From an optimization exercise on the open Yosys and OpenROAD flow, aimed at small area, a short achievable clock period and few clock cycles per item; shortcuts taken in it are not production practice.
Function was checked by simulation only, so behaviour that the tests miss may differ from the original.
Not every run is shown, and edits may drop behaviour that the tests do not exercise.

### design/flow/run.sh
#!/bin/bash
# synth_recipe.tcl (not shown) runs the flow's synth.tcl, then flattens the netlist and writes it again
# the make line also repeats each setting of config.mk as NAME=value (left out here)
make -C /OpenROAD-flow-scripts/flow DESIGN_CONFIG=/design/flow/config.mk WORK_HOME=/design/flow/orfs CLKGATE_MAP_FILE= SYNTH_SCRIPT=/design/flow/synth_recipe.tcl finish
### design/flow/config.mk
export PLATFORM = sky130hd
export DESIGN_NAME = rsa_wrapper
export DESIGN_NICKNAME = rsa_wrapper
export VERILOG_FILES = /design/flow/design.v
export SDC_FILE = /design/flow/constraint.sdc
export NUM_CORES = 8
export LEC_CHECK = 0
export CAP_MARGIN = 30
export CORE_MARGIN = 2
export CORE_UTILIZATION = 35
export SETUP_SLACK_MARGIN = 0.3
export SLEW_MARGIN = 50
### design/flow/constraint.sdc
create_clock -name core_clock -period 9.0 [get_ports {clk}]
set_input_delay 1.8000 -clock core_clock [delete_from_list [all_inputs] [get_ports {clk}]]
set_output_delay 1.8000 -clock core_clock [all_outputs]
set_load 0.01 [all_outputs]
### design/flow/design.v
`timescale 1ns / 1ps
module carry_sel_adder #(parameter ADDER_W = 124)
                      (input wire clk,
                       input wire [ADDER_W-1:0] A,
                       input wire [ADDER_W-1:0] B,
                       input wire cin,
                       output wire [ADDER_W-1:0] S,
                       output wire cout);
    reg [ADDER_W-1:0] S0, S1;
    reg C0, C1;
    always @(posedge clk)
    begin
        {C0, S0} <= A + B;
        {C1, S1} <= A + B + {{(ADDER_W-1){1'b0}}, 1'b1};
    end
    assign cout = (cin == 1'b1) ? C1 : C0;
    assign S    = (cin == 1'b1) ? S1 : S0;
endmodule
module mpadder #(parameter N = 512, parameter ADDER_W = 124, parameter ADDER_NUM = 4)
       (
        input  wire          clk,
        input  wire          resetn,
        input  wire          start,
        input  wire          subtract,
        input  wire [N+2:0]  in_a,
        input  wire [N+2:0]  in_b,
        output wire [N+3:0]  result,
        output wire          done
        );
        localparam LOW_W = ADDER_W * ADDER_NUM;
        wire cin;
        assign cin = subtract;
        wire [N+2:0] in_b_xor;
        wire [ADDER_NUM+1:0] carries;
        assign in_b_xor = in_b ^ {(N+3){subtract}};
        carry_sel_adder #(ADDER_W) adder_0(clk, in_a[ADDER_W-1:0], in_b_xor[ADDER_W-1:0], cin, result[ADDER_W-1:0], carries[0]);
        for (genvar i = 1; i < ADDER_NUM; i = i + 1) begin : g_adder
            carry_sel_adder #(ADDER_W) adder_i(clk, in_a[ADDER_W*i + ADDER_W-1 : ADDER_W*i], in_b_xor[ADDER_W*i + ADDER_W-1 : ADDER_W*i], carries[i-1], result[ADDER_W*i + ADDER_W-1 : ADDER_W*i], carries[i]);
        end
        assign {carries[ADDER_NUM], result[N+2:LOW_W]} = in_a[N+2:LOW_W] + in_b_xor[N+2:LOW_W] + {{(N+2-LOW_W){1'b0}}, carries[ADDER_NUM-1]};
        assign result[N+3]  = carries[ADDER_NUM] ^ subtract;
        reg regDone;
        always @(posedge clk)
        begin
            if (~resetn)
                regDone <= 1'b0;
            else
                regDone <= start;
        end
        assign done = regDone;
    endmodule
`timescale 1ns / 1ps
module montgomery #(parameter N = 512, parameter LOGN = 9) (
    input clk,
    input resetn,
    input start,
    input wire [N-1:0] in_a,
    input wire [N-1:0] in_b,
    input wire [N-1:0] in_m,
    output wire [N+3:0] result,
    output wire done);
    reg [LOGN:0] shift_counter;
    wire ai;
    wire c0;
    wire adder_b_done;
    wire [N+3:0] muxOutAdder_B;
    wire adder_b_done_mux;
    wire adder_m_done;
    reg adder_m_done_reg;
    assign c0 = (start) ? 1'b0 : muxOutAdder_B[0];
    wire mux1;
    assign mux1 = (c0) ? adder_m_done : adder_b_done_mux;
    always @(posedge clk)
    begin
        if (~resetn)
            adder_m_done_reg <= 1'b0;
        else if (shift_counter[LOGN] == 1'b0)
            adder_m_done_reg <= mux1;
        else
            adder_m_done_reg <= 1'b0;
    end
    reg [N-1:0] in_a_reg;
    always @(posedge clk)
    begin
        if (~resetn || start)
        begin
            shift_counter <= 0;
            in_a_reg      <= in_a;
        end
        else if (mux1 && shift_counter[LOGN] == 1'b0)
        begin
            in_a_reg      <= in_a_reg >> 1;
            shift_counter <= shift_counter + 1;
        end
    end
    reg stage;
    always @(posedge clk) begin
        if (~resetn || start)
            stage <= 1'b0;
        else if (shift_counter[LOGN] == 1'b1)
            stage <= 1'b1;
    end
    reg [N+3:0] regC_Q;
    wire start_b_;
    assign start_b_ = start || adder_m_done_reg;
    wire start_b;
    assign start_b = ai && start_b_;
    assign ai = (start) ? in_a[0] : in_a_reg[0];
    wire [N+3:0] adder_b_result;
    mpadder #(.N(N)) adder_B (
    .clk      (clk),
    .resetn   (resetn),
    .start    (start_b),
    .subtract (1'b0),
    .in_a     (regC_Q),
    .in_b     ({3'b0, in_b}),
    .result   (adder_b_result),
    .done     (adder_b_done));
    assign muxOutAdder_B = (in_a_reg[0] == 1) ? adder_b_result : regC_Q;
    assign adder_b_done_mux = (ai == 1) ? adder_b_done : start_b_;
    reg start_m_sub;
    always @(posedge clk) begin
        if (~resetn || start)
            start_m_sub <= 1'b0;
        else if (shift_counter[LOGN] == 1'b1)
            start_m_sub <= adder_m_done;
    end
    reg regLoopDone;
    reg start_m_sub_d;
    always @(posedge clk) begin
        if (~resetn || start)
            start_m_sub_d <= 1'b0;
        else if (shift_counter[LOGN] == 1'b1)
            start_m_sub_d <= start_m_sub || regLoopDone;
    end
    reg [N+3:0] regC_sub;
    wire [N+3:0] adder_m_input;
    assign adder_m_input = (stage) ? regC_sub : muxOutAdder_B;
    wire [N+3:0] adder_m_result;
    wire start_m;
    assign start_m = (shift_counter[LOGN]) ? start_m_sub_d : (adder_b_done_mux && c0);
    mpadder #(.N(N)) adder_M (
    .clk      (clk),
    .resetn   (resetn),
    .start    (start_m),
    .subtract (stage),
    .in_a     (adder_m_input),
    .in_b     ({3'b0, in_m}),
    .result   (adder_m_result),
    .done     (adder_m_done));
    wire [N+3:0] muxOutAdder_M;
    assign muxOutAdder_M = (c0 == 1) ? adder_m_result : muxOutAdder_B;
    always @(posedge clk)
    begin
        if (~resetn || start)
            regC_Q <= {(N+4){1'b0}};
        else if (mux1 && shift_counter[LOGN] == 1'b0)
            regC_Q <= (muxOutAdder_M >> (~shift_counter[LOGN]));
    end
    always @(posedge clk) begin
        if (~resetn || start) begin
            regLoopDone <= 1'b0;
        end else if(shift_counter[LOGN] == 1'b1) begin
            regLoopDone <= adder_m_done_reg;
        end
    end
    reg subDone;
    always @(posedge clk) begin
        if (~resetn || start)
            regC_sub <= {(N+4){1'b0}};
        else if (regLoopDone)
            regC_sub <= regC_Q;
        else if (stage == 1'b1 && start_m_sub == 1'b1 && subDone == 1'b0)
            regC_sub <= adder_m_result;
    end
    always @(posedge clk) begin
        if (~resetn || start)
            subDone      <= 1'b0;
        else if (adder_m_result[N+3] == 1'b1 && adder_m_done)
            subDone      <= 1'b1;
    end
    assign result = regC_sub[N-1:0];
    assign done = subDone;
endmodule
module montgomery_exp #(parameter N = 512, parameter LOGN = 9) (
    input clk,
    input resetn,
    input start,
    input encryp_mode,
    input [N-1:0] msg,
    input [N-1:0] exp,
    input [N-1:0] n,
    input [N-1:0] rmodn,
    input [N-1:0] r2modn,
    output [N-1:0] result,
    output done);
    wire [N-1:0] m0_in_a;
    wire [N-1:0] m0_in_b;
    wire [N-1:0] m0_res;
    wire [N-1:0] m1_in_a;
    wire [N-1:0] m1_in_b;
    wire [N-1:0] m1_res;
    wire m0_resetn;
    wire m1_resetn;
    wire m0_start;
    wire m1_start;
    wire m0_done;
    wire m1_done;
    wire m0m1_done;
    assign m0m1_done = m0_done && m1_done;
    reg regStart;
    always @(posedge clk) begin
        if (~resetn)
            regStart <= 1'b0;
        else if (m0_done || start)
            regStart <= start;
    end
    wire inLoop;
    assign inLoop = ~(regStart || start);
    reg [LOGN:0] shift_counter;
    always @(posedge clk) begin
        if (~resetn || start)
            shift_counter <= 0;
        else if (encryp_mode == 0 && inLoop && m0m1_done && shift_counter[4] == 1'b0)
            shift_counter <= shift_counter + 1;
        else if (encryp_mode != 0 && inLoop && m0m1_done && shift_counter[LOGN] == 1'b0)
            shift_counter <= shift_counter + 1;
    end
    wire outLoop;
    assign outLoop = inLoop && ((encryp_mode == 0) ? shift_counter[4] : shift_counter[LOGN]);
    reg [N-1:0] e_reg;
    always @(posedge clk) begin
        if (~resetn || start)
        begin
            if(encryp_mode == 0)
                e_reg <= exp << (N-16);
            else
                e_reg <= exp;
        end
        else if (inLoop && m0m1_done)
            e_reg <= e_reg << 1;
    end
    wire e_i;
    assign e_i = e_reg[N-1];
    reg start_d;
    always @(posedge clk) begin
        if (~resetn)
            start_d <= 1'b0;
        else
            start_d <= start;
    end
    reg m0_start_reg;
    always @(posedge clk) begin
        if (~resetn)
            m0_start_reg <= 1'b0;
        else if (start)
            m0_start_reg <= start;
        else if(~inLoop)
            m0_start_reg <= m0_done;
        else
            m0_start_reg <= m0m1_done;
    end
    assign m0_start = m0_start_reg && ((encryp_mode == 0) ? ~shift_counter[4] : ~shift_counter[LOGN]);
    assign m1_start = (outLoop) ? m0_start_reg : (m0_start && inLoop);
    wire [N-1:0] muxA_out;
    assign muxA_out = (e_i) ? m0_res : m1_res;
    reg muxX_sel;
    always @(posedge clk) begin
        if (~resetn || start)
            muxX_sel <= 1'b1;
        else if (inLoop)
            muxX_sel <= ~e_i;
    end
    wire [N-1:0] muxX_out;
    assign muxX_out = (muxX_sel) ? m0_res : m1_res;
    wire [N-1:0] muxRegA_D;
    assign muxRegA_D = (start) ? rmodn : muxA_out;
    reg [N-1:0] regA_Q;
    always @(posedge clk) begin
        if (~resetn)
            regA_Q <= {N{1'b0}};
        else if (start || m0m1_done)
            regA_Q <= muxRegA_D;
    end
    reg [N-1:0] regX_Q;
    always @(posedge clk) begin
        if (~resetn || start)
            regX_Q <= {N{1'b0}};
        else if (m0m1_done || (m0_done && regStart))
            regX_Q <= muxX_out;
    end
    assign m0_in_a = (~inLoop) ? msg : regA_Q;
    assign m0_in_b = (~inLoop) ? r2modn : regX_Q;
    montgomery #(.N(N), .LOGN(LOGN)) multi_0 (
    .clk      (clk),
    .resetn   (m0_resetn),
    .start    (m0_start),
    .in_a     (m0_in_a),
    .in_b     (m0_in_b),
    .in_m     (n),
    .result   (m0_res),
    .done     (m0_done));
    assign m1_in_a = (outLoop) ? regA_Q : ((e_i) ? regX_Q : regA_Q);
    assign m1_in_b = (outLoop) ? {{(N-1){1'b0}}, 1'b1} : m1_in_a;
    montgomery #(.N(N), .LOGN(LOGN)) multi_1 (
    .clk      (clk),
    .resetn   (m1_resetn),
    .start    (m1_start),
    .in_a     (m1_in_a),
    .in_b     (m1_in_b),
    .in_m     (n),
    .result   (m1_res),
    .done     (m1_done));
    reg regDone;
    always @(posedge clk) begin
        if (~resetn || start)
            regDone <= 1'b0;
        else if (m1_done && outLoop)
            regDone <= 1'b1;
        else
            regDone <= 1'b0;
    end
    assign result = m1_res;
    assign done = regDone;
    assign m0_resetn = (~inLoop) ? ((~m0_done) && resetn) : ((~m0m1_done) && resetn);
    assign m1_resetn = m0_resetn;
endmodule
`timescale 1ns / 1ps
module rsa_wrapper #(parameter N = 512, parameter LOGN = 9)
(
    input           clk,
    input           resetn,
    input  [  31:0] arm_to_fpga_cmd,
    input           arm_to_fpga_cmd_valid,
    output          fpga_to_arm_done,
    input           fpga_to_arm_done_read,
    input           arm_to_fpga_data_valid,
    output          arm_to_fpga_data_ready,
    input  [N-1:0] arm_to_fpga_data,
    output          fpga_to_arm_data_valid,
    input           fpga_to_arm_data_ready,
    output [N-1:0] fpga_to_arm_data);
    localparam STATE_BITS           = 3;    
    localparam STATE_WAIT_FOR_CMD   = 3'h0;  
    localparam STATE_READ_DATA      = 3'h1;
    localparam STATE_COMPUTE        = 3'h2;
    localparam STATE_ENCRYPT        = 3'h3;
    localparam STATE_DECRYPT        = 3'h4;
    localparam STATE_WRITE_DATA     = 3'h5;
    localparam STATE_ASSERT_DONE    = 3'h6;
    localparam STATE_WAIT_FOR_RESULT= 3'h7;
    reg [STATE_BITS-1:0] r_state;
    reg [STATE_BITS-1:0] next_state;
    localparam CMD_READ             = 32'h0;
    localparam CMD_ENCRYPT          = 32'h1;    
    localparam CMD_WRITE            = 32'h2;
    localparam CMD_DECRYPT          = 32'h3;
    wire calc_done;
    always @(*)
    begin
        if (resetn==1'b0)
        begin
            next_state <= STATE_WAIT_FOR_CMD;
        end
        else
        begin
            case (r_state)
                STATE_WAIT_FOR_CMD:
                    begin
                        if (arm_to_fpga_cmd_valid) begin
                            case (arm_to_fpga_cmd)
                                CMD_READ:
                                begin
                                    next_state <= STATE_READ_DATA;
                                end
                                CMD_ENCRYPT:
                                begin                      
                                    next_state <= STATE_ENCRYPT;
                                end
                                CMD_DECRYPT:
                                begin
                                    next_state <= STATE_DECRYPT;
                                end
                                CMD_WRITE:
                                begin
                                    next_state <= STATE_WRITE_DATA;
                                end
                                default:
                                    next_state <= r_state;
                            endcase
                        end else begin
                            next_state <= r_state;
                        end
                    end
                STATE_READ_DATA:
                    next_state <= (arm_to_fpga_data_valid) ? STATE_ASSERT_DONE : r_state;
                STATE_ENCRYPT:
                    next_state <= STATE_COMPUTE;
                STATE_DECRYPT:
                    next_state <= STATE_COMPUTE;
                STATE_COMPUTE:
                    next_state <= STATE_WAIT_FOR_RESULT;
                STATE_WAIT_FOR_RESULT:
                    next_state <= (calc_done) ? STATE_ASSERT_DONE : STATE_WAIT_FOR_RESULT;
                STATE_WRITE_DATA:
                begin
                    next_state <= (fpga_to_arm_data_ready) ? STATE_ASSERT_DONE : r_state;
                end
                STATE_ASSERT_DONE:
                begin
                    next_state <= (fpga_to_arm_done_read) ? STATE_WAIT_FOR_CMD : r_state;
                end
                default:
                    next_state <= STATE_WAIT_FOR_CMD;
            endcase
        end
    end
    always @(posedge(clk))
        if (resetn==1'b0)
            r_state <= STATE_WAIT_FOR_CMD;
        else
            r_state <= next_state;   
    reg [N-1:0] core_data;
    reg start;
    reg encrpyt_mode;
    reg exp_resetn;
    wire [N-1:0] result;
    reg  [N-1:0]   msg;
    reg  [N-1:0]   exp;
    reg  [N-1:0]   n;
    reg  [N-1:0]   rmodn;
    reg  [N-1:0]   r2modn;
    montgomery_exp #(.N(N), .LOGN(LOGN)) mont_exp(
        .clk(clk),
        .resetn(exp_resetn),
        .start(start),
        .encryp_mode(encrpyt_mode),
        .msg(msg),
        .exp(exp),
        .n(n),
        .rmodn(rmodn),
        .r2modn(r2modn),
        .result(result),
        .done(calc_done)
    );
    reg[2:0] param_cnt;
    always @(posedge(clk))
        if (resetn==1'b0)
        begin
            core_data <= {N{1'b0}};
            param_cnt <= 0;
            exp_resetn <= 1'b0;
        end
        else
        begin
            case (r_state)
                STATE_READ_DATA: begin
                    exp_resetn <= 1'b0;
                    if (arm_to_fpga_data_valid)
                    begin
                        case (param_cnt)
                            3'b000:
                            begin
                                msg <= arm_to_fpga_data;
                                param_cnt <= 3'b001;
                            end
                            3'b001:
                            begin
                                exp <= arm_to_fpga_data;
                                param_cnt <= 3'b010;
                            end
                            3'b010:
                            begin
                                n <= arm_to_fpga_data;
                                param_cnt <= 3'b011;
                            end
                            3'b011:
                            begin
                                rmodn <= arm_to_fpga_data;
                                param_cnt <= 3'b100;
                            end
                            3'b100:
                            begin
                                r2modn <= arm_to_fpga_data;
                                param_cnt <= 3'b000;
                            end
                            default: param_cnt <= 3'b000;
                        endcase
                    end
                    else
                    begin
                        msg <= msg;
                        exp <= exp;
                        n <= n;
                        rmodn <= rmodn;
                        r2modn <= r2modn;
                    end
                end
                STATE_ENCRYPT: begin
                    exp_resetn <= 1'b0;
                    encrpyt_mode <= 1'b0;
                end
                STATE_DECRYPT: begin
                    exp_resetn <= 1'b0;
                    encrpyt_mode <= 1'b1;
                end
                STATE_COMPUTE:
                begin
                    start <= 1'b1;
                    exp_resetn <= 1'b1;
                end
                default: begin
                    msg <= msg;
                    exp <= exp;
                    n <= n;
                    rmodn <= rmodn;
                    r2modn <= r2modn;
                    start <= 1'b0;
                end
            endcase
        end
    assign fpga_to_arm_data       = result;
    reg r_fpga_to_arm_data_valid;
    reg r_arm_to_fpga_data_ready;
    always @(posedge(clk)) begin
        r_fpga_to_arm_data_valid <= (r_state==STATE_WRITE_DATA);
        r_arm_to_fpga_data_ready <= (r_state==STATE_READ_DATA);
    end
    assign fpga_to_arm_data_valid = r_fpga_to_arm_data_valid;
    assign arm_to_fpga_data_ready = r_arm_to_fpga_data_ready;
    reg r_fpga_to_arm_done;
    always @(posedge(clk))
    begin
        r_fpga_to_arm_done <= (r_state==STATE_ASSERT_DONE);
    end
    assign fpga_to_arm_done = r_fpga_to_arm_done;
endmodule
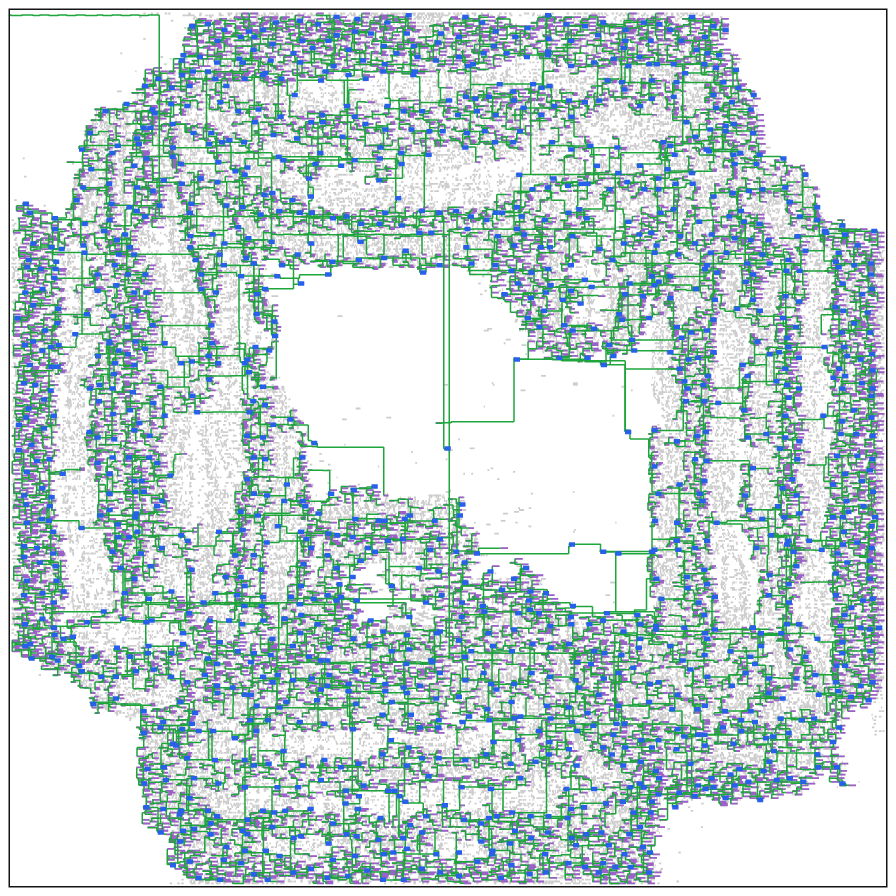
(run_1/clk_routes.png)
green -> clock wires  # length 157 mm
purple -> flip-flops  # count 10992
blue -> clock drivers  # count 1334
flops lie = spread over the die
routed clock nets = 1335

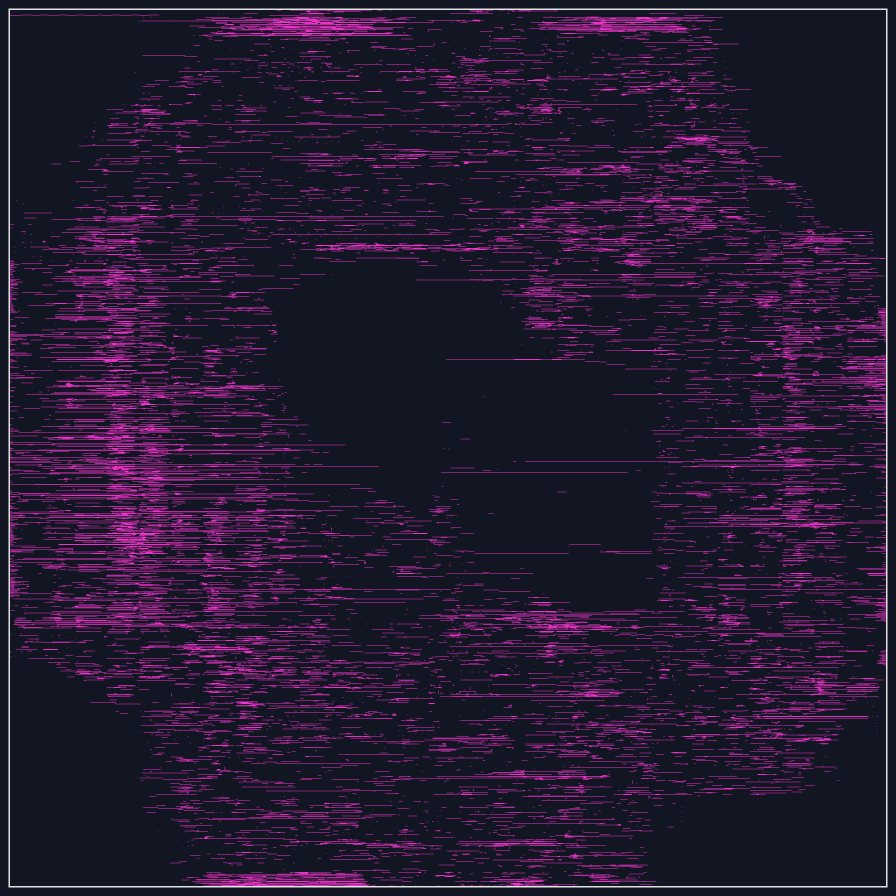
(run_1/layer_met3.png)
nets with wire on the layer = 6535
wire length on this layer = 205 mm
main direction = horizontal
longest straight run = 512 um
share of all routed wire = 8.3%

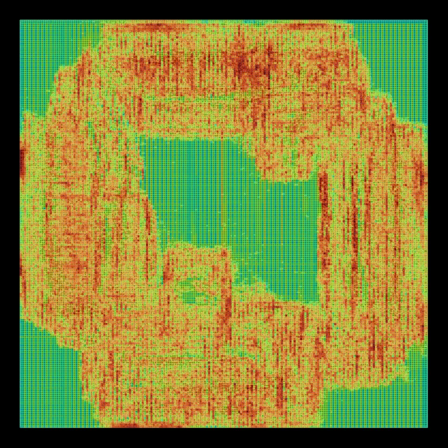
(run_1/congestion.png)
met1 usage: 0.3764
overall routing resource usage: 0.2719
met2 routing resource usage after global routing: 0.4067

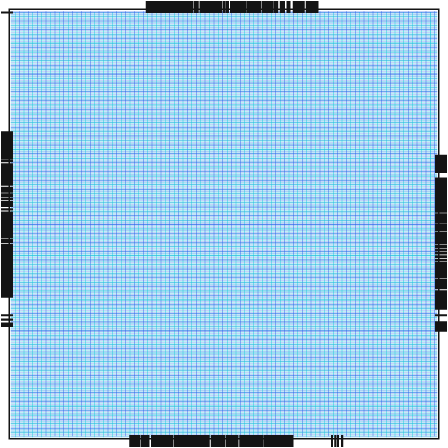
(run_1/power_grid.png)
Pins as bars on the die edge.
blue -> VDD
cyan -> VSS
signal pins = 1065
met1 rails = 482
met5 straps = 96
met4 straps = 96
rows = 481
Die Y-Extent: 1315 um
die width: 1315 um
standard cell core area: 1715000 sq um

==> flow_summary.ini, run 1 <==
[global_routing]
grt_pass1_wl_um = 3491000
grt_remaining_overflow = 0
first_global_vias = 477700
maximum_number_of_pins_on_one_net_before_global_route_repair = 167
number_of_antenna_violations_at_the_first_check_in_global_routing = 319

[finish]
layout.core_utilization = 0.4020
area_growth_pct = 14.60
layout_top_registers = mont_exp.multi_0.regC_Q (516), mont_exp.multi_1.regC_Q (516)
drive_above_1_share = 0.08057
nNetsFinal = 72000

[sta]
number_of_max_slew_violations_in_the_final_report = 0
slew-limit-headroom = 0.3707
report.final.setup_viol = 0
final_hold_viol_count = 0
holdWs_ps = 439.2
fin_worst_skew_ps = 125.2
finalCriticalPeriod_ps = 8726
worst_slack_ps = 274.0
finalSetupTns_ps = 0
grt_setup_unrepaired = true
post-route-period-util = 0.9696
worst-slew-pin-transition_ps = 944.0
fmax_ghz = 0.1146

[worst_setup_path]
critical_path.top_delay_family = buffers and inverters
worst_flop_to_flop_path_startpoint = encrpyt_mode$_DFFE_PP_
critical-path-slowest-cell = buf_4
worst_setup_path_end_kind = register
critical_path_peak_fanout = 32
worstReg2RegEnd = mont_exp.multi_1.adder_B.adder_0.C0$_DFF_P_
timing.critical_path.depth = 29
endpoint = mont_exp.multi_1.adder_B.adder_0.C0$_DFF_P_
critPathMostFrequentCell = buf_4
crit_start = encrpyt_mode$_DFFE_PP_
reg2regPathDepth = 29
worst-endpoint-required_ps = 10160
arrival_ps = 9880
type_of_the_worst_setup_path = reg -> reg
worst-path-buf-inv = 10
start_kind = register
critPathMaxStageDelay_ps = 550
reg2reg_slack_ps = 270

[min_path]
worstHoldStart = mont_exp.e_reg[111]$_DFFE_PP_
worstHoldEndpoint = mont_exp.e_reg[112]$_DFFE_PP_
hold_path_depth = 2
min_path_type = reg -> reg

[route]
vias_per_cell = 5.569
drcViolationCount = 0
drt_first_iter_violations = 55680
num_vias = 519600
wl_um = 2470000
ant_nets = 0
route.detailed.wl_per_inst_um = 26.48
drt-pass1-iter-count = 10

[logic_synthesis]
yosys-top-cells-area = dfxtp_1, edfxtp_1, nand2_1, mux2i_1, ha_1
ys_seq_area_frac = 0.4341
synth_top_area_share = 0.2295
mappedNetlistArea_sq_um = 601500
avgSynthCellArea_sq_um = 8.694
synth_cell_type_count = 134
syn_inst = 69180
synth.mux.area_fraction = 0.07088
postSynthNetCount = 71820
synth_seq_cells = 10990
synthAdderAreaFrac = 0.04367
dominantRegCellSynth = dfxtp_1
synth_xor_area_frac = 0.06235
synthDominantAreaCellType = dfxtp_1
async_reset_ff_frac = 0
yosys-top-cells-count = nand2_1, dfxtp_1, nor2_1, a21oi_1, edfxtp_1
synth_enable_flop_cells = 4098
complex_gate_fraction_of_the_synthesized_area = 0.1588
synth.most_common_cell = nand2_1
post_synth_and_or_nand_nor_area_fraction = 0.1906
largest_family_of_logic_cells_by_synthesized_area = simple AND/OR/NAND/NOR gates
synth.yosys.warnings = 9

[clocking]
cts-root-buf = clkbuf_16
htreeDepth = 7
tritoncts = yes
cts_inserted_buffers = 1334
worst_skew_pair.late_latency_ps = 1380
clkSlewWorstSetupHoldPaths_ps = 60
ctsLongestPathBuffers = 6
numClockSinks = 10990

[floorplan]
top_level_ports = 1065
floorplan.initialDensity = 0.3508
fp.dieArea_sq_um = 1729000
std_cell_rows = 481

[place]
place_congestion = 1.010
pre_cts_ws_ps = 106.0
place.port_buffers = 1064
dpl.hpwl_um = 1929000

[job]
timing.max_cap.violations = 0

[run_status]
status = complete, no violations
Testbench counts for the RTL of run 1, summed over its fixed seeds: cycles 2,281,739, ops 12.
-- run 1: cells by family after synthesis --
family / Yosys count
compound gates: 15550
xor+xnor: 4281
simple gates: 26250
flops: 10990
buf+inv: 5835
mux: 4189
fa+ha+maj: 2085
-- run 1: worst register-to-register path, delay by kind of cell, from the launching register on --
kind	cells	cell delay, ps
muxes	1	480
buffers and inverters	10	2800
AOI/OAI and AO/OA	7	1820
and+or+nand+nor	10	2690
DFF	1	410
adders and majority gates	1	300
-- run 1: metrics by stage --
| stage | instances | instance area [sq um] |
|---|---|---|
| global route | 93220 | 689100 |
| CTS | 93020 | 686700 |
| global placement | 90610 | 641900 |
| detailed placement | 90660 | 643500 |
| finish | 93300 | 689300 |
| floorplan | 69180 | 601500 |
-- run 1: repair_timing --
item	in CTS	in global routing
hold buffers	0	0
resized for setup	8	71
pin swaps	2	11
setup buffers	6	17
gates cloned	0	2
endpoints found under the setup margin	22	113
-- run 1: layout by cell type (no fill, tap or decap), types with 2060 or more instances in the layout --
cell,n
mux2i_1,3621
edfxtp_1,4098
nand2_1,13320
o21ai_0,3760
nand3_1,2215
xnor2_1,2258
dfxtp_1,6880
nor2_1,5648
a21oi_1,4961
ha_1,2060
-- run 1: area by class of cell --
cell class / count / area (sq um)
Antenna cell: 217 / 543.0
Timing Repair Buffer: 3427 / 33070
Inverter: 1255 / 4738
Sequential cell: 10990 / 261100
Clock inverter: 490 / 4936
Multi-Input combinational cell: 52360 / 318300
Fill cell: 171600 / 1025000
Tap cell: 22700 / 28400
Clock buffer: 1866 / 38120
-- run 1: layer usage --
| metal | global-route usage | share of wire | up-vias |
|---|---|---|---|
| li1 | - | - | 243800 |
| met1 | 0.3764 | 0.44 | 251800 |
| met2 | 0.4067 | 0.42 | 20250 |
| met3 | 0.05395 | 0.083 | 3649 |
| met4 | 0.1263 | 0.053 | 96 |
| met5 | 0.001206 | 0.00039 | - |
--- run 2 (changed files replaced; the others as in run 1) ---
==> design/flow/design.v <==
`timescale 1ns / 1ps
module mont_stage #(parameter W = 515) (
    input  wire [W-1:0] s_in,
    input  wire [W-1:0] c_in,
    input  wire         cl_in,
    input  wire [W:0]   pa,
    input  wire         neg,
    input  wire [W:0]   pq,
    output wire [W-1:0] s_out,
    output wire [W-1:0] c_out,
    output wire         cl_out);
    wire [W:0]   sx  = {1'b0, s_in};
    wire [W:0]   cx  = {1'b0, c_in};
    wire [W:0]   s1  = sx ^ cx ^ pa;
    wire [W:0]   c1  = (sx & cx) | (sx & pa) | (cx & pa);
    wire [W+1:0] c1s = {c1, neg};
    wire [W+1:0] s1x = {1'b0, s1};
    wire [W+1:0] pqx = {1'b0, pq};
    wire [W+1:0] s2  = s1x ^ c1s ^ pqx;
    wire [W+1:0] c2  = (s1x & c1s) | (s1x & pqx) | (c1s & pqx);
    assign s_out  = s2[W+1:2];
    assign c_out  = c2[W:1];
    assign cl_out = s2[0] | s2[1] | c2[0] | cl_in;
endmodule
`timescale 1ns / 1ps
module rsa_core (
    input  wire         clk,
    input  wire         rst,
    input  wire         start,
    input  wire         enc,
    input  wire [511:0] msg,
    input  wire [511:0] expo,
    input  wire [511:0] nmod,
    input  wire [511:0] r2,
    output reg          finish,
    output wire [511:0] result);
    localparam W  = 515;    
    localparam CW = 130;    
    localparam ST_IDLE  = 4'd0;
    localparam ST_LDA   = 4'd1;
    localparam ST_LDX   = 4'd2;
    localparam ST_PRIM1 = 4'd3;
    localparam ST_PRIM2 = 4'd4;
    localparam ST_ITER  = 4'd5;
    localparam ST_CNV   = 4'd6;
    localparam ST_WAIT  = 4'd7;
    localparam ST_ONE   = 4'd8;
    localparam ST_CORR  = 4'd9;
    localparam ST_DONE  = 4'd10;
    localparam OP_C1  = 3'd0;   
    localparam OP_C2  = 3'd1;   
    localparam OP_SQ  = 3'd2;   
    localparam OP_MU  = 3'd3;   
    localparam OP_FIN = 3'd4;   
    reg [3:0] st;
    reg [2:0] op;
    reg [1:0] k;
    reg [7:0] it;
    reg [7:0] fi;
    reg       first;
    reg [519:0] A;
    reg [519:0] X;
    reg [W-1:0] S;
    reg [W-1:0] C;
    reg         cl;
    reg         cy;
    assign result = A[511:0];
    reg [8:0] eidx, eidx1, eidx2;
    reg [7:0] e8;
    reg       ebit;
    reg       ev1, ev2, siss, scanning, found;
    reg [8:0] top;
    reg [8:0] cur;
    integer j;
    always @(posedge clk) begin
        for (j = 0; j < 8; j = j + 1)
            e8[j] <= expo[64*j + eidx[5:0]];
        eidx1 <= eidx;
        ebit  <= e8[eidx1[8:6]];
        eidx2 <= eidx1;
    end
    wire [515:0] Abits = {A[513], A[513], A[513:0]};
    wire [515:0] Xbits = {X[513], X[513], X[513:0]};
    wire         src_a   = (op == OP_SQ);
    wire         src_one = (op == OP_FIN);
    wire         fi_ok   = (fi <= 8'd128);
    wire [3:0]   ga = Abits[4*fi +: 4];
    wire [3:0]   gx = Xbits[4*fi +: 4];
    wire         gsign = src_a ? A[513] : X[513];
    wire [3:0]   gfetch = !fi_ok ? {4{gsign & ~src_one}} :
                          src_one ? ((fi == 8'd0) ? 4'b0001 : 4'b0000) :
                          src_a ? ga : gx;
    reg [3:0] gn;     
    reg       gnp;    
    reg d0s1, d0s2, d0n, d1s1, d1s2, d1n;
    reg q0s1, q0s2, q0n;
    wire n0s1 = gn[0] ^ gnp;
    wire n0s2 = (gn[1] & ~gn[0] & ~gnp) | (~gn[1] & gn[0] & gnp);
    wire n0n  = gn[1] & ~(gn[0] & gnp);
    wire n1s1 = gn[2] ^ gn[1];
    wire n1s2 = (gn[3] & ~gn[2] & ~gn[1]) | (~gn[3] & gn[2] & gn[1]);
    wire n1n  = gn[3] & ~(gn[2] & gn[1]);
    wire [515:0] B  = {A[513], A[513], A[513:0]};
    wire [513:0] Mx = {2'b00, nmod};
    wire [515:0] pa0r = (({516{d0s1}} & B) | ({516{d0s2}} & {B[514:0], 1'b0})) ^ {516{d0n}};
    wire [515:0] pa0  = {~pa0r[515], pa0r[514:0]};
    wire [515:0] pa1r = (({516{d1s1}} & B) | ({516{d1s2}} & {B[514:0], 1'b0})) ^ {516{d1n}};
    wire [515:0] pa1  = {~pa1r[515], pa1r[514:0]};
    wire [513:0] pq0l = ({514{q0s1}} & (Mx ^ {{513{q0n}}, 1'b0})) | ({514{q0s2}} & {Mx[512:0], 1'b0});
    wire [515:0] pq0  = first ? {~q0n, q0n, pq0l} : {1'b0, ~q0n, pq0l};
    wire [W-1:0] s1o, c1o;
    wire         cl1o;
    mont_stage #(.W(W)) stage0 (
        .s_in(S), .c_in(C), .cl_in(cl),
        .pa(pa0), .neg(d0n), .pq(pq0),
        .s_out(s1o), .c_out(c1o), .cl_out(cl1o));
    wire [1:0] L1 = s1o[1:0] + c1o[1:0] + pa1[1:0] + {1'b0, cl1o} + {1'b0, d1n};
    wire q1s1 = L1[0];
    wire q1s2 = L1[1] & ~L1[0];
    wire q1n  = L1[0] & (L1[1] == nmod[1]);
    wire [513:0] pq1l = ({514{q1s1}} & (Mx ^ {{513{q1n}}, 1'b0})) | ({514{q1s2}} & {Mx[512:0], 1'b0});
    wire [515:0] pq1  = {1'b0, ~q1n, pq1l};
    wire [W-1:0] s2o, c2o;
    wire         cl2o;
    mont_stage #(.W(W)) stage1 (
        .s_in(s1o), .c_in(c1o), .cl_in(cl1o),
        .pa(pa1), .neg(d1n), .pq(pq1),
        .s_out(s2o), .c_out(c2o), .cl_out(cl2o));
    wire [1:0] pa0n = (({2{n0s1}} & B[1:0]) | ({2{n0s2}} & {B[0], 1'b0})) ^ {2{n0n}};
    wire       iter = (st == ST_ITER);
    wire [1:0] Ln = (iter ? (s2o[1:0] + c2o[1:0] + {1'b0, cl2o}) : 2'b00) + pa0n + {1'b0, n0n};
    wire qns1 = Ln[0];
    wire qns2 = Ln[1] & ~Ln[0];
    wire qnn  = Ln[0] & (Ln[1] == nmod[1]);
    wire [519:0] r2e = {8'b0, r2};
    wire [519:0] mse = {8'b0, msg};
    wire [519:0] nme = {8'b0, nmod};
    wire [CW-1:0] op1 = (st == ST_CNV)  ? S[CW-1:0] :
                        (st == ST_CORR) ? A[CW-1:0] : {CW{1'b0}};
    wire [CW-1:0] op2 = (st == ST_CNV)  ? C[CW-1:0] :
                        (st == ST_LDA)  ? r2e[CW*k +: CW] :
                        (st == ST_LDX)  ? mse[CW*k +: CW] :
                        (st == ST_CORR) ? nme[CW*k +: CW] : {CW{1'b0}};
    wire          cin = (k == 2'd0) ? ((st == ST_CNV) ? cl : (st == ST_ONE)) : cy;
    wire [CW:0]   sum = {1'b0, op1} + {1'b0, op2} + {{CW{1'b0}}, cin};
    wire cnv_a = (op != OP_C1);
    wire cnv_x = (op == OP_C1) || (op == OP_C2);
    wire a_we = (st == ST_LDA) || (st == ST_ONE) || (st == ST_CORR) || ((st == ST_CNV) && cnv_a);
    wire x_we = (st == ST_LDX) || ((st == ST_CNV) && cnv_x);
    always @(posedge clk) begin
        if (a_we) A <= {sum[CW-1:0], A[519:CW]};
        if (x_we) X <= {sum[CW-1:0], X[519:CW]};
        cy <= sum[CW];
        if (iter) begin
            S  <= s2o;
            C  <= c2o;
            cl <= cl2o;
        end else begin
            S  <= {{CW{1'b0}}, S[W-1:CW]};
            C  <= {{CW{1'b0}}, C[W-1:CW]};
            cl <= 1'b0;
        end
    end
    always @(posedge clk) begin
        if (st == ST_PRIM1) begin
            gn  <= gfetch;
            gnp <= 1'b0;
            fi  <= fi + 8'd1;
        end else if (st == ST_PRIM2 || iter) begin
            d0s1 <= n0s1; d0s2 <= n0s2; d0n <= n0n;
            d1s1 <= n1s1; d1s2 <= n1s2; d1n <= n1n;
            q0s1 <= qns1; q0s2 <= qns2; q0n <= qnn;
            gnp <= gn[3];
            gn  <= gfetch;
            fi  <= fi + 8'd1;
        end else begin
            fi  <= 8'd0;
        end
        first <= (st == ST_PRIM2);
    end
    wire [7:0] it_last = (op == OP_C2) ? 8'd253 : 8'd128;
    wire       zsign   = sum[513 - 3*CW];    
    always @(posedge clk) begin
        finish <= 1'b0;
        if (rst) begin
            st       <= ST_IDLE;
            scanning <= 1'b0;
            siss     <= 1'b0;
            ev1      <= 1'b0;
            ev2      <= 1'b0;
        end else begin
            ev1 <= siss;
            ev2 <= ev1;
            if (siss) begin
                eidx <= eidx - 9'd1;
                if (eidx == 9'd0) siss <= 1'b0;
            end
            if (scanning && ev2) begin
                if (ebit) begin
                    scanning <= 1'b0;
                    siss     <= 1'b0;
                    ev1      <= 1'b0;
                    ev2      <= 1'b0;
                    found    <= 1'b1;
                    top      <= eidx2;
                end else if (eidx2 == 9'd0) begin
                    scanning <= 1'b0;
                    found    <= 1'b0;
                end
            end
            case (st)
            ST_IDLE: begin
                if (start) begin
                    st       <= ST_LDA;
                    k        <= 2'd0;
                    scanning <= 1'b1;
                    siss     <= 1'b1;
                    ev1      <= 1'b0;
                    ev2      <= 1'b0;
                    found    <= 1'b0;
                    eidx     <= enc ? 9'd15 : 9'd511;
                end
            end
            ST_LDA: begin
                k <= k + 2'd1;
                if (k == 2'd3) st <= ST_LDX;
            end
            ST_LDX: begin
                k <= k + 2'd1;
                if (k == 2'd3) begin
                    st <= ST_PRIM1;
                    op <= OP_C1;
                end
            end
            ST_PRIM1: st <= ST_PRIM2;
            ST_PRIM2: begin
                st <= ST_ITER;
                it <= 8'd0;
            end
            ST_ITER: begin
                it <= it + 8'd1;
                if (it == it_last) begin
                    st <= ST_CNV;
                    k  <= 2'd0;
                end
            end
            ST_CNV: begin
                k <= k + 2'd1;
                if (k == 2'd3) begin
                    case (op)
                    OP_C1: begin
                        op <= OP_C2;
                        st <= ST_PRIM1;
                    end
                    OP_C2: st <= ST_WAIT;
                    OP_SQ: begin
                        if (ebit) begin
                            op <= OP_MU;
                            st <= ST_PRIM1;
                        end else if (cur == 9'd0) begin
                            op <= OP_FIN;
                            st <= ST_PRIM1;
                        end else begin
                            cur  <= cur - 9'd1;
                            eidx <= cur - 9'd1;
                            op   <= OP_SQ;
                            st   <= ST_PRIM1;
                        end
                    end
                    OP_MU: begin
                        if (cur == 9'd0) begin
                            op <= OP_FIN;
                        end else begin
                            cur  <= cur - 9'd1;
                            eidx <= cur - 9'd1;
                            op   <= OP_SQ;
                        end
                        st <= ST_PRIM1;
                    end
                    default: begin   
                        if (zsign) begin
                            st <= ST_CORR;
                        end else begin
                            st     <= ST_IDLE;
                            finish <= 1'b1;
                        end
                    end
                    endcase
                end
            end
            ST_WAIT: begin
                if (!scanning) begin
                    if (!found) begin
                        st <= ST_ONE;
                        k  <= 2'd0;
                    end else if (top == 9'd0) begin
                        op <= OP_FIN;
                        st <= ST_PRIM1;
                    end else begin
                        cur  <= top - 9'd1;
                        eidx <= top - 9'd1;
                        op   <= OP_SQ;
                        st   <= ST_PRIM1;
                    end
                end
            end
            ST_ONE, ST_CORR: begin
                k <= k + 2'd1;
                if (k == 2'd3) begin
                    st     <= ST_IDLE;
                    finish <= 1'b1;
                end
            end
            default: st <= ST_IDLE;
            endcase
        end
    end
endmodule
`timescale 1ns / 1ps
module rsa_wrapper #(parameter N = 512, parameter LOGN = 9)
(
    input           clk,
    input           resetn,
    input  [  31:0] arm_to_fpga_cmd,
    input           arm_to_fpga_cmd_valid,
    output          fpga_to_arm_done,
    input           fpga_to_arm_done_read,
    input           arm_to_fpga_data_valid,
    output          arm_to_fpga_data_ready,
    input  [N-1:0] arm_to_fpga_data,
    output          fpga_to_arm_data_valid,
    input           fpga_to_arm_data_ready,
    output [N-1:0] fpga_to_arm_data);
    reg st_idle, st_rd, st_wr, st_comp, st_done;
    reg [2:0] slot;
    wire cmd_go   = st_idle & arm_to_fpga_cmd_valid;
    wire start    = cmd_go & arm_to_fpga_cmd[0];
    wire core_fin;
    always @(posedge clk) begin
        if (resetn == 1'b0) begin
            st_idle <= 1'b1;
            st_rd   <= 1'b0;
            st_wr   <= 1'b0;
            st_comp <= 1'b0;
            st_done <= 1'b0;
            slot    <= 3'd0;
        end else begin
            if (cmd_go) begin
                st_idle <= 1'b0;
                case (arm_to_fpga_cmd[1:0])
                    2'd0:    st_rd   <= 1'b1;
                    2'd2:    st_wr   <= 1'b1;
                    default: st_comp <= 1'b1;
                endcase
            end
            if (st_rd & arm_to_fpga_data_valid) begin
                st_rd   <= 1'b0;
                st_done <= 1'b1;
                slot    <= (slot == 3'd4) ? 3'd0 : slot + 3'd1;
            end
            if (st_wr & fpga_to_arm_data_ready) begin
                st_wr   <= 1'b0;
                st_done <= 1'b1;
            end
            if (st_comp & core_fin) begin
                st_comp <= 1'b0;
                st_done <= 1'b1;
            end
            if (st_done & fpga_to_arm_done_read) begin
                st_done <= 1'b0;
                st_idle <= 1'b1;
            end
        end
    end
    reg [N-1:0] msg, expo, nmod, r2;
    always @(posedge clk) begin
        if (st_rd && slot == 3'd0) msg  <= arm_to_fpga_data;
        if (st_rd && slot == 3'd1) expo <= arm_to_fpga_data;
        if (st_rd && slot == 3'd2) nmod <= arm_to_fpga_data;
        if (st_rd && slot == 3'd4) r2   <= arm_to_fpga_data;
    end
    rsa_core core (
        .clk    (clk),
        .rst    (~resetn),
        .start  (start),
        .enc    (~arm_to_fpga_cmd[1]),
        .msg    (msg),
        .expo   (expo),
        .nmod   (nmod),
        .r2     (r2),
        .finish (core_fin),
        .result (fpga_to_arm_data));
    assign fpga_to_arm_done       = st_done;
    assign arm_to_fpga_data_ready = st_rd;
    assign fpga_to_arm_data_valid = st_wr;
endmodule
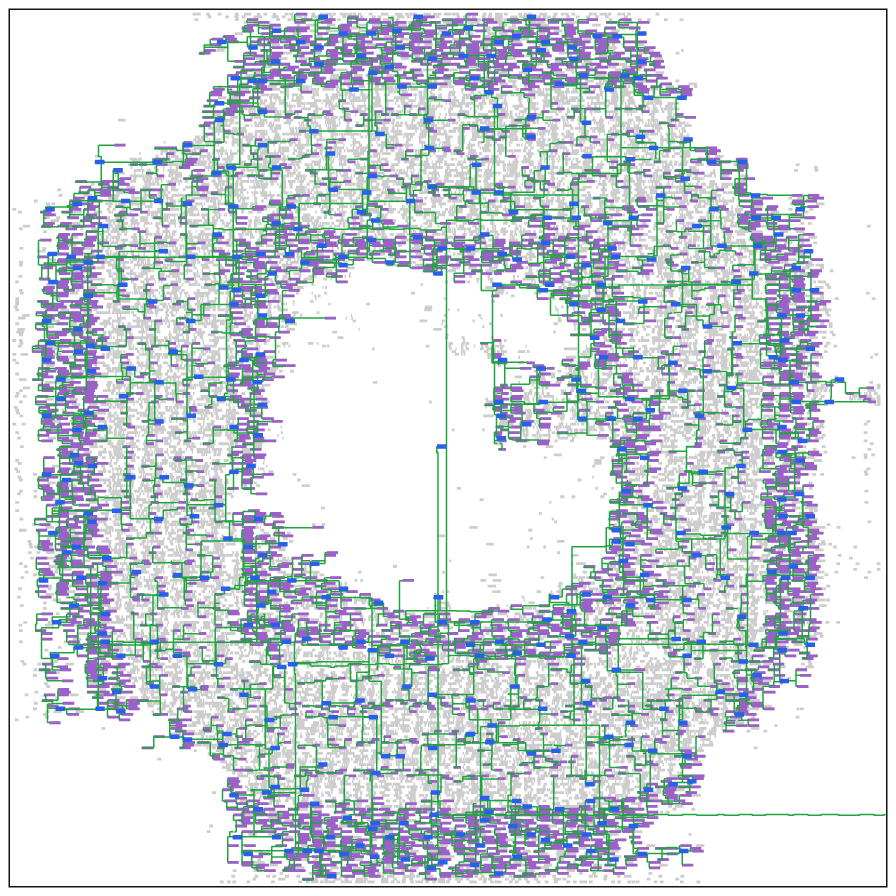
(run_2/clk_routes.png)
green -> clock wires  # length 60.2 mm
purple -> flip-flops  # count 4227
blue -> clock drivers  # count 470
flops lie = spread over the die

==> run 2 against run 1 <==
Global-route usage fell by 1.5 points. Via count is 67% lower. Critical path type unchanged. Clock-buffer cell count decreased by 1325. Still clean on timing, DRC and antenna. Wire length down 61%. Maximum frequency is 16% higher. Cell area shrank 58%. Clock skew down 33 ps. Non-clock buffer count fell by 1955. Highest routed layer unchanged.
==> flow_summary.ini, run 2 <==
[run_status]
status = complete, no violations

[clocking]
numClockSinks = 4227
tritoncts = yes
cts_inserted_buffers = 470
postCtsSetupBuffers = 0
clkSlewWorstSetupHoldPaths_ps = 70
ctsResizeCount = 0
holdBufCountCts = 0
ctsLongestPathBuffers = 4
worst_skew_pair.late_latency_ps = 1150
cts-root-buf = clkbuf_16
htreeDepth = 5

[sta]
fin_worst_skew_ps = 91.85
worst-slew-pin-transition_ps = 806.6
finalCriticalPeriod_ps = 7538
fmax_ghz = 0.1327
number_of_max_slew_violations_in_the_final_report = 0
post-route-period-util = 0.8375
report.final.setup_viol = 0
slew-limit-headroom = 0.4566
finalSetupTns_ps = 0
final_hold_viol_count = 0
grt_setup_unrepaired = false
worst_slack_ps = 1462

[worst_setup_path]
worst-endpoint-required_ps = 9850
critical_path_peak_fanout = 30
type_of_the_worst_setup_path = reg -> reg
start_kind = register
worst_flop_to_flop_path_startpoint = core.k[0]$_SDFFCE_PN0P_
worst_setup_path_end_kind = register
crit_start = core.k[0]$_SDFFCE_PN0P_
arrival_ps = 8380

[global_routing]
first_global_vias = 171400
grt_remaining_overflow = 0
maximum_number_of_pins_on_one_net_before_global_route_repair = 133
gr-usage-all-layers = 0.2571
number_of_antenna_violations_at_the_first_check_in_global_routing = 73
grt_pass1_wl_um = 1340000

[logic_synthesis]
synth_enable_flop_cells = 3142
ys_seq_area_frac = 0.4591
mappedNetlistArea_sq_um = 252800
synthDominantAreaCellType = edfxtp_1
synth.yosys.warnings = 2
yosys-top-cells-area = edfxtp_1, fa_1, dfxtp_1, mux4_2, xnor2_1
avgSynthCellArea_sq_um = 12.05
synth_seq_cells = 4227
postSynthNetCount = 23740
syn_inst = 20980
async_reset_ff_frac = 0
yosys-top-cells-count = nand2_1, edfxtp_1, inv_1, fa_1, a22oi_1
synth_top_area_share = 0.3732
synth.most_common_cell = nand2_1
synth_cell_type_count = 91
dominantRegCellSynth = edfxtp_1

[finish]
area_growth_pct = 14.01
nNetsFinal = 23870
layout_commonest_cell = nand2_1
fin_cells = 31130
layout.core_utilization = 0.3998
layout_top_registers = core.A (520), core.X (520), core.C (515)
most_frequent_cells_in_the_layout = nand2_1, edfxtp_1, inv_1, fa_1, a22oi_1
drive_above_1_share = 0.09367

[floorplan]
std_cell_rows = 312
fp.coreArea_sq_um = 721000
floorplan.die.height_um = 853.9
top_level_ports = 1065
die_width_um = 853.9
floorplan.initialDensity = 0.3507
fp.dieArea_sq_um = 729200

[place]
pre_cts_ws_ps = 1761
dpl.hpwl_um = 721500
place.port_buffers = 1034
dp.cells = 30200
place_congestion = 0.9720

[route]
drt_first_iter_violations = 20120
ant_nets = 0
route.detailed.wl_per_inst_um = 30.93
drcViolationCount = 0
drt-pass1-iter-count = 9
num_vias = 171300
vias_per_cell = 5.502
wl_um = 962800

[min_path]
min_path_type = reg -> reg
worstHoldStart = core.eidx1[1]$_DFF_P_

[job]
timing.max_cap.violations = 0
Testbench counts for the RTL of run 2, summed over its fixed seeds: cycles 443,592, ops 12.
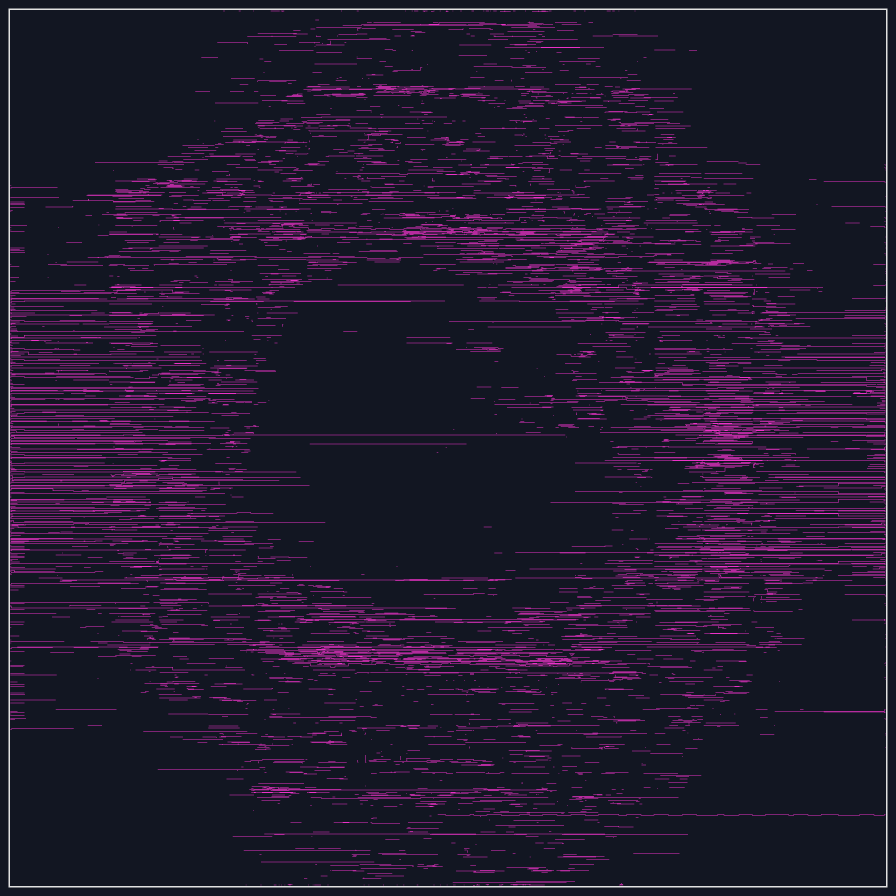
(run_2/layer_met3.png)
main direction = horizontal
longest straight run = 410 um
nets with wire on the layer = 2544
wire length on this layer = 103 mm

[run 2: cell type report]
cell class | count | area (sq um)
antenna | 26 | 65.06
clock buffer | 541 | 12200
clock inverter | 340 | 3796
fill | 67980 | 432800
inverter | 2127 | 8016
multi-input combinational | 12820 | 120300
sequential | 4227 | 116100
tap | 9577 | 11980
timing repair buffer | 1472 | 15840
[run 2: cell families after synthesis]
kind of cell | synth area share
fa+ha+maj | 0.1706
compound gates | 0.09082
xor+xnor | 0.07666
flops | 0.4591
simple gates | 0.06766
mux | 0.06853
buf+inv | 0.06664
[run 2: routing by layer]
layer | GRT usage | routed length, um | vias up
met5 | 0 | 422 | -
li1 | - | - | 71740
met1 | 0.3443 | 382700 | 89210
met4 | 0.1132 | 50350 | 48
met3 | 0.07065 | 102800 | 1458
met2 | 0.3915 | 426500 | 8796
[run 2: stage by stage]
step           cell area (sq um)  hold slack (ps)
2_1_floorplan             252900            309.6
4_1_cts                   287700            319.4
5_1_grt                   288200            317.2
3_3_place_gp              270200            311.9
3_5_place_dp              271700            312.1
6_report                  288300            319.8
[run 2: worst max-delay path: stages (launching register included)]
cell and delay [ps]:
edfxtp_1 710, buf_12 300, buf_4 570, mux4_2 610
o21ai_0 430, o21ai_0 290, ha_1 530, a21o_1 250
a21oi_1 90, o21bai_1 250, a211oi_1 140, o21ai_0 610
a21oi_1 380, a21oi_1 650, o211ai_1 420, a31oi_1 330
o21a_1 150, nor2_1 50, xnor2_1 330
[run 2: path summary, 6_finish.rpt]
check        cells after the start  slack, ps                     to
min                              0        320  core.eidx2[1]$_DFF_P_
max                             18       1460  core.X[517]$_DFFE_PP_
max reg2reg                     18       1460  core.X[517]$_DFFE_PP_
min reg2reg                      0        320  core.eidx2[1]$_DFF_P_
==> run 3, diff against run 2 <==
--- a/design/flow/config.mk
+++ b/design/flow/config.mk
@@ -5,8 +5,9 @@
 export SDC_FILE = /design/flow/constraint.sdc
 export NUM_CORES = 8
 export LEC_CHECK = 0
+export ABC_CLOCK_PERIOD_IN_PS = 3500
 export CAP_MARGIN = 30
 export CORE_MARGIN = 2
 export CORE_UTILIZATION = 35
-export SETUP_SLACK_MARGIN = 0.3
+export SETUP_SLACK_MARGIN = 5
 export SLEW_MARGIN = 50
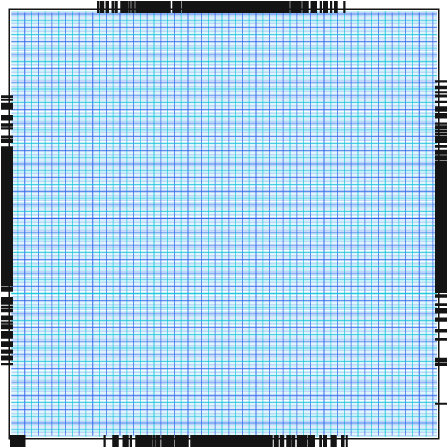
(run_3/power_grid.png)
Pins as bars on the die edge.
blue -> VDD
cyan -> VSS
met5 straps = 62
met4 straps = 62
standard cell core area: 721000 sq um
Die Y-Extent: 853.9 um
die width: 853.9 um

==> run 3 against run 2 <==
Final cell count rose by 4.3%. Wire length rose by 14%. Clock-buffer cell count rose by 9. Sequential share of layout area fell by 4.2 points. Critical path type unchanged. Highest routed layer unchanged.
==> flow_summary.ini, run 3 <==
[finish]
multi_input_gate_area_in_the_final_layout_sq_um = 135500
nNonClkInverters = 2134
most_frequent_cells_in_the_layout = edfxtp_1, nand2_1, inv_1, a22oi_1, fa_1
layout.cell_area.non_filler_sq_um = 321900
fin_cells = 32460
seqAreaFraction = 0.3607
antennaDiodeCount = 40
multi_input_area_share = 0.4209
design.seq.count = 4227
area_growth_pct = 27.31
fillCellCount = 64100
biggestCellCategory = multi-input gates
clock_buffer_count = 550
clock_area_frac = 0.05075
multiInputCombCellCount = 12820
nNetsFinal = 25190
buf_share = 0.1047
num-nonclk-buffers = 2775
layout.core_utilization = 0.4464
layout_commonest_cell = edfxtp_1
layout_top_registers = core.A (520), core.X (520), core.C (515)
seq_area_sq_um = 116100

[place]
pre_cts_ws_ps = 1675
place.port_buffers = 1034
postPlaceCellArea_sq_um = 271600
place_congestion = 0.9619
dp.cells = 30200
dpl.hpwl_um = 710800

[logic_synthesis]
synth_cell_type_count = 91
synthDominantAreaCellType = edfxtp_1
synth.yosys.warnings = 2
postSynthNetCount = 23740
syn_inst = 20980
ys_seq_area_frac = 0.4591
mappedNetlistArea_sq_um = 252800
synth_seq_cells = 4227
synth.most_common_cell = nand2_1
async_reset_ff_frac = 0
yosys-top-cells-area = edfxtp_1, fa_1, dfxtp_1, mux4_2, xnor2_1
synth_top_area_share = 0.3732
avgSynthCellArea_sq_um = 12.05
dominantRegCellSynth = edfxtp_1
synth_enable_flop_cells = 3142

[clocking]
htreeDepth = 5
cts-root-buf = clkbuf_16
clkSlewWorstSetupHoldPaths_ps = 70
cts_inserted_buffers = 473
tritoncts = yes
numClockSinks = 4227
ctsLongestPathBuffers = 4
worst_skew_pair.late_latency_ps = 1180

[worst_setup_path]
worst_setup_path_end_kind = register
arrival_ps = 7440
start_kind = register
critical_path_peak_fanout = 5
worst-endpoint-required_ps = 9910
type_of_the_worst_setup_path = reg -> reg

[run_status]
status = complete, no violations

[route]
ant_nets = 0
drcViolationCount = 0
drt-pass1-iter-count = 6
drt_first_iter_violations = 23540
route.detailed.wl_per_inst_um = 33.86
vias_per_cell = 5.700

[global_routing]
gr-usage-all-layers = 0.2882
maximum_number_of_pins_on_one_net_before_global_route_repair = 165
first_global_vias = 182500
grt_remaining_overflow = 0
grt_pass1_wl_um = 1476000
number_of_antenna_violations_at_the_first_check_in_global_routing = 118

[floorplan]
taps = 9577
fp.dieArea_sq_um = 729200
floorplan.initialDensity = 0.3507
std_cell_rows = 312
top_level_ports = 1065

[sta]
fin_worst_skew_ps = 135.5
finalCriticalPeriod_ps = 6524
final_hold_viol_count = 0
holdWs_ps = 327.4
worst_slack_ps = 2476
worst-slew-pin-transition_ps = 873.4
fmax_ghz = 0.1533
post-route-period-util = 0.7249
report.final.setup_viol = 0
grt_setup_unrepaired = true
number_of_max_slew_violations_in_the_final_report = 0
slew-limit-headroom = 0.4178

[job]
timing.max_cap.violations = 0

[min_path]
min_path_type = reg -> reg
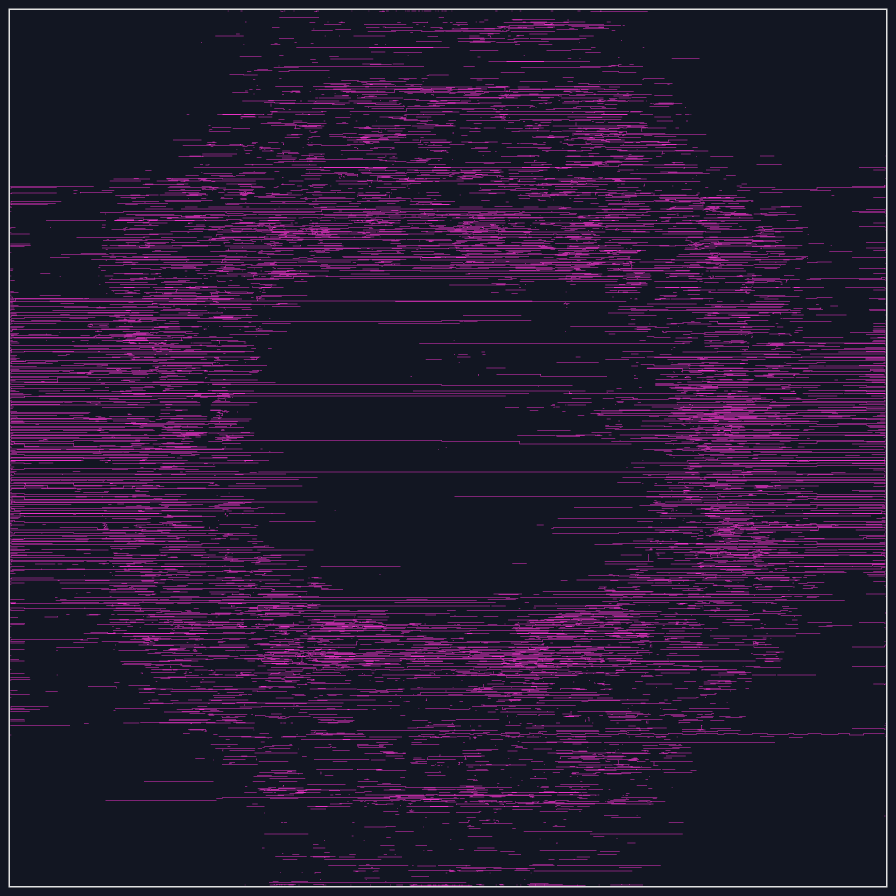
(run_3/layer_met3.png)
main direction = horizontal
nets with wire on the layer = 3371
share of all routed wire = 13%
longest straight run = 524 um
grt met3 use: 0.09227
overall via count from detail_route: 185000
final routed wirelength across all metal layers: 1099000 um

## run 3: cell count changes in the layout (fill, tap and decap cells not counted), sizes merged, moves of 12 or more
| cell | change |
|---|---|
| buf | +1263 |
| clkdlybuf4s50 | -476 |
| dlygate4sd2 | +246 |
| clkdlybuf4s15 | +190 |
| clkbuf | +56 |
| bufbuf | +29 |
| inv | -17 |
| diode | +14 |
| bufinv | +12 |
## run 3: what timing repair did
item	4_1_cts	5_1_grt
resized for setup	3777	1468
cloned	161	43
pin swaps	792	1070
buffers inserted	869	238
endpoints found under the setup margin	1924	1352
hold buffers	0	0
## run 3: worst max-delay path, cell delays in order, from the launching register on
cell	delay, ps
edfxtp_1	480
a22oi_2	240
xnor2_1	100
fa_1	510
inv_2	40
fa_1	500
inv_2	40
fa_1	530
inv_2	50
fa_4	470
xnor2_4	160
xnor2_2	190
or2_4	320
xnor2_2	140
a22oi_2	220
fa_1	480
fa_2	380
xor2_2	170
xnor2_2	280
nor2_1	100
o21ai_1	140
o21ai_1	70
a21oi_1	180
xor2_1	250
xnor2_1	110
and2_1	180
## run 3: path summary, 6_finish.rpt
| path | startpoint | to | slack, ps | cells past startpoint |
|---|---|---|---|---|
| worst max-delay path | core.d0s2$_DFFE_PP_ | core.q0n$_DFFE_PP_ | 2480 | 25 |
| worst min-delay path | core.eidx1[1]$_DFF_P_ | core.eidx2[1]$_DFF_P_ | 330 | 0 |
| worst max register to register | core.d0s2$_DFFE_PP_ | core.q0n$_DFFE_PP_ | 2480 | 25 |
| worst min register to register | core.eidx1[1]$_DFF_P_ | core.eidx2[1]$_DFF_P_ | 330 | 0 |
## run 3: kinds of logic (layout without fill, tap and decap cells)
logic type      count (synthesis)  after routing  synth area share
flops                        4227           4227            0.4591
mux                           858            858           0.06853
simple gates                 4182           4182           0.06766
fa+ha+maj                    2211           2211            0.1706
other cells                     0             40                 0
xor+xnor                     2213           2213           0.07666
compound gates               3351           3351           0.09082
buf+inv                      3935           5799           0.06664
## run 3: layer usage
layer	part of all wire	GRT usage	wire, um	vias up
met5	0.00049	0	538	-
met4	0.073	0.1641	80570	72
met3	0.13	0.09227	141500	2454
met2	0.43	0.4264	471700	11830
met1	0.37	0.3730	404500	95960
li1	-	-	-	74710
## Run 4: files that changed since run 3, shown whole
==> design/flow/design.v <==
`timescale 1ns / 1ps
module csel_add #(parameter W = 130) (
    input  wire [W-1:0] a,
    input  wire [W-1:0] b,
    input  wire         cin,
    output wire [W-1:0] s,
    output wire         cout);
    localparam L = W / 2;
    localparam H = W - L;
    wire [L:0] lo  = {1'b0, a[L-1:0]} + {1'b0, b[L-1:0]} + {{L{1'b0}}, cin};
    wire [H:0] hi0 = {1'b0, a[W-1:L]} + {1'b0, b[W-1:L]};
    wire [H:0] hi1 = {1'b0, a[W-1:L]} + {1'b0, b[W-1:L]} + {{H{1'b0}}, 1'b1};
    wire [H:0] hi  = lo[L] ? hi1 : hi0;
    assign s    = {hi[H-1:0], lo[L-1:0]};
    assign cout = hi[H];
endmodule
`timescale 1ns / 1ps
module rsa_core (
    input  wire         clk,
    input  wire         rst,
    input  wire         start,
    input  wire         enc,
    input  wire [1:0]   ph,       
    input  wire [129:0] msg_t,    
    input  wire [129:0] exp_t,    
    input  wire [129:0] r2_t,     
    input  wire [511:0] nmod,
    output reg          finish,
    output wire [511:0] result);
    localparam W  = 515;    
    localparam CW = 130;    
    localparam ST_IDLE  = 4'd0;
    localparam ST_LDA   = 4'd1;
    localparam ST_LDX   = 4'd2;
    localparam ST_PRIM1 = 4'd3;
    localparam ST_PRIM2 = 4'd4;
    localparam ST_ITER  = 4'd5;
    localparam ST_CNV   = 4'd6;
    localparam ST_WAIT  = 4'd7;
    localparam ST_ONE   = 4'd8;
    localparam ST_CORR  = 4'd9;
    localparam ST_ALN   = 4'd10;
    localparam OP_C1  = 3'd0;   
    localparam OP_C2  = 3'd1;   
    localparam OP_SQ  = 3'd2;   
    localparam OP_MU  = 3'd3;   
    localparam OP_FIN = 3'd4;   
    reg [3:0] st;
    reg [2:0] op;
    reg [1:0] k;
    reg [7:0] it;
    reg [7:0] fi;
    reg       first;
    reg [519:0] A;
    reg [519:0] X;
    reg [W-1:0] S;
    reg [W-1:0] C;
    reg         cl;
    reg         cy;
    assign result = A[511:0];
    wire iter = (st == ST_ITER);
    reg [1:0] ecc;
    reg [7:0] eco;
    reg       ebit, ebv, scanning, found;
    wire      eb_now = exp_t[eco];
    wire      ehere  = (ph == ecc);
    wire      ezero  = (ecc == 2'd0) && (eco == 8'd0);
    wire [1:0] ecc_m = (eco == 8'd0) ? ecc - 2'd1 : ecc;
    wire [7:0] eco_m = (eco == 8'd0) ? 8'd129 : eco - 8'd1;
    wire [515:0] Abits = {A[513], A[513], A[513:0]};
    wire [515:0] Xbits = {X[513], X[513], X[513:0]};
    wire         src_a   = (op == OP_SQ);
    wire         src_one = (op == OP_FIN);
    wire         fi_ok   = (fi <= 8'd128);
    wire [3:0]   ga = Abits[4*fi +: 4];
    wire [3:0]   gx = Xbits[4*fi +: 4];
    wire         gsign = src_a ? A[513] : X[513];
    wire [3:0]   gfetch = !fi_ok ? {4{gsign & ~src_one}} :
                          src_one ? ((fi == 8'd0) ? 4'b0001 : 4'b0000) :
                          src_a ? ga : gx;
    reg [3:0] gn;     
    reg       gnp;    
    wire n0s1 = gn[0] ^ gnp;
    wire n0s2 = (gn[1] & ~gn[0] & ~gnp) | (~gn[1] & gn[0] & gnp);
    wire n0n  = gn[1] & ~(gn[0] & gnp);
    wire n1s1 = gn[2] ^ gn[1];
    wire n1s2 = (gn[3] & ~gn[2] & ~gn[1]) | (~gn[3] & gn[2] & gn[1]);
    wire n1n  = gn[3] & ~(gn[2] & gn[1]);
    reg a0s1, a0s2, a0n, a1s1, a1s2, a1n;
    reg q0p1, q0m1, q0p2, q1p1, q1m1, q1p2;    
    wire [515:0] B  = {A[513], A[513], A[513:0]};
    wire [513:0] Mx = {2'b00, nmod};
    wire [513:0] Mn = ~Mx;
    wire [515:0] pa0r = (({516{a0s1}} & B) | ({516{a0s2}} & {B[514:0], 1'b0})) ^ {516{a0n}};
    wire [515:0] pa0  = {~pa0r[515], pa0r[514:0]};
    wire [515:0] pa1r = (({516{a1s1}} & B) | ({516{a1s2}} & {B[514:0], 1'b0})) ^ {516{a1n}};
    wire [515:0] pa1  = {~pa1r[515], pa1r[514:0]};
    wire [513:0] pq0l = ({514{q0p1}} & Mx) | ({514{q0m1}} & {Mn[513:1], 1'b1}) | ({514{q0p2}} & {Mx[512:0], 1'b0});
    wire [515:0] pq0  = first ? {~q0m1, q0m1, pq0l} : {1'b0, ~q0m1, pq0l};
    wire [513:0] pq1l = ({514{q1p1}} & Mx) | ({514{q1m1}} & {Mn[513:1], 1'b1}) | ({514{q1p2}} & {Mx[512:0], 1'b0});
    wire [515:0] pq1  = {1'b0, ~q1m1, pq1l};
    wire [515:0] xs  = {1'b0, S};
    wire [515:0] xc  = {1'b0, C};
    wire [515:0] sa  = xs ^ xc ^ pa0;
    wire [515:0] ca  = (xs & xc) | (xs & pa0) | (xc & pa0);
    wire [517:0] pq0x = {2'b00, pq0};
    wire [517:0] pa1x = {pa1, a1n, 1'b0};
    wire [517:0] pq1x = {pq1, a1n, 1'b0};
    wire [517:0] sb  = pq0x ^ pa1x ^ pq1x;
    wire [517:0] cb  = (pq0x & pa1x) | (pq0x & pq1x) | (pa1x & pq1x);
    wire [517:0] sax = {2'b00, sa};
    wire [517:0] cax = {1'b0, ca, cl};
    wire [517:0] sc  = sax ^ cax ^ sb;
    wire [517:0] cc  = (sax & cax) | (sax & sb) | (cax & sb);
    wire [518:0] scx = {1'b0, sc};
    wire [518:0] ccx = {cc, 1'b0};
    wire [518:0] cbx = {cb, a0n};
    wire [518:0] sd  = scx ^ ccx ^ cbx;
    wire [518:0] cd  = (scx & ccx) | (scx & cbx) | (ccx & cbx);
    wire [W-1:0] s_nx  = sd[518:4];
    wire [W-1:0] c_nx  = cd[517:3];
    wire         cl_nx = (|sd[3:0]) | (|cd[2:0]);
    reg  [7:0] pa_r;     
    wire [7:0] m8   = nmod[7:0];
    wire [7:0] q0m8 = ({8{q0p1}} & m8) | ({8{q0m1}} & {~m8[7:1], 1'b1}) | ({8{q0p2}} & {m8[6:0], 1'b0});
    wire [5:0] q1m6 = ({6{q1p1}} & m8[5:0]) | ({6{q1m1}} & {~m8[5:1], 1'b1}) | ({6{q1p2}} & {m8[4:0], 1'b0});
    wire [7:0] T    = S[7:0] + C[7:0] + {7'd0, cl} + pa_r + q0m8 + {q1m6, 2'b00};
    wire [3:0] Z4   = iter ? T[7:4] : 4'd0;
    wire [7:0] pn0  = (({8{n0s1}} & B[7:0]) | ({8{n0s2}} & {B[6:0], 1'b0})) ^ {8{n0n}};
    wire [7:0] pn1  = (({8{n1s1}} & B[7:0]) | ({8{n1s2}} & {B[6:0], 1'b0})) ^ {8{n1n}};
    wire [7:0] pa_n = pn0 + {7'd0, n0n} + {pn1[5:0], 2'b00} + {5'd0, n1n, 2'b00};
    wire [3:0] K0   = pn0[3:0] + {3'd0, n0n};
    wire [1:0] L0   = Z4[1:0] + K0[1:0];
    wire       nq0p1 = L0[0] & (L0[1] != nmod[1]);
    wire       nq0m1 = L0[0] & (L0[1] == nmod[1]);
    wire       nq0p2 = (L0 == 2'd2);
    wire [3:0] q0m4 = ({4{nq0p1}} & m8[3:0]) | ({4{nq0m1}} & {~m8[3:1], 1'b1}) | ({4{nq0p2}} & {m8[2:0], 1'b0});
    wire [3:0] Wv   = Z4 + K0 + q0m4;
    wire [1:0] L1   = Wv[3:2] + pn1[1:0] + {1'b0, n1n};
    wire       nq1p1 = L1[0] & (L1[1] != nmod[1]);
    wire       nq1m1 = L1[0] & (L1[1] == nmod[1]);
    wire       nq1p2 = (L1 == 2'd2);
    reg  sel_cnv, sel_lda, sel_ldx, sel_corr;
    wire [519:0]  nme = {8'b0, nmod};
    wire [CW-1:0] nch = nme[CW*k +: CW];
    wire [CW-1:0] op1 = ({CW{sel_cnv}} & S[CW-1:0]) | ({CW{sel_corr}} & A[CW-1:0]);
    wire [CW-1:0] op2 = ({CW{sel_cnv}} & C[CW-1:0]) | ({CW{sel_lda}} & r2_t) |
                        ({CW{sel_ldx}} & msg_t) | ({CW{sel_corr}} & nch);
    wire          cin = (k == 2'd0) ? ((st == ST_CNV) ? cl : (st == ST_ONE)) : cy;
    wire [CW-1:0] sum;
    wire          cout;
    csel_add #(.W(CW)) cadd (.a(op1), .b(op2), .cin(cin), .s(sum), .cout(cout));
    wire cnv_a = (op != OP_C1);
    wire cnv_x = (op == OP_C1) || (op == OP_C2);
    wire a_we = (st == ST_LDA) || (st == ST_ONE) || (st == ST_CORR) || ((st == ST_CNV) && cnv_a);
    wire x_we = (st == ST_LDX) || ((st == ST_CNV) && cnv_x);
    always @(posedge clk) begin
        if (a_we) A <= {sum, A[519:CW]};
        if (x_we) X <= {sum, X[519:CW]};
        cy <= cout;
        if (iter) begin
            S  <= s_nx;
            C  <= c_nx;
            cl <= cl_nx;
        end else begin
            S  <= {{CW{1'b0}}, S[W-1:CW]};
            C  <= {{CW{1'b0}}, C[W-1:CW]};
            cl <= 1'b0;
        end
    end
    always @(posedge clk) begin
        if (st == ST_PRIM1) begin
            gn  <= gfetch;
            gnp <= 1'b0;
            fi  <= fi + 8'd1;
        end else if (st == ST_PRIM2 || iter) begin
            a0s1 <= n0s1; a0s2 <= n0s2; a0n <= n0n;
            a1s1 <= n1s1; a1s2 <= n1s2; a1n <= n1n;
            q0p1 <= nq0p1; q0m1 <= nq0m1; q0p2 <= nq0p2;
            q1p1 <= nq1p1; q1m1 <= nq1m1; q1p2 <= nq1p2;
            pa_r <= pa_n;
            gnp  <= gn[3];
            gn   <= gfetch;
            fi   <= fi + 8'd1;
        end else begin
            fi   <= 8'd0;
        end
        first <= (st == ST_PRIM2);
    end
    wire [7:0] it_last = (op == OP_C2) ? 8'd253 : 8'd128;
    wire       zsign   = sum[513 - 3*CW];    
    reg [3:0] st_n;
    reg [1:0] k_n;
    always @(*) begin
        st_n = st;
        k_n  = k;
        case (st)
        ST_IDLE:  if (start) st_n = ST_ALN;
        ST_ALN:   if (ph == 2'd3) begin st_n = ST_LDA; k_n = 2'd0; end
        ST_LDA:   begin k_n = k + 2'd1; if (k == 2'd3) st_n = ST_LDX; end
        ST_LDX:   begin k_n = k + 2'd1; if (k == 2'd3) st_n = ST_PRIM1; end
        ST_PRIM1: st_n = ST_PRIM2;
        ST_PRIM2: st_n = ST_ITER;
        ST_ITER:  if (it == it_last) begin st_n = ST_CNV; k_n = 2'd0; end
        ST_CNV: begin
            k_n = k + 2'd1;
            if (k == 2'd3) begin
                if (op == OP_C2)        st_n = ST_WAIT;
                else if (op == OP_FIN)  st_n = zsign ? ST_CORR : ST_IDLE;
                else                    st_n = ST_PRIM1;
            end
        end
        ST_WAIT: if (!scanning) begin
            if (!found) begin st_n = ST_ONE; k_n = 2'd0; end
            else st_n = ST_PRIM1;
        end
        ST_ONE, ST_CORR: begin k_n = k + 2'd1; if (k == 2'd3) st_n = ST_IDLE; end
        default: st_n = ST_IDLE;
        endcase
        if (rst) st_n = ST_IDLE;
    end
    always @(posedge clk) begin
        st <= st_n;
        k  <= k_n;
        sel_cnv  <= (st_n == ST_CNV);
        sel_lda  <= (st_n == ST_LDA);
        sel_ldx  <= (st_n == ST_LDX);
        sel_corr <= (st_n == ST_CORR);
    end
    always @(posedge clk) begin
        finish <= 1'b0;
        if (rst) begin
            scanning <= 1'b0;
        end else begin
            if (scanning && ehere) begin
                if (eb_now) begin
                    scanning <= 1'b0;
                    found    <= 1'b1;
                end else if (ezero) begin
                    scanning <= 1'b0;
                    found    <= 1'b0;
                end else begin
                    ecc <= ecc_m;
                    eco <= eco_m;
                end
            end
            if (!scanning && !ebv && ehere) begin
                ebit <= eb_now;
                ebv  <= 1'b1;
            end
            case (st)
            ST_IDLE: begin
                if (start) begin
                    scanning <= 1'b1;
                    found    <= 1'b0;
                    ebv      <= 1'b1;
                    ecc      <= enc ? 2'd0 : 2'd3;
                    eco      <= enc ? 8'd15 : 8'd121;
                end
            end
            ST_LDX: if (k == 2'd3) op <= OP_C1;
            ST_PRIM2: it <= 8'd0;
            ST_ITER: it <= it + 8'd1;
            ST_CNV: begin
                if (k == 2'd3) begin
                    case (op)
                    OP_C1: op <= OP_C2;
                    OP_C2: ;
                    OP_SQ, OP_MU: begin
                        if (op == OP_SQ && ebit) begin
                            op <= OP_MU;
                        end else if (ezero) begin
                            op <= OP_FIN;
                        end else begin
                            ecc <= ecc_m;
                            eco <= eco_m;
                            ebv <= 1'b0;
                            op  <= OP_SQ;
                        end
                    end
                    default: if (!zsign) finish <= 1'b1;   
                    endcase
                end
            end
            ST_WAIT: begin
                if (!scanning && found) begin
                    if (ezero) begin
                        op <= OP_FIN;
                    end else begin
                        ecc <= ecc_m;
                        eco <= eco_m;
                        ebv <= 1'b0;
                        op  <= OP_SQ;
                    end
                end
            end
            ST_ONE, ST_CORR: if (k == 2'd3) finish <= 1'b1;
            default: ;
            endcase
        end
    end
endmodule
`timescale 1ns / 1ps
module rsa_wrapper #(parameter N = 512, parameter LOGN = 9)
(
    input           clk,
    input           resetn,
    input  [  31:0] arm_to_fpga_cmd,
    input           arm_to_fpga_cmd_valid,
    output          fpga_to_arm_done,
    input           fpga_to_arm_done_read,
    input           arm_to_fpga_data_valid,
    output          arm_to_fpga_data_ready,
    input  [N-1:0] arm_to_fpga_data,
    output          fpga_to_arm_data_valid,
    input           fpga_to_arm_data_ready,
    output [N-1:0] fpga_to_arm_data);
    reg st_idle, st_rd, st_wr, st_comp, st_done;
    reg [2:0] slot;
    wire cmd_go   = st_idle & arm_to_fpga_cmd_valid;
    wire start    = cmd_go & arm_to_fpga_cmd[0];
    wire core_fin;
    always @(posedge clk) begin
        if (resetn == 1'b0) begin
            st_idle <= 1'b1;
            st_rd   <= 1'b0;
            st_wr   <= 1'b0;
            st_comp <= 1'b0;
            st_done <= 1'b0;
            slot    <= 3'd0;
        end else begin
            if (cmd_go) begin
                st_idle <= 1'b0;
                case (arm_to_fpga_cmd[1:0])
                    2'd0:    st_rd   <= 1'b1;
                    2'd2:    st_wr   <= 1'b1;
                    default: st_comp <= 1'b1;
                endcase
            end
            if (rd_ready & arm_to_fpga_data_valid) begin
                st_rd   <= 1'b0;
                st_done <= 1'b1;
                slot    <= (slot == 3'd4) ? 3'd0 : slot + 3'd1;
            end
            if (st_wr & fpga_to_arm_data_ready) begin
                st_wr   <= 1'b0;
                st_done <= 1'b1;
            end
            if (st_comp & core_fin) begin
                st_comp <= 1'b0;
                st_done <= 1'b1;
            end
            if (st_done & fpga_to_arm_done_read) begin
                st_done <= 1'b0;
                st_idle <= 1'b1;
            end
        end
    end
    reg  [1:0]   ph;
    reg  [1:0]   lc;
    reg  [519:0] msg_r, exp_r, r2_r;
    reg  [N-1:0] nmod;
    wire [519:0] din_e  = {8'b0, arm_to_fpga_data};
    wire [129:0] dchunk = din_e[130*ph +: 130];
    wire         ring_slot = (slot != 3'd2) && (slot != 3'd3);
    wire         rd_ready  = st_rd & (~ring_slot | (lc == 2'd3));
    always @(posedge clk) begin
        if (resetn == 1'b0) ph <= 2'd0;
        else                ph <= ph + 2'd1;
        if (st_rd && arm_to_fpga_data_valid) lc <= lc + 2'd1;
        else if (!st_rd)                     lc <= 2'd0;
        msg_r <= {(st_rd && slot == 3'd0) ? dchunk : msg_r[129:0], msg_r[519:130]};
        exp_r <= {(st_rd && slot == 3'd1) ? dchunk : exp_r[129:0], exp_r[519:130]};
        r2_r  <= {(st_rd && slot == 3'd4) ? dchunk : r2_r[129:0],  r2_r[519:130]};
        if (st_rd && slot == 3'd2) nmod <= arm_to_fpga_data;
    end
    rsa_core core (
        .clk    (clk),
        .rst    (~resetn),
        .start  (start),
        .enc    (~arm_to_fpga_cmd[1]),
        .ph     (ph),
        .msg_t  (msg_r[129:0]),
        .exp_t  (exp_r[129:0]),
        .r2_t   (r2_r[129:0]),
        .nmod   (nmod),
        .finish (core_fin),
        .result (fpga_to_arm_data));
    assign fpga_to_arm_done       = st_done;
    assign arm_to_fpga_data_ready = rd_ready;
    assign fpga_to_arm_data_valid = st_wr;
endmodule
==> design/flow/config.mk <==
export PLATFORM = sky130hd
export DESIGN_NAME = rsa_wrapper
export DESIGN_NICKNAME = rsa_wrapper
export VERILOG_FILES = /design/flow/design.v
export SDC_FILE = /design/flow/constraint.sdc
export NUM_CORES = 8
export LEC_CHECK = 0
export CAP_MARGIN = 30
export CORE_MARGIN = 2
export CORE_UTILIZATION = 35
export SETUP_SLACK_MARGIN = 5
export SLEW_MARGIN = 50
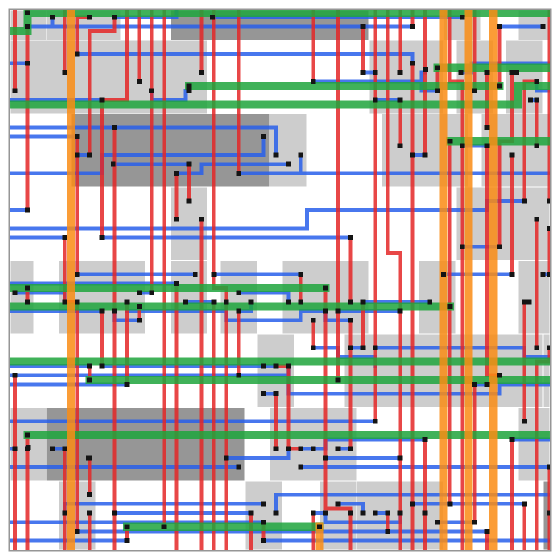
(run_4/detail.png)
Region (196, 196) to (216, 216) um. Cells in grey, sequential cells in the stronger grey; small squares are vias.
red -> metal 2
green -> metal 3
orange -> metal 4
blue -> metal 1
sequential cells in the window = 2
netlist names of flops here include = `core.C` (1), `core.S` (1)
most frequent = nand2_1 (5)
cells with their middle in the window = 23

==> run 4 against run 3 <==
Worst setup slack got worse by 670 ps. Still clean. Area after synthesis fell by 7.0%. Register-to-register slack got worse by 670 ps. Worst hold slack got worse by 61 ps. Die area fell by 7.0%. Final cell count fell by 2.9%. Flip-flop and latch count fell by 2. Critical path type unchanged. Cell area fell by 8.5%.
==> flow_summary.ini, run 4 <==
[run_status]
status = complete, no violations

[clocking]
holdBufCountCts = 0
ctsLongestPathBuffers = 4
cts-root-buf = clkbuf_16
clkSlewWorstSetupHoldPaths_ps = 70
worst_skew_pair.late_latency_ps = 1130
cts_inserted_buffers = 459
numClockSinks = 4225
htreeDepth = 5
tritoncts = yes

[finish]
layout.cell_area.non_filler_sq_um = 294500
drive_above_1_share = 0.2173
most_frequent_cells_in_the_layout = nand2_1, inv_1, dfxtp_1, fa_1, edfxtp_1
layout.core_utilization = 0.4390
fin_cells = 31520
nNetsFinal = 24920
layout_commonest_cell = nand2_1
area_growth_pct = 25.21

[worst_setup_path]
arrival_ps = 8090
worst_flop_to_flop_path_startpoint = core.q0m1$_DFFE_PP_
reg2reg_slack_ps = 1810
crit_start = core.q0m1$_DFFE_PP_
type_of_the_worst_setup_path = reg -> reg
critical_path_peak_fanout = 5
critPathMaxStageDelay_ps = 510
critical_path.top_delay_family = adder cells
worst_setup_path_end_kind = register
critical-path-slowest-cell = fa_1
critPathMostFrequentCell = xnor2_1
worst-path-buf-inv = 5
worst-endpoint-required_ps = 9890
start_kind = register

[sta]
number_of_max_slew_violations_in_the_final_report = 0
fin_worst_skew_ps = 141.6
slew-limit-headroom = 0.3983
finalSetupTns_ps = 0
grt_setup_unrepaired = true
fmax_ghz = 0.1390
final_hold_viol_count = 0
post-route-period-util = 0.7994
finalCriticalPeriod_ps = 7194
report.final.setup_viol = 0
worst-slew-pin-transition_ps = 896.2

[logic_synthesis]
synth.yosys.warnings = 2
syn_inst = 20830
postSynthNetCount = 23640
synth_cell_type_count = 105
synthDominantAreaCellType = dfxtp_1
synth_seq_cells = 4225
synth_enable_flop_cells = 1604
ys_seq_area_frac = 0.4279
avgSynthCellArea_sq_um = 11.29
yosys-top-cells-count = nand2_1, inv_1, dfxtp_1, fa_1, edfxtp_1
synth_top_area_share = 0.2231
dominantRegCellSynth = dfxtp_1
yosys-top-cells-area = dfxtp_1, edfxtp_1, fa_1, mux4_2, nand2_1
async_reset_ff_frac = 0
synth.most_common_cell = nand2_1
mappedNetlistArea_sq_um = 235200

[floorplan]
std_cell_rows = 301
top_level_ports = 1065
floorplan.initialDensity = 0.3506
fp.dieArea_sq_um = 678500

[route]
drt_first_iter_violations = 23780
route.detailed.wl_per_inst_um = 33.27
ant_nets = 0
drcViolationCount = 0
drt-pass1-iter-count = 9
vias_per_cell = 5.735
wl_um = 1049000
num_vias = 180800

[global_routing]
number_of_antenna_violations_at_the_first_check_in_global_routing = 104
first_global_vias = 176300
maximum_number_of_pins_on_one_net_before_global_route_repair = 135
grt_remaining_overflow = 0
gr-usage-all-layers = 0.2918
grt_pass1_wl_um = 1406000

[place]
place_congestion = 0.9592
place.port_buffers = 1034
dp.cells = 29380
postPlaceCellArea_sq_um = 252400
dpl.hpwl_um = 675200

[min_path]
min_path_type = reg -> reg
worstHoldStart = exp_r[219]$_DFF_P_

[job]
timing.max_cap.violations = 0
Testbench counts for the RTL of run 4, summed over its fixed seeds: cycles 443,729, ops 12.
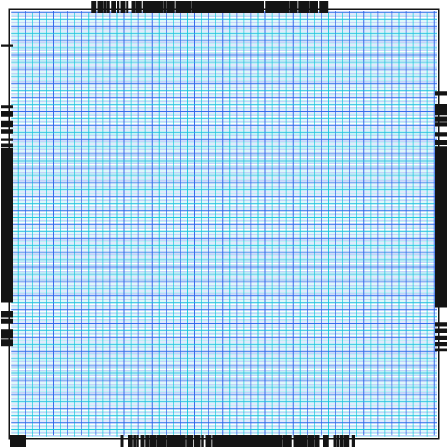
(run_4/power_grid.png)
Pins as bars on the die edge.
blue -> VDD
cyan -> VSS
signal pins = 1065
met5 straps = 60
met4 straps = 60
met1 rails = 302
Die Y-Extent: 823.7 um
standard cell core area: 670700 sq um
die width: 823.7 um

## run 4: path summary, 6_finish.rpt
| path | endpoint | depth (start not counted) |
|---|---|---|
| worst max register to register | core.q1p1$_DFFE_PP_ | 32 |
| worst min register to register | exp_r[89]$_DFF_P_ | 0 |
| worst min-delay path | exp_r[89]$_DFF_P_ | 0 |
| worst max-delay path | core.q1p1$_DFFE_PP_ | 32 |
## run 4: cells by family (layout without fill, tap and decap cells)
logic type / Yosys count / count (layout) / share of synthesized area
muxes: 1031 / 1031 / 0.07823
buffers and inverters: 4423 / 6114 / 0.07899
adders and majority gates: 2258 / 2258 / 0.1866
AOI/OAI and AO/OA: 2983 / 2983 / 0.09977
xor gates and xnor gates: 1265 / 1265 / 0.04734
DFF: 4225 / 4225 / 0.4279
and+or+nand+nor: 4649 / 4650 / 0.08115
other: 0 / 58 / 0
## run 4: final cells by class
cell class | instances | area [sq um]
diodes | 58 | 145.1
repair buffers | 2570 | 30190
clock inverters | 227 | 2516
clock buffers | 644 | 13720
flip-flops and latches | 4225 | 100700
multi-input cells | 12190 | 125900
inverters | 2670 | 10090
fillers | 61300 | 376300
well taps | 8938 | 11180
repair inverters | 3 | 26.28
## run 4: per-stage QoR
step	hold slack, ps	setup slack, ps
floorplan	309.6	-129.0
detailed placement	312.1	1140
CTS	262.5	1780
global placement	309.5	892.6
global route	280.1	1594
finish	266.1	1806
## run 4: timing repair
action,in CTS,in global routing
hold endpoints to repair,0,0
setup endpoints to repair,1568,972
pin swaps,241,672
cloned,120,60
gates resized for setup,2050,996
buffers inserted,803,226
## run 4: layer usage
metal | wire [um] | up-vias | GRT usage
met4 | 90580 | 68 | 0.1874
met1 | 374900 | 91670 | 0.3647
met3 | 139700 | 2985 | 0.09683
met5 | 473 | - | 0
met2 | 443000 | 13070 | 0.4332
li1 | - | 72980 | -
## Run 5: files that changed since run 4, shown whole
==> design/flow/design.v <==
`timescale 1ns / 1ps
`timescale 1ns / 1ps
module rsa_core (
    input  wire         clk,
    input  wire         rst,
    input  wire         start,
    input  wire         enc,
    input  wire [2:0]   ph,       
    input  wire [64:0]  exp_t,    
    input  wire [64:0]  msg_t1,   
    input  wire [64:0]  r2_t1,    
    input  wire [511:0] nmod,
    output reg          finish,
    output wire [511:0] result);
    localparam W  = 515;    
    localparam CW = 65;     
    localparam ST_IDLE  = 4'd0;
    localparam ST_LDA   = 4'd1;
    localparam ST_LDX   = 4'd2;
    localparam ST_PRIM1 = 4'd3;
    localparam ST_PRIM2 = 4'd4;
    localparam ST_ITER  = 4'd5;
    localparam ST_CNV   = 4'd6;
    localparam ST_WAIT  = 4'd7;
    localparam ST_ONE   = 4'd8;
    localparam ST_CORR  = 4'd9;
    localparam ST_ALN   = 4'd10;
    localparam ST_PRIM0 = 4'd11;
    localparam ST_WAIT2 = 4'd12;
    localparam OP_C1  = 3'd0;   
    localparam OP_C2  = 3'd1;   
    localparam OP_SQ  = 3'd2;   
    localparam OP_MU  = 3'd3;   
    localparam OP_FIN = 3'd4;   
    reg [3:0] st;
    reg [2:0] op;      
    reg [2:0] nop;     
    reg [2:0] k;
    reg [7:0] it;
    reg [7:0] fi;
    reg       first;
    reg [519:0] A;
    reg [519:0] X;
    reg [W-1:0] S;
    reg [W-1:0] C;
    reg         cl;
    reg         cy;
    reg [11:0]  lo12;  
    reg [7:0]   blo;   
    assign result = A[511:0];
    wire iter  = (st == ST_ITER);
    wire cnv   = (st == ST_CNV);
    wire chain = cnv && (op == OP_C1 || op == OP_SQ || op == OP_MU);
    wire prim0 = (st == ST_PRIM0) || (chain && k == 3'd5);
    wire prim1 = (st == ST_PRIM1) || (chain && k == 3'd6);
    wire prim2 = (st == ST_PRIM2) || (chain && k == 3'd7);
    wire cnv_a = (op != OP_C1);
    wire cnv_x = (op == OP_C1) || (op == OP_C2);
    reg [2:0] ecc;
    reg [6:0] eco;
    reg       ebit, ebv, scanning, found;
    wire      eb_now = exp_t[eco];
    wire      ehere  = (ph == ecc);
    wire      ezero  = (ecc == 3'd0) && (eco == 7'd0);
    wire [2:0] ecc_m = (eco == 7'd0) ? ecc - 3'd1 : ecc;
    wire [6:0] eco_m = (eco == 7'd0) ? 7'd64 : eco - 7'd1;
    reg          src_a, src_one, byp;
    wire [515:0] Abits = {A[513], A[513], A[513:0]};
    wire [515:0] Xbits = {X[513], X[513], X[513:0]};
    wire         fi_ok   = (fi <= 8'd128);
    wire [3:0]   ga = Abits[4*fi +: 4];
    wire [3:0]   gx = Xbits[4*fi +: 4];
    wire [3:0]   glo = (fi[1:0] == 2'd0) ? lo12[3:0] : (fi[1:0] == 2'd1) ? lo12[7:4] : lo12[11:8];
    reg  [3:0]   gfa, gfx, gfl;
    reg          fok_d, f0_d, flo_d;
    wire         gsign = src_a ? A[513] : X[513];
    wire [3:0]   gsel = !fok_d ? {4{gsign & ~src_one}} :
                        src_one ? {3'b000, f0_d} :
                        (byp && flo_d) ? gfl :
                        src_a ? gfa : gfx;
    reg       gn3;    
    wire       gp   = prim1 ? 1'b0 : gn3;
    wire       e0s1 = gsel[0] ^ gp;
    wire       e0s2 = (gsel[1] & ~gsel[0] & ~gp) | (~gsel[1] & gsel[0] & gp);
    wire       e0n  = gsel[1] & ~(gsel[0] & gp);
    wire       e1s1 = gsel[2] ^ gsel[1];
    wire       e1s2 = (gsel[3] & ~gsel[2] & ~gsel[1]) | (~gsel[3] & gsel[2] & gsel[1]);
    wire       e1n  = gsel[3] & ~(gsel[2] & gsel[1]);
    wire [7:0] ep0  = (({8{e0s1}} & blo) | ({8{e0s2}} & {blo[6:0], 1'b0})) ^ {8{e0n}};
    wire [7:0] ep1  = (({8{e1s1}} & blo) | ({8{e1s2}} & {blo[6:0], 1'b0})) ^ {8{e1n}};
    reg n0s1, n0s2, n0n, n1s1, n1s2, n1n;
    reg [3:0] K0;       
    reg [1:0] K1;       
    reg [7:0] pa_r;     
    reg a0s1, a0s2, a0n, a1s1, a1s2, a1n;
    reg q0p1, q0m1, q0p2, q1p1, q1m1, q1p2;    
    wire [515:0] B  = {A[513], A[513], A[513:0]};
    wire [513:0] Mx = {2'b00, nmod};
    wire [513:0] Mn = ~Mx;
    wire [515:0] pa0r = (({516{a0s1}} & B) | ({516{a0s2}} & {B[514:0], 1'b0})) ^ {516{a0n}};
    wire [515:0] pa0  = {~pa0r[515], pa0r[514:0]};
    wire [515:0] pa1r = (({516{a1s1}} & B) | ({516{a1s2}} & {B[514:0], 1'b0})) ^ {516{a1n}};
    wire [515:0] pa1  = {~pa1r[515], pa1r[514:0]};
    wire [513:0] pq0l = ({514{q0p1}} & Mx) | ({514{q0m1}} & {Mn[513:1], 1'b1}) | ({514{q0p2}} & {Mx[512:0], 1'b0});
    wire [515:0] pq0  = first ? {~q0m1, q0m1, pq0l} : {1'b0, ~q0m1, pq0l};
    wire [513:0] pq1l = ({514{q1p1}} & Mx) | ({514{q1m1}} & {Mn[513:1], 1'b1}) | ({514{q1p2}} & {Mx[512:0], 1'b0});
    wire [515:0] pq1  = {1'b0, ~q1m1, pq1l};
    wire [515:0] xs  = {1'b0, S};
    wire [515:0] xc  = {1'b0, C};
    wire [515:0] sa  = xs ^ xc ^ pa0;
    wire [515:0] ca  = (xs & xc) | (xs & pa0) | (xc & pa0);
    wire [517:0] pq0x = {2'b00, pq0};
    wire [517:0] pa1x = {pa1, a1n, 1'b0};
    wire [517:0] pq1x = {pq1, a1n, 1'b0};
    wire [517:0] sb  = pq0x ^ pa1x ^ pq1x;
    wire [517:0] cb  = (pq0x & pa1x) | (pq0x & pq1x) | (pa1x & pq1x);
    wire [517:0] sax = {2'b00, sa};
    wire [517:0] cax = {1'b0, ca, cl};
    wire [517:0] sc  = sax ^ cax ^ sb;
    wire [517:0] cc  = (sax & cax) | (sax & sb) | (cax & sb);
    wire [518:0] scx = {1'b0, sc};
    wire [518:0] ccx = {cc, 1'b0};
    wire [518:0] cbx = {cb, a0n};
    wire [518:0] sd  = scx ^ ccx ^ cbx;
    wire [518:0] cd  = (scx & ccx) | (scx & cbx) | (ccx & cbx);
    wire [W-1:0] s_nx  = sd[518:4];
    wire [W-1:0] c_nx  = cd[517:3];
    wire         cl_nx = (|sd[3:0]) | (|cd[2:0]);
    reg  [7:0] p1_r;
    wire [7:0] m8   = nmod[7:0];
    wire [7:0] q1m8 = {({6{q1p1}} & m8[5:0]) | ({6{q1m1}} & {~m8[5:1], 1'b1}) | ({6{q1p2}} & {m8[4:0], 1'b0}), 2'b00};
    wire [7:0] x1 = S[7:0] ^ C[7:0] ^ p1_r;
    wire [7:0] y1 = {(S[6:0] & C[6:0]) | (S[6:0] & p1_r[6:0]) | (C[6:0] & p1_r[6:0]), cl};
    wire [7:0] x2 = x1 ^ y1 ^ q1m8;
    wire [7:0] y2 = {(x1[6:0] & y1[6:0]) | (x1[6:0] & q1m8[6:0]) | (y1[6:0] & q1m8[6:0]), 1'b0};
    wire [7:0] g  = x2 & y2;
    wire [7:0] p  = x2 ^ y2;
    wire       g10 = g[1] | (p[1] & g[0]);
    wire       g32 = g[3] | (p[3] & g[2]);
    wire       p32 = p[3] & p[2];
    wire       c4  = g32 | (p32 & g10);
    wire       c5  = g[4] | (p[4] & c4);
    wire       g54 = g[5] | (p[5] & g[4]);
    wire       p54 = p[5] & p[4];
    wire       c6  = g54 | (p54 & c4);
    wire       c7  = g[6] | (p[6] & c6);
    wire [3:0] Zt  = {p[7] ^ c7, p[6] ^ c6, p[5] ^ c5, p[4] ^ c4};
    wire [3:0] Z4  = {4{iter}} & Zt;
    wire [3:0] mp1  = m8[3:0];
    wire [3:0] mm1  = {~m8[3:1], 1'b1};
    wire [3:0] mp2  = {m8[2:0], 1'b0};
    wire [7:0] M8m1 = {~m8[7:1], 1'b1};
    wire [7:0] M8p2 = {m8[6:0], 1'b0};
    wire [2:0] q1tab [0:15];
    wire [2:0] q0tab [0:3];
    wire [7:0] p1tab [0:3];
    genvar z;
    generate
        for (z = 0; z < 16; z = z + 1) begin : g_qt
            wire [3:0] e   = z + K0;
            wire       t0p1 = e[0] & (e[1] ^ nmod[1]);
            wire       t0m1 = e[0] & ~(e[1] ^ nmod[1]);
            wire       t0p2 = e[1] & ~e[0];
            wire [3:0] qm  = ({4{t0p1}} & mp1) | ({4{t0m1}} & mm1) | ({4{t0p2}} & mp2);
            wire [3:0] w   = e + qm;
            wire [1:0] l   = w[3:2] + K1;
            assign q1tab[z] = {l[0] & (l[1] ^ nmod[1]), l[0] & ~(l[1] ^ nmod[1]), l[1] & ~l[0]};
            if (z < 4) begin : g_q0
                assign q0tab[z] = {t0p1, t0m1, t0p2};
                assign p1tab[z] = pa_r + (({8{t0p1}} & m8) | ({8{t0m1}} & M8m1) | ({8{t0p2}} & M8p2));
            end
        end
    endgenerate
    wire [2:0] q0n = q0tab[Z4[1:0]];
    wire [2:0] q1n = q1tab[Z4];
    wire [7:0] p1n = ({8{Z4[1:0] == 2'd0}} & p1tab[0]) | ({8{Z4[1:0] == 2'd1}} & p1tab[1]) |
                     ({8{Z4[1:0] == 2'd2}} & p1tab[2]) | ({8{Z4[1:0] == 2'd3}} & p1tab[3]);
    wire [CW:0] sum = {1'b0, S[CW-1:0]} + {1'b0, C[CW-1:0]} + {{CW{1'b0}}, cy};
    reg  ld_r2, ld_msg, ld_a;
    reg  [7:0] nsel;     
    wire [519:0]  nme = {8'b0, nmod};
    reg  [CW-1:0] nch;
    integer j;
    always @(*) begin
        nch = {CW{1'b0}};
        for (j = 0; j < 8; j = j + 1)
            nch = nch | ({CW{nsel[j]}} & nme[CW*j +: CW]);
    end
    wire [CW-1:0] s_ld = ({CW{ld_a}} & A[2*CW-1:CW]);
    wire [CW-1:0] c_ld = ({CW{ld_r2}} & r2_t1) | ({CW{ld_msg}} & msg_t1) | nch;
    reg  zneg;           
    wire a_we = (st == ST_LDA) || (st == ST_ONE) || ((st == ST_CORR) && zneg) || (cnv && cnv_a);
    wire x_we = (st == ST_LDX) || (cnv && cnv_x);
    always @(posedge clk) begin
        if (a_we) A <= {sum[CW-1:0], A[519:CW]};
        if (x_we) X <= {sum[CW-1:0], X[519:CW]};
        if (iter && it == it_last)                     cy <= cl_nx;
        else if (st == ST_WAIT && !scanning && !found) cy <= 1'b1;
        else                                           cy <= sum[CW];
        if (cnv && k == 3'd0) lo12 <= sum[11:0];
        if (cnv && k == 3'd7) zneg <= sum[513 - 7*CW];
        if (cnv && k == 3'd0 && cnv_a) blo <= sum[7:0];
        else if (!(cnv && cnv_a))      blo <= A[7:0];
        if (iter) begin
            S  <= s_nx;
            C  <= c_nx;
            cl <= cl_nx;
        end else begin
            S  <= {{CW{1'b0}}, S[W-1:2*CW], S[2*CW-1:CW] | s_ld};
            C  <= {{CW{1'b0}}, C[W-1:2*CW], C[2*CW-1:CW] | c_ld};
            cl <= 1'b0;
        end
    end
    always @(posedge clk) begin
        a0s1 <= n0s1; a0s2 <= n0s2; a0n <= n0n;
        a1s1 <= n1s1; a1s2 <= n1s2; a1n <= n1n;
        {q0p1, q0m1, q0p2} <= q0n;
        {q1p1, q1m1, q1p2} <= q1n;
        p1_r <= p1n;
        gfa  <= ga;
        gfx  <= gx;
        gfl  <= glo;
        fok_d <= fi_ok;
        f0_d  <= (fi == 8'd0);
        flo_d <= (fi < 8'd3);
        gn3  <= gsel[3];
        n0s1 <= e0s1; n0s2 <= e0s2; n0n <= e0n;
        n1s1 <= e1s1; n1s2 <= e1s2; n1n <= e1n;
        K0   <= ep0[3:0] + {3'd0, e0n};
        K1   <= ep1[1:0] + {1'b0, e1n};
        pa_r <= ep0 + {7'd0, e0n} + {ep1[5:0], 2'b00} + {5'd0, e1n, 2'b00};
        fi   <= (prim0 || prim1 || prim2 || iter) ? fi + 8'd1 : 8'd0;
        src_a   <= (cnv ? nop : op) == OP_SQ;
        src_one <= (cnv ? nop : op) == OP_FIN;
        byp     <= cnv && (((cnv ? nop : op) == OP_SQ) ? cnv_a : cnv_x);
        first <= prim2;
    end
    wire [7:0] it_last = (op == OP_C2) ? 8'd253 : 8'd128;
    reg [3:0] st_n;
    reg [2:0] k_n;
    always @(*) begin
        st_n = st;
        k_n  = k;
        case (st)
        ST_IDLE:  if (start) st_n = ST_ALN;
        ST_ALN:   if (ph == 3'd7) begin st_n = ST_LDA; k_n = 3'd0; end
        ST_LDA:   begin k_n = k + 3'd1; if (k == 3'd7) st_n = ST_LDX; end
        ST_LDX:   begin k_n = k + 3'd1; if (k == 3'd7) st_n = ST_PRIM0; end
        ST_PRIM0: st_n = ST_PRIM1;
        ST_PRIM1: st_n = ST_PRIM2;
        ST_PRIM2: st_n = ST_ITER;
        ST_ITER:  if (it == it_last) begin st_n = ST_CNV; k_n = 3'd0; end
        ST_CNV: begin
            k_n = k + 3'd1;
            if (k == 3'd7) begin
                if (op == OP_C2)        st_n = ST_WAIT;
                else if (op == OP_FIN)  st_n = ST_CORR;
                else                    st_n = ST_ITER;
            end
        end
        ST_WAIT: if (!scanning) begin
            if (!found) begin st_n = ST_ONE; k_n = 3'd0; end
            else st_n = ST_WAIT2;
        end
        ST_WAIT2: st_n = ST_PRIM0;
        ST_ONE, ST_CORR: begin k_n = k + 3'd1; if (k == 3'd7) st_n = ST_IDLE; end
        default: st_n = ST_IDLE;
        endcase
        if (rst) st_n = ST_IDLE;
    end
    always @(posedge clk) begin
        st <= st_n;
        k  <= k_n;
        ld_r2  <= ((st == ST_IDLE) && start && (ph == 3'd6)) ||
                  ((st == ST_ALN) && (ph == 3'd6)) ||
                  ((st == ST_ALN) && (ph == 3'd7)) ||
                  ((st == ST_LDA) && (k <= 3'd5));
        ld_msg <= ((st == ST_LDA) && (k == 3'd6)) || ((st == ST_LDA) && (k == 3'd7)) ||
                  ((st == ST_LDX) && (k <= 3'd5));
        ld_a   <= (cnv && (op == OP_FIN) && (k >= 3'd6)) || ((st == ST_CORR) && (k <= 3'd5));
        nsel   <= ((cnv && (op == OP_FIN) && (k == 3'd6)) ? 8'b00000001 : 8'b0) |
                  ((cnv && (op == OP_FIN) && (k == 3'd7)) ? 8'b00000010 : 8'b0) |
                  (((st == ST_CORR) && (k <= 3'd5)) ? (8'b00000100 << k) : 8'b0);
    end
    always @(posedge clk) begin
        finish <= 1'b0;
        if (rst) begin
            scanning <= 1'b0;
        end else begin
            if (scanning && ehere) begin
                if (eb_now) begin
                    scanning <= 1'b0;
                    found    <= 1'b1;
                end else if (ezero) begin
                    scanning <= 1'b0;
                    found    <= 1'b0;
                end else begin
                    ecc <= ecc_m;
                    eco <= eco_m;
                end
            end
            if (!scanning && !ebv && ehere) begin
                ebit <= eb_now;
                ebv  <= 1'b1;
            end
            case (st)
            ST_IDLE: begin
                if (start) begin
                    scanning <= 1'b1;
                    found    <= 1'b0;
                    ebv      <= 1'b1;
                    ecc      <= enc ? 3'd0 : 3'd7;
                    eco      <= enc ? 7'd15 : 7'd56;
                end
            end
            ST_LDX: if (k == 3'd6) op <= OP_C1;
            ST_PRIM2: it <= 8'd0;
            ST_ITER: begin
                it <= it + 8'd1;
                if (it == it_last) begin
                    case (op)
                    OP_C1: nop <= OP_C2;
                    OP_SQ, OP_MU: begin
                        if (op == OP_SQ && ebit) begin
                            nop <= OP_MU;
                        end else if (ezero) begin
                            nop <= OP_FIN;
                        end else begin
                            ecc <= ecc_m;
                            eco <= eco_m;
                            ebv <= 1'b0;
                            nop <= OP_SQ;
                        end
                    end
                    default: nop <= op;
                    endcase
                end
            end
            ST_CNV: begin
                if (k == 3'd7) begin
                    it <= 8'd0;
                    if (op != OP_FIN && op != OP_C2) begin
                        op <= nop;
                    end
                end
            end
            ST_WAIT: begin
                if (!scanning && found) begin
                    if (ezero) begin
                        op <= OP_FIN;
                    end else begin
                        ecc <= ecc_m;
                        eco <= eco_m;
                        ebv <= 1'b0;
                        op  <= OP_SQ;
                    end
                end
            end
            ST_ONE, ST_CORR: if (k == 3'd7) finish <= 1'b1;
            default: ;
            endcase
        end
    end
endmodule
`timescale 1ns / 1ps
module rsa_wrapper #(parameter N = 512, parameter LOGN = 9)
(
    input           clk,
    input           resetn,
    input  [  31:0] arm_to_fpga_cmd,
    input           arm_to_fpga_cmd_valid,
    output          fpga_to_arm_done,
    input           fpga_to_arm_done_read,
    input           arm_to_fpga_data_valid,
    output          arm_to_fpga_data_ready,
    input  [N-1:0] arm_to_fpga_data,
    output          fpga_to_arm_data_valid,
    input           fpga_to_arm_data_ready,
    output [N-1:0] fpga_to_arm_data);
    reg st_idle, st_rd, st_wr, st_comp, st_done;
    reg [2:0] slot;
    wire cmd_go   = st_idle & arm_to_fpga_cmd_valid;
    wire start    = cmd_go & arm_to_fpga_cmd[0];
    wire core_fin;
    always @(posedge clk) begin
        if (resetn == 1'b0) begin
            st_idle <= 1'b1;
            st_rd   <= 1'b0;
            st_wr   <= 1'b0;
            st_comp <= 1'b0;
            st_done <= 1'b0;
            slot    <= 3'd0;
        end else begin
            if (cmd_go) begin
                st_idle <= 1'b0;
                case (arm_to_fpga_cmd[1:0])
                    2'd0:    st_rd   <= 1'b1;
                    2'd2:    st_wr   <= 1'b1;
                    default: st_comp <= 1'b1;
                endcase
            end
            if (rd_ready & arm_to_fpga_data_valid) begin
                st_rd   <= 1'b0;
                st_done <= 1'b1;
                slot    <= (slot == 3'd4) ? 3'd0 : slot + 3'd1;
            end
            if (st_wr & fpga_to_arm_data_ready) begin
                st_wr   <= 1'b0;
                st_done <= 1'b1;
            end
            if (st_comp & core_fin) begin
                st_comp <= 1'b0;
                st_done <= 1'b1;
            end
            if (st_done & fpga_to_arm_done_read) begin
                st_done <= 1'b0;
                st_idle <= 1'b1;
            end
        end
    end
    reg  [2:0]   ph;
    reg  [2:0]   lc;
    reg  [519:0] msg_r, exp_r, r2_r;
    reg  [N-1:0] nmod;
    wire [519:0] din_e  = {8'b0, arm_to_fpga_data};
    wire [64:0]  dchunk = din_e[65*ph +: 65];
    wire         ring_slot = (slot != 3'd2) && (slot != 3'd3);
    wire         rd_ready  = st_rd & (~ring_slot | (lc == 3'd7));
    always @(posedge clk) begin
        if (resetn == 1'b0) ph <= 3'd0;
        else                ph <= ph + 3'd1;
        if (st_rd && arm_to_fpga_data_valid) lc <= lc + 3'd1;
        else if (!st_rd)                     lc <= 3'd0;
        msg_r <= {(st_rd && slot == 3'd0) ? dchunk : msg_r[64:0], msg_r[519:65]};
        exp_r <= {(st_rd && slot == 3'd1) ? dchunk : exp_r[64:0], exp_r[519:65]};
        r2_r  <= {(st_rd && slot == 3'd4) ? dchunk : r2_r[64:0],  r2_r[519:65]};
        if (st_rd && slot == 3'd2) nmod <= arm_to_fpga_data;
    end
    rsa_core core (
        .clk    (clk),
        .rst    (~resetn),
        .start  (start),
        .enc    (~arm_to_fpga_cmd[1]),
        .ph     (ph),
        .exp_t  (exp_r[64:0]),
        .msg_t1 (msg_r[129:65]),
        .r2_t1  (r2_r[129:65]),
        .nmod   (nmod),
        .finish (core_fin),
        .result (fpga_to_arm_data));
    assign fpga_to_arm_done       = st_done;
    assign arm_to_fpga_data_ready = rd_ready;
    assign fpga_to_arm_data_valid = st_wr;
endmodule
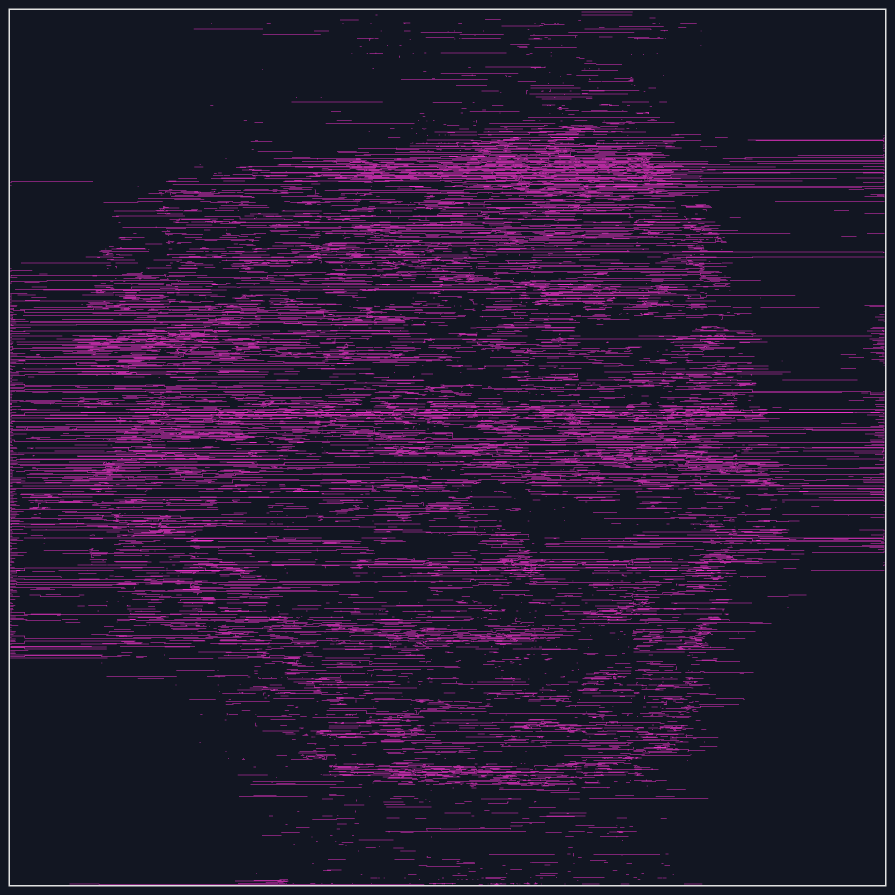
(run_5/layer_met3.png)
nets with wire on the layer = 3473
share of all routed wire = 13%
wire length on this layer = 149 mm

==> run 5 against run 4 <==
Final cell count down 2.4%. First-iteration DRC count rose by 17%. Utilization is 1.8 points lower. Cell area shrank 6.6%. Flip-flop and latch count grew 66. Still clean. Largest cell class unchanged. Area after synthesis down 2.5%. Register-to-register slack gained 2800 ps. Worst hold slack got worse by 35 ps. Critical path type unchanged.
==> flow_summary.ini, run 5 <==
[finish]
area_growth_pct = 19.95
fillCellCount = 61530
fin_cells = 30750
layout.core_utilization = 0.4209
layout_commonest_cell = nand2_1
most_frequent_cells_in_the_layout = nand2_1, inv_1, dfxtp_1, fa_1, edfxtp_1
nNetsFinal = 24280
drive_above_1_share = 0.1327

[clocking]
cts-root-buf = clkbuf_16
clkSlewWorstSetupHoldPaths_ps = 60
htreeDepth = 5
cts_inserted_buffers = 463
numClockSinks = 4291
ctsLongestPathBuffers = 4
tritoncts = yes
worst_skew_pair.late_latency_ps = 1170

[place]
place_congestion = 0.9896
place.port_buffers = 1034
dp.cells = 29070
dpl.hpwl_um = 843200

[logic_synthesis]
synth_enable_flop_cells = 1606
yosys-top-cells-area = dfxtp_1, edfxtp_1, fa_1, mux4_2, nand2_1
postSynthNetCount = 23250
dominantRegCellSynth = dfxtp_1
mappedNetlistArea_sq_um = 229300
avgSynthCellArea_sq_um = 11.22
synth_top_area_share = 0.2344
async_reset_ff_frac = 0
synth.yosys.warnings = 2
synthDominantAreaCellType = dfxtp_1
ys_seq_area_frac = 0.4446
synth_cell_type_count = 102
yosys-top-cells-count = nand2_1, dfxtp_1, inv_1, fa_1, edfxtp_1
synth.most_common_cell = nand2_1
syn_inst = 20450
synth_seq_cells = 4291

[floorplan]
std_cell_rows = 297
fp.dieArea_sq_um = 661800
floorplan.initialDensity = 0.3509
top_level_ports = 1065

[worst_setup_path]
critical-path-slowest-cell = fa_1
crit_start = core.C[2]$_DFF_P_
critPathMaxStageDelay_ps = 560
critical_path_peak_fanout = 5
worst_flop_to_flop_path_startpoint = core.C[2]$_DFF_P_
arrival_ps = 5350
critical_path.cell_chain = fa_1 -> inv_1 -> fa_1 -> inv_2 -> ha_4 -> a41o_1 -> a21oi_2 -> o21bai_1 -> a21oi_2 -> fa_2 -> xnor3_2 -> xor2_4 -> buf_12 -> buf_4 -> buf_8 -> xor2_1 -> nor4_2 -> nor3_1 -> a31oi_1
worst_setup_path_end_kind = register
type_of_the_worst_setup_path = reg -> reg
worst-endpoint-required_ps = 9970
start_kind = register

[sta]
number_of_max_slew_violations_in_the_final_report = 0
post-route-period-util = 0.4859
finalCriticalPeriod_ps = 4373
holdWs_ps = 231.5
report.final.setup_viol = 0
slew-limit-headroom = 0.4290
grt_setup_unrepaired = true
worst-slew-pin-transition_ps = 856.6
fin_worst_skew_ps = 131.0
final_hold_viol_count = 0
finalSetupTns_ps = 0
fmax_ghz = 0.2287

[route]
drt-pass1-iter-count = 10
wl_um = 1150000
drt_first_iter_violations = 27740
route.detailed.wl_per_inst_um = 37.41
vias_per_cell = 5.786
drcViolationCount = 0
num_vias = 177900
ant_nets = 0

[global_routing]
number_of_antenna_violations_at_the_first_check_in_global_routing = 274
grt_pass1_wl_um = 1523000
gr-usage-all-layers = 0.3373
grt_util_met3 = 0.1180
first_global_vias = 171300
busiest_layer = met2
global_route.usage.met1 = 0.3983
grt_remaining_overflow = 0
maximum_number_of_pins_on_one_net_before_global_route_repair = 152
use_met2 = 0.4682

[min_path]
worstHoldStart = exp_r[125]$_DFF_P_
min_path_type = reg -> reg

[job]
timing.max_cap.violations = 0

[run_status]
status = complete, no violations
Testbench counts for the RTL of run 5, summed over its fixed seeds: cycles 450,699, ops 12.
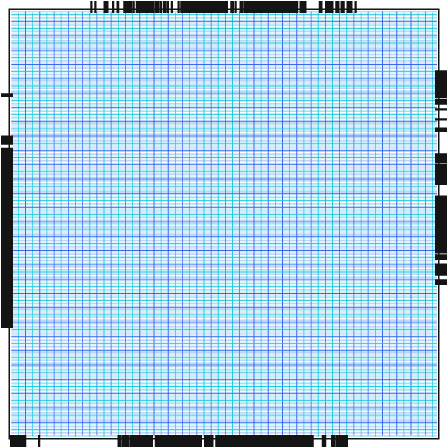
(run_5/power_grid.png)
Pins as bars on the die edge.
cyan -> VSS
blue -> VDD
signal pins = 1065
met1 rails = 298
rows = 297
met5 straps = 59
die width: 813.5 um
standard cell core area: 653700 sq um
Die Y-Extent: 813.5 um

[run 5: changes by cell type in the layout (fill, tap and decap cells not counted), moves of 139 or more]
cell and delta:
a221oi_2 -442, a22oi_1 +139, a221oi_1 +597, buf_4 -147, o21ai_0 +269, mux2_2 -360, and2_1 -252
[run 5: logic make-up after synthesis]
group,count (synthesis),synth area share
mux,576,0.05132
simple gates,4394,0.07670
compound gates,3303,0.1083
buf+inv,4401,0.08072
flops,4291,0.4446
xor+xnor,1232,0.04745
fa+ha+maj,2252,0.1909
[run 5: area by class of cell]
cell class                      instances  area, sq um  share of cell area
Clock buffer                          625        13390             0.04868
Timing Repair Buffer                 2300        24480             0.08899
Multi-Input combinational cell      11760       110800              0.4027
Clock inverter                        251         2918             0.01061
Tap cell                             8671        10850             0.03944
Antenna cell                          196        490.5            0.001783
Timing Repair inverter                  3        26.28          0.00009551
Sequential cell                      4291       102100              0.3712
Inverter                             2660        10040             0.03649
[run 5: final timing paths]
kind | to | slack, ps | depth (start not counted)
hold / removal | exp_r[60]$_DFF_P_ | 230 | 0
setup reg to reg | core.q1p2$_DFF_P_ | 4630 | 19
hold reg to reg | exp_r[60]$_DFF_P_ | 230 | 0
setup / recovery | core.q1p2$_DFF_P_ | 4630 | 19
[run 5: timing repair]
item	in CTS	in global routing
gates cloned	18	8
hold buffers	0	0
gates resized for setup	745	138
setup endpoints to repair	1463	330
buffers inserted	524	42
pin swaps	53	52
[run 5: through the flow]
step                      worst slack (ps)  instance area [sq um]
after floorplan                       4058                 229400
after global placement                3262                 245400
after detailed placement              3737                 250800
after CTS                             4629                 273000
after global routing                  4459                 274800
final                                 4627                 275100
[run 5: worst max-delay path: cells and delay by family, from the launching register on]
family	cells	cell delay (ps)
AOI/OAI and AO/OA	5	710
and+or+nand+nor	2	390
DFF	1	350
xor gates and xnor gates	3	610
buffers and inverters	5	540
adders and majority gates	4	1640
[run 5: per-layer routing]
metal / up-vias / share of wire
met5: - / 0.00092
met4: 106 / 0.12
met3: 3273 / 0.13
met2: 14460 / 0.40
met1: 89260 / 0.34
li1: 70840 / -
==> run 6, diff against run 5 <==
--- a/design/flow/design.v
+++ b/design/flow/design.v
@@ -59,8 +59,12 @@
     reg [2:0] ecc;
     reg [6:0] eco;
     reg       ebit, ebv, scanning, found;
-    wire      eb_now = exp_t[eco];
-    wire      ehere  = (ph == ecc);
+    reg       eb_now, eh_r, pchg;
+    wire      ehere = eh_r && !pchg;
+    always @(posedge clk) begin
+        eb_now <= exp_t[eco];
+        eh_r   <= (ph == ecc);
+    end
     wire      ezero  = (ecc == 3'd0) && (eco == 7'd0);
     wire [2:0] ecc_m = (eco == 7'd0) ? ecc - 3'd1 : ecc;
     wire [6:0] eco_m = (eco == 7'd0) ? 7'd64 : eco - 7'd1;
@@ -133,19 +137,14 @@
     wire [7:0] y1 = {(S[6:0] & C[6:0]) | (S[6:0] & p1_r[6:0]) | (C[6:0] & p1_r[6:0]), cl};
     wire [7:0] x2 = x1 ^ y1 ^ q1m8;
     wire [7:0] y2 = {(x1[6:0] & y1[6:0]) | (x1[6:0] & q1m8[6:0]) | (y1[6:0] & q1m8[6:0]), 1'b0};
-    wire [7:0] g  = x2 & y2;
-    wire [7:0] p  = x2 ^ y2;
+    wire [3:0] g  = x2[3:0] & y2[3:0];
+    wire [3:0] p  = x2[3:0] ^ y2[3:0];
     wire       g10 = g[1] | (p[1] & g[0]);
     wire       g32 = g[3] | (p[3] & g[2]);
     wire       p32 = p[3] & p[2];
     wire       c4  = g32 | (p32 & g10);
-    wire       c5  = g[4] | (p[4] & c4);
-    wire       g54 = g[5] | (p[5] & g[4]);
-    wire       p54 = p[5] & p[4];
-    wire       c6  = g54 | (p54 & c4);
-    wire       c7  = g[6] | (p[6] & c6);
-    wire [3:0] Zt  = {p[7] ^ c7, p[6] ^ c6, p[5] ^ c5, p[4] ^ c4};
-    wire [3:0] Z4  = {4{iter}} & Zt;
+    wire [3:0] H0  = x2[7:4] + y2[7:4];
+    wire [3:0] H1  = H0 + 4'd1;
     wire [3:0] mp1  = m8[3:0];
     wire [3:0] mm1  = {~m8[3:1], 1'b1};
     wire [3:0] mp2  = {m8[2:0], 1'b0};
@@ -171,10 +170,11 @@
             end
         end
     endgenerate
-    wire [2:0] q0n = q0tab[Z4[1:0]];
-    wire [2:0] q1n = q1tab[Z4];
-    wire [7:0] p1n = ({8{Z4[1:0] == 2'd0}} & p1tab[0]) | ({8{Z4[1:0] == 2'd1}} & p1tab[1]) |
-                     ({8{Z4[1:0] == 2'd2}} & p1tab[2]) | ({8{Z4[1:0] == 2'd3}} & p1tab[3]);
+    wire [2:0] q0n = !iter ? q0tab[0] : c4 ? q0tab[H1[1:0]] : q0tab[H0[1:0]];
+    wire [2:0] q1n = !iter ? q1tab[0] : c4 ? q1tab[H1] : q1tab[H0];
+    wire [1:0] Z2  = {2{iter}} & (c4 ? H1[1:0] : H0[1:0]);
+    wire [7:0] p1n = ({8{Z2 == 2'd0}} & p1tab[0]) | ({8{Z2 == 2'd1}} & p1tab[1]) |
+                     ({8{Z2 == 2'd2}} & p1tab[2]) | ({8{Z2 == 2'd3}} & p1tab[3]);
     wire [CW:0] sum = {1'b0, S[CW-1:0]} + {1'b0, C[CW-1:0]} + {{CW{1'b0}}, cy};
     reg  ld_r2, ld_msg, ld_a;
     reg  [7:0] nsel;     
@@ -284,6 +284,7 @@
     end
     always @(posedge clk) begin
         finish <= 1'b0;
+        pchg   <= 1'b0;
         if (rst) begin
             scanning <= 1'b0;
         end else begin
@@ -297,6 +298,7 @@
                 end else begin
                     ecc <= ecc_m;
                     eco <= eco_m;
+                    pchg <= 1'b1;
                 end
             end
             if (!scanning && !ebv && ehere) begin
@@ -310,6 +312,7 @@
                     found    <= 1'b0;
                     ebv      <= 1'b1;
                     ecc      <= enc ? 3'd0 : 3'd7;
+                    pchg     <= 1'b1;
                     eco      <= enc ? 7'd15 : 7'd56;
                 end
             end
@@ -328,6 +331,7 @@
                         end else begin
                             ecc <= ecc_m;
                             eco <= eco_m;
+                            pchg <= 1'b1;
                             ebv <= 1'b0;
                             nop <= OP_SQ;
                         end
@@ -351,6 +355,7 @@
                     end else begin
                         ecc <= ecc_m;
                         eco <= eco_m;
+                        pchg <= 1'b1;
                         ebv <= 1'b0;
                         op  <= OP_SQ;
                     end
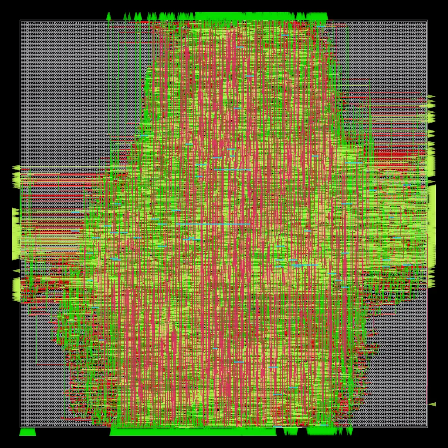
(run_6/routing.png)
uppermost routed layer: met5
amount of wire on met2 after detailed routing: 482200 um
detailed-route wire length on metal 1: 401800 um

==> run 6 against run 5 <==
Now fails the layout checks on antenna rules. Largest cell class unchanged. Maximum frequency up 5.5%. Via count grew 4.2%. Clock skew up 35 ps. Critical path type unchanged.
==> flow_summary.ini, run 6 <==
[floorplan]
fp.dieArea_sq_um = 662600
floorplan.die.height_um = 814.0
std_cell_rows = 297
top_level_ports = 1065
floorplan.initialDensity = 0.3511
die_width_um = 814.0
fp.coreArea_sq_um = 654000

[sta]
post-route-period-util = 0.4606
finalCriticalPeriod_ps = 4146
number_of_max_slew_violations_in_the_final_report = 0
fmax_ghz = 0.2412
fin_worst_skew_ps = 165.6
worst_slack_ps = 4854
worst-slew-pin-transition_ps = 972.2
slew-limit-headroom = 0.3498
report.final.setup_viol = 0
final_hold_viol_count = 0
finalSetupTns_ps = 0
grt_setup_unrepaired = true
holdWs_ps = 261.7

[finish]
drive_above_1_share = 0.1360
nNetsFinal = 24410
layout.cell_area.non_filler_sq_um = 276800
layout.core_utilization = 0.4232
most_frequent_cells_in_the_layout = nand2_1, inv_1, dfxtp_1, fa_1, edfxtp_1
layout_commonest_cell = nand2_1
fin_cells = 31010
area_growth_pct = 20.54

[route]
wl_um = 1218000
drt-pass1-iter-count = 17
num_vias = 185400
ant_nets = 1
drcViolationCount = 0
drt_first_iter_violations = 30890
vias_per_cell = 5.978

[run_status]
status = finished with violations
violatedChecks = antenna rules

[logic_synthesis]
yosys-top-cells-area = dfxtp_1, edfxtp_1, fa_1, mux4_2, nand2_1
yosys-top-cells-count = nand2_1, dfxtp_1, inv_1, fa_1, edfxtp_1
synth.most_common_cell = nand2_1
postSynthNetCount = 23290
mappedNetlistArea_sq_um = 229700
synth_cell_type_count = 94
ys_seq_area_frac = 0.4443
avgSynthCellArea_sq_um = 11.21
dominantRegCellSynth = dfxtp_1
synth.yosys.warnings = 2
synth_enable_flop_cells = 1606
synth_seq_cells = 4294
synthDominantAreaCellType = dfxtp_1
synth_top_area_share = 0.2343
syn_inst = 20480
async_reset_ff_frac = 0

[place]
pre_cts_ws_ps = 3526
postPlaceCellArea_sq_um = 251000
dpl.hpwl_um = 890900
dp.cells = 29160
place.port_buffers = 1034
place_congestion = 1.041

[global_routing]
first_global_vias = 175100
grt_pass1_wl_um = 1590000
gr-usage-all-layers = 0.3558
grt_remaining_overflow = 0
maximum_number_of_pins_on_one_net_before_global_route_repair = 141
number_of_antenna_violations_at_the_first_check_in_global_routing = 325

[worst_setup_path]
critical_path_peak_fanout = 68
worst_setup_path_end_kind = register
critPathMostFrequentCell = mux4_2
reg2reg_slack_ps = 4850
critical-path-slowest-cell = mux4_2
arrival_ps = 5150
worst-endpoint-required_ps = 10000
type_of_the_worst_setup_path = reg -> reg
critPathMaxStageDelay_ps = 740
critical_path.cell_chain = buf_12 -> mux4_2 -> mux4_2 -> mux4_2 -> mux2i_1 -> o21ai_0
start_kind = register

[clocking]
ctsLongestPathBuffers = 4
tritoncts = yes
cts_inserted_buffers = 463
cts-root-buf = clkbuf_16
clkSlewWorstSetupHoldPaths_ps = 60
numClockSinks = 4294
holdBufCountCts = 0
htreeDepth = 5
worst_skew_pair.late_latency_ps = 1170

[job]
timing.max_cap.violations = 0

[min_path]
min_path_type = reg -> reg
Testbench counts for the RTL of run 6, summed over its fixed seeds: cycles 450,699, ops 12.
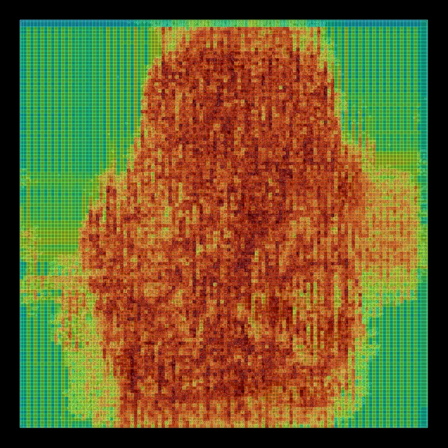
(run_6/congestion.png)
grt met3 use: 0.1569
post-DR wirelength/cell: 39.27 um
met1 usage: 0.4113

run 6: changes by cell type in the layout (fill, tap and decap cells not counted), sizes merged, moves of 23 or more:
cell and change:
diode +134, and2 +126, and3 -122, buf +56, clkdlybuf4s15 -25, a31oi +23
run 6: metal layers:
layer,global-route usage,share of wire,vias up,wire length (um)
li1,-,-,71290,-
met1,0.4113,0.33,92850,401800
met2,0.4860,0.40,16610,482200
met3,0.1569,0.15,4510,187100
met4,0.3382,0.12,126,145700
met5,0.007244,0.00090,-,1094
run 6: logic make-up after synthesis:
| family | synth area share |
|---|---|
| buffers and inverters | 0.08022 |
| AND/OR/NAND/NOR | 0.07640 |
| flip-flops | 0.4443 |
| AO/OA/AOI/OAI | 0.1088 |
| adder cells (fa/ha/maj) | 0.1909 |
| XOR/XNOR | 0.04785 |
| multiplexers | 0.05152 |
run 6: path summary, 6_finish.rpt:
path	start	endpoint	cells past startpoint
hold reg to reg	exp_r[169]$_DFF_P_	exp_r[104]$_DFF_P_	0
setup reg to reg	core.fi[1]$_SDFF_PN0_	core.gfa[1]$_DFF_P_	6
hold / removal	exp_r[169]$_DFF_P_	exp_r[104]$_DFF_P_	0
setup / recovery	core.fi[1]$_SDFF_PN0_	core.gfa[1]$_DFF_P_	6
run 6: worst max-delay path, delay by kind of cell (launching register included):
family                 cells  cell delay (ps)
multiplexers               4             2530
flip-flops                 1              630
AO/OA/AOI/OAI              1              150
buffers and inverters      1              440
run 6: repair_timing:
item                                    4_1_cts  5_1_grt
endpoints found under the setup margin     1480      447
buffers inserted                            536       31
endpoints found under the hold margin         0        0
cloned                                       29       13
gates resized for setup                     851      131
pin swaps                                    53       45
run 6: layout make-up:
| type | instances | area (sq um) |
|---|---|---|
| fillers | 61570 | 377200 |
| multi-input cells | 11800 | 111200 |
| flip-flops and latches | 4294 | 102200 |
| repair buffers | 2372 | 25530 |
| clock buffers | 610 | 13120 |
| well taps | 8671 | 10850 |
| inverters | 2669 | 10080 |
| clock inverters | 262 | 2959 |
| diodes | 330 | 825.8 |
| repair inverters | 4 | 35.03 |

==> port drivers added, routing unchanged <==
Ports are ideal in the flow. The routed layouts listed here were re-timed in OpenROAD. Step 1 assumes that a clkbuf_16 drives the clock port and a buf_2 every other input. Step 2 adds t to the input delays and takes it off the output delays; t is the mean of the earliest and latest rising clock arrival at the registers after step 1. Input paths then give back, and output paths get back, about the clock's delay inside the block. Slacks: ideal ports / drivers / drivers and shift; pairs: ideal ports / drivers.
run | t, ns | slack for setup (ns) | worst setup path after step 2 | latest minus earliest clock arrival (ns)
run 1 | 1.524 | 0.274 / 0.274 / 0.274 | register to register | 0.132 / 0.132
run 2 | 1.246 | 1.462 / 1.462 / 1.462 | register to register | 0.094 / 0.094
run 3 | 1.261 | 2.476 / 2.476 / 2.476 | register to register | 0.138 / 0.138
run 4 | 1.206 | 1.806 / 1.806 / 1.806 | register to register | 0.149 / 0.149
run 5 | 1.242 | 4.627 / 4.627 / 4.484 | input to register | 0.138 / 0.137
run 6 | 1.227 | 4.854 / 4.770 / 4.387 | input to register | 0.171 / 0.170
The setup slack of run 6, which loses most, moves by -0.084 ns with the drivers and by -0.467 ns with both steps.
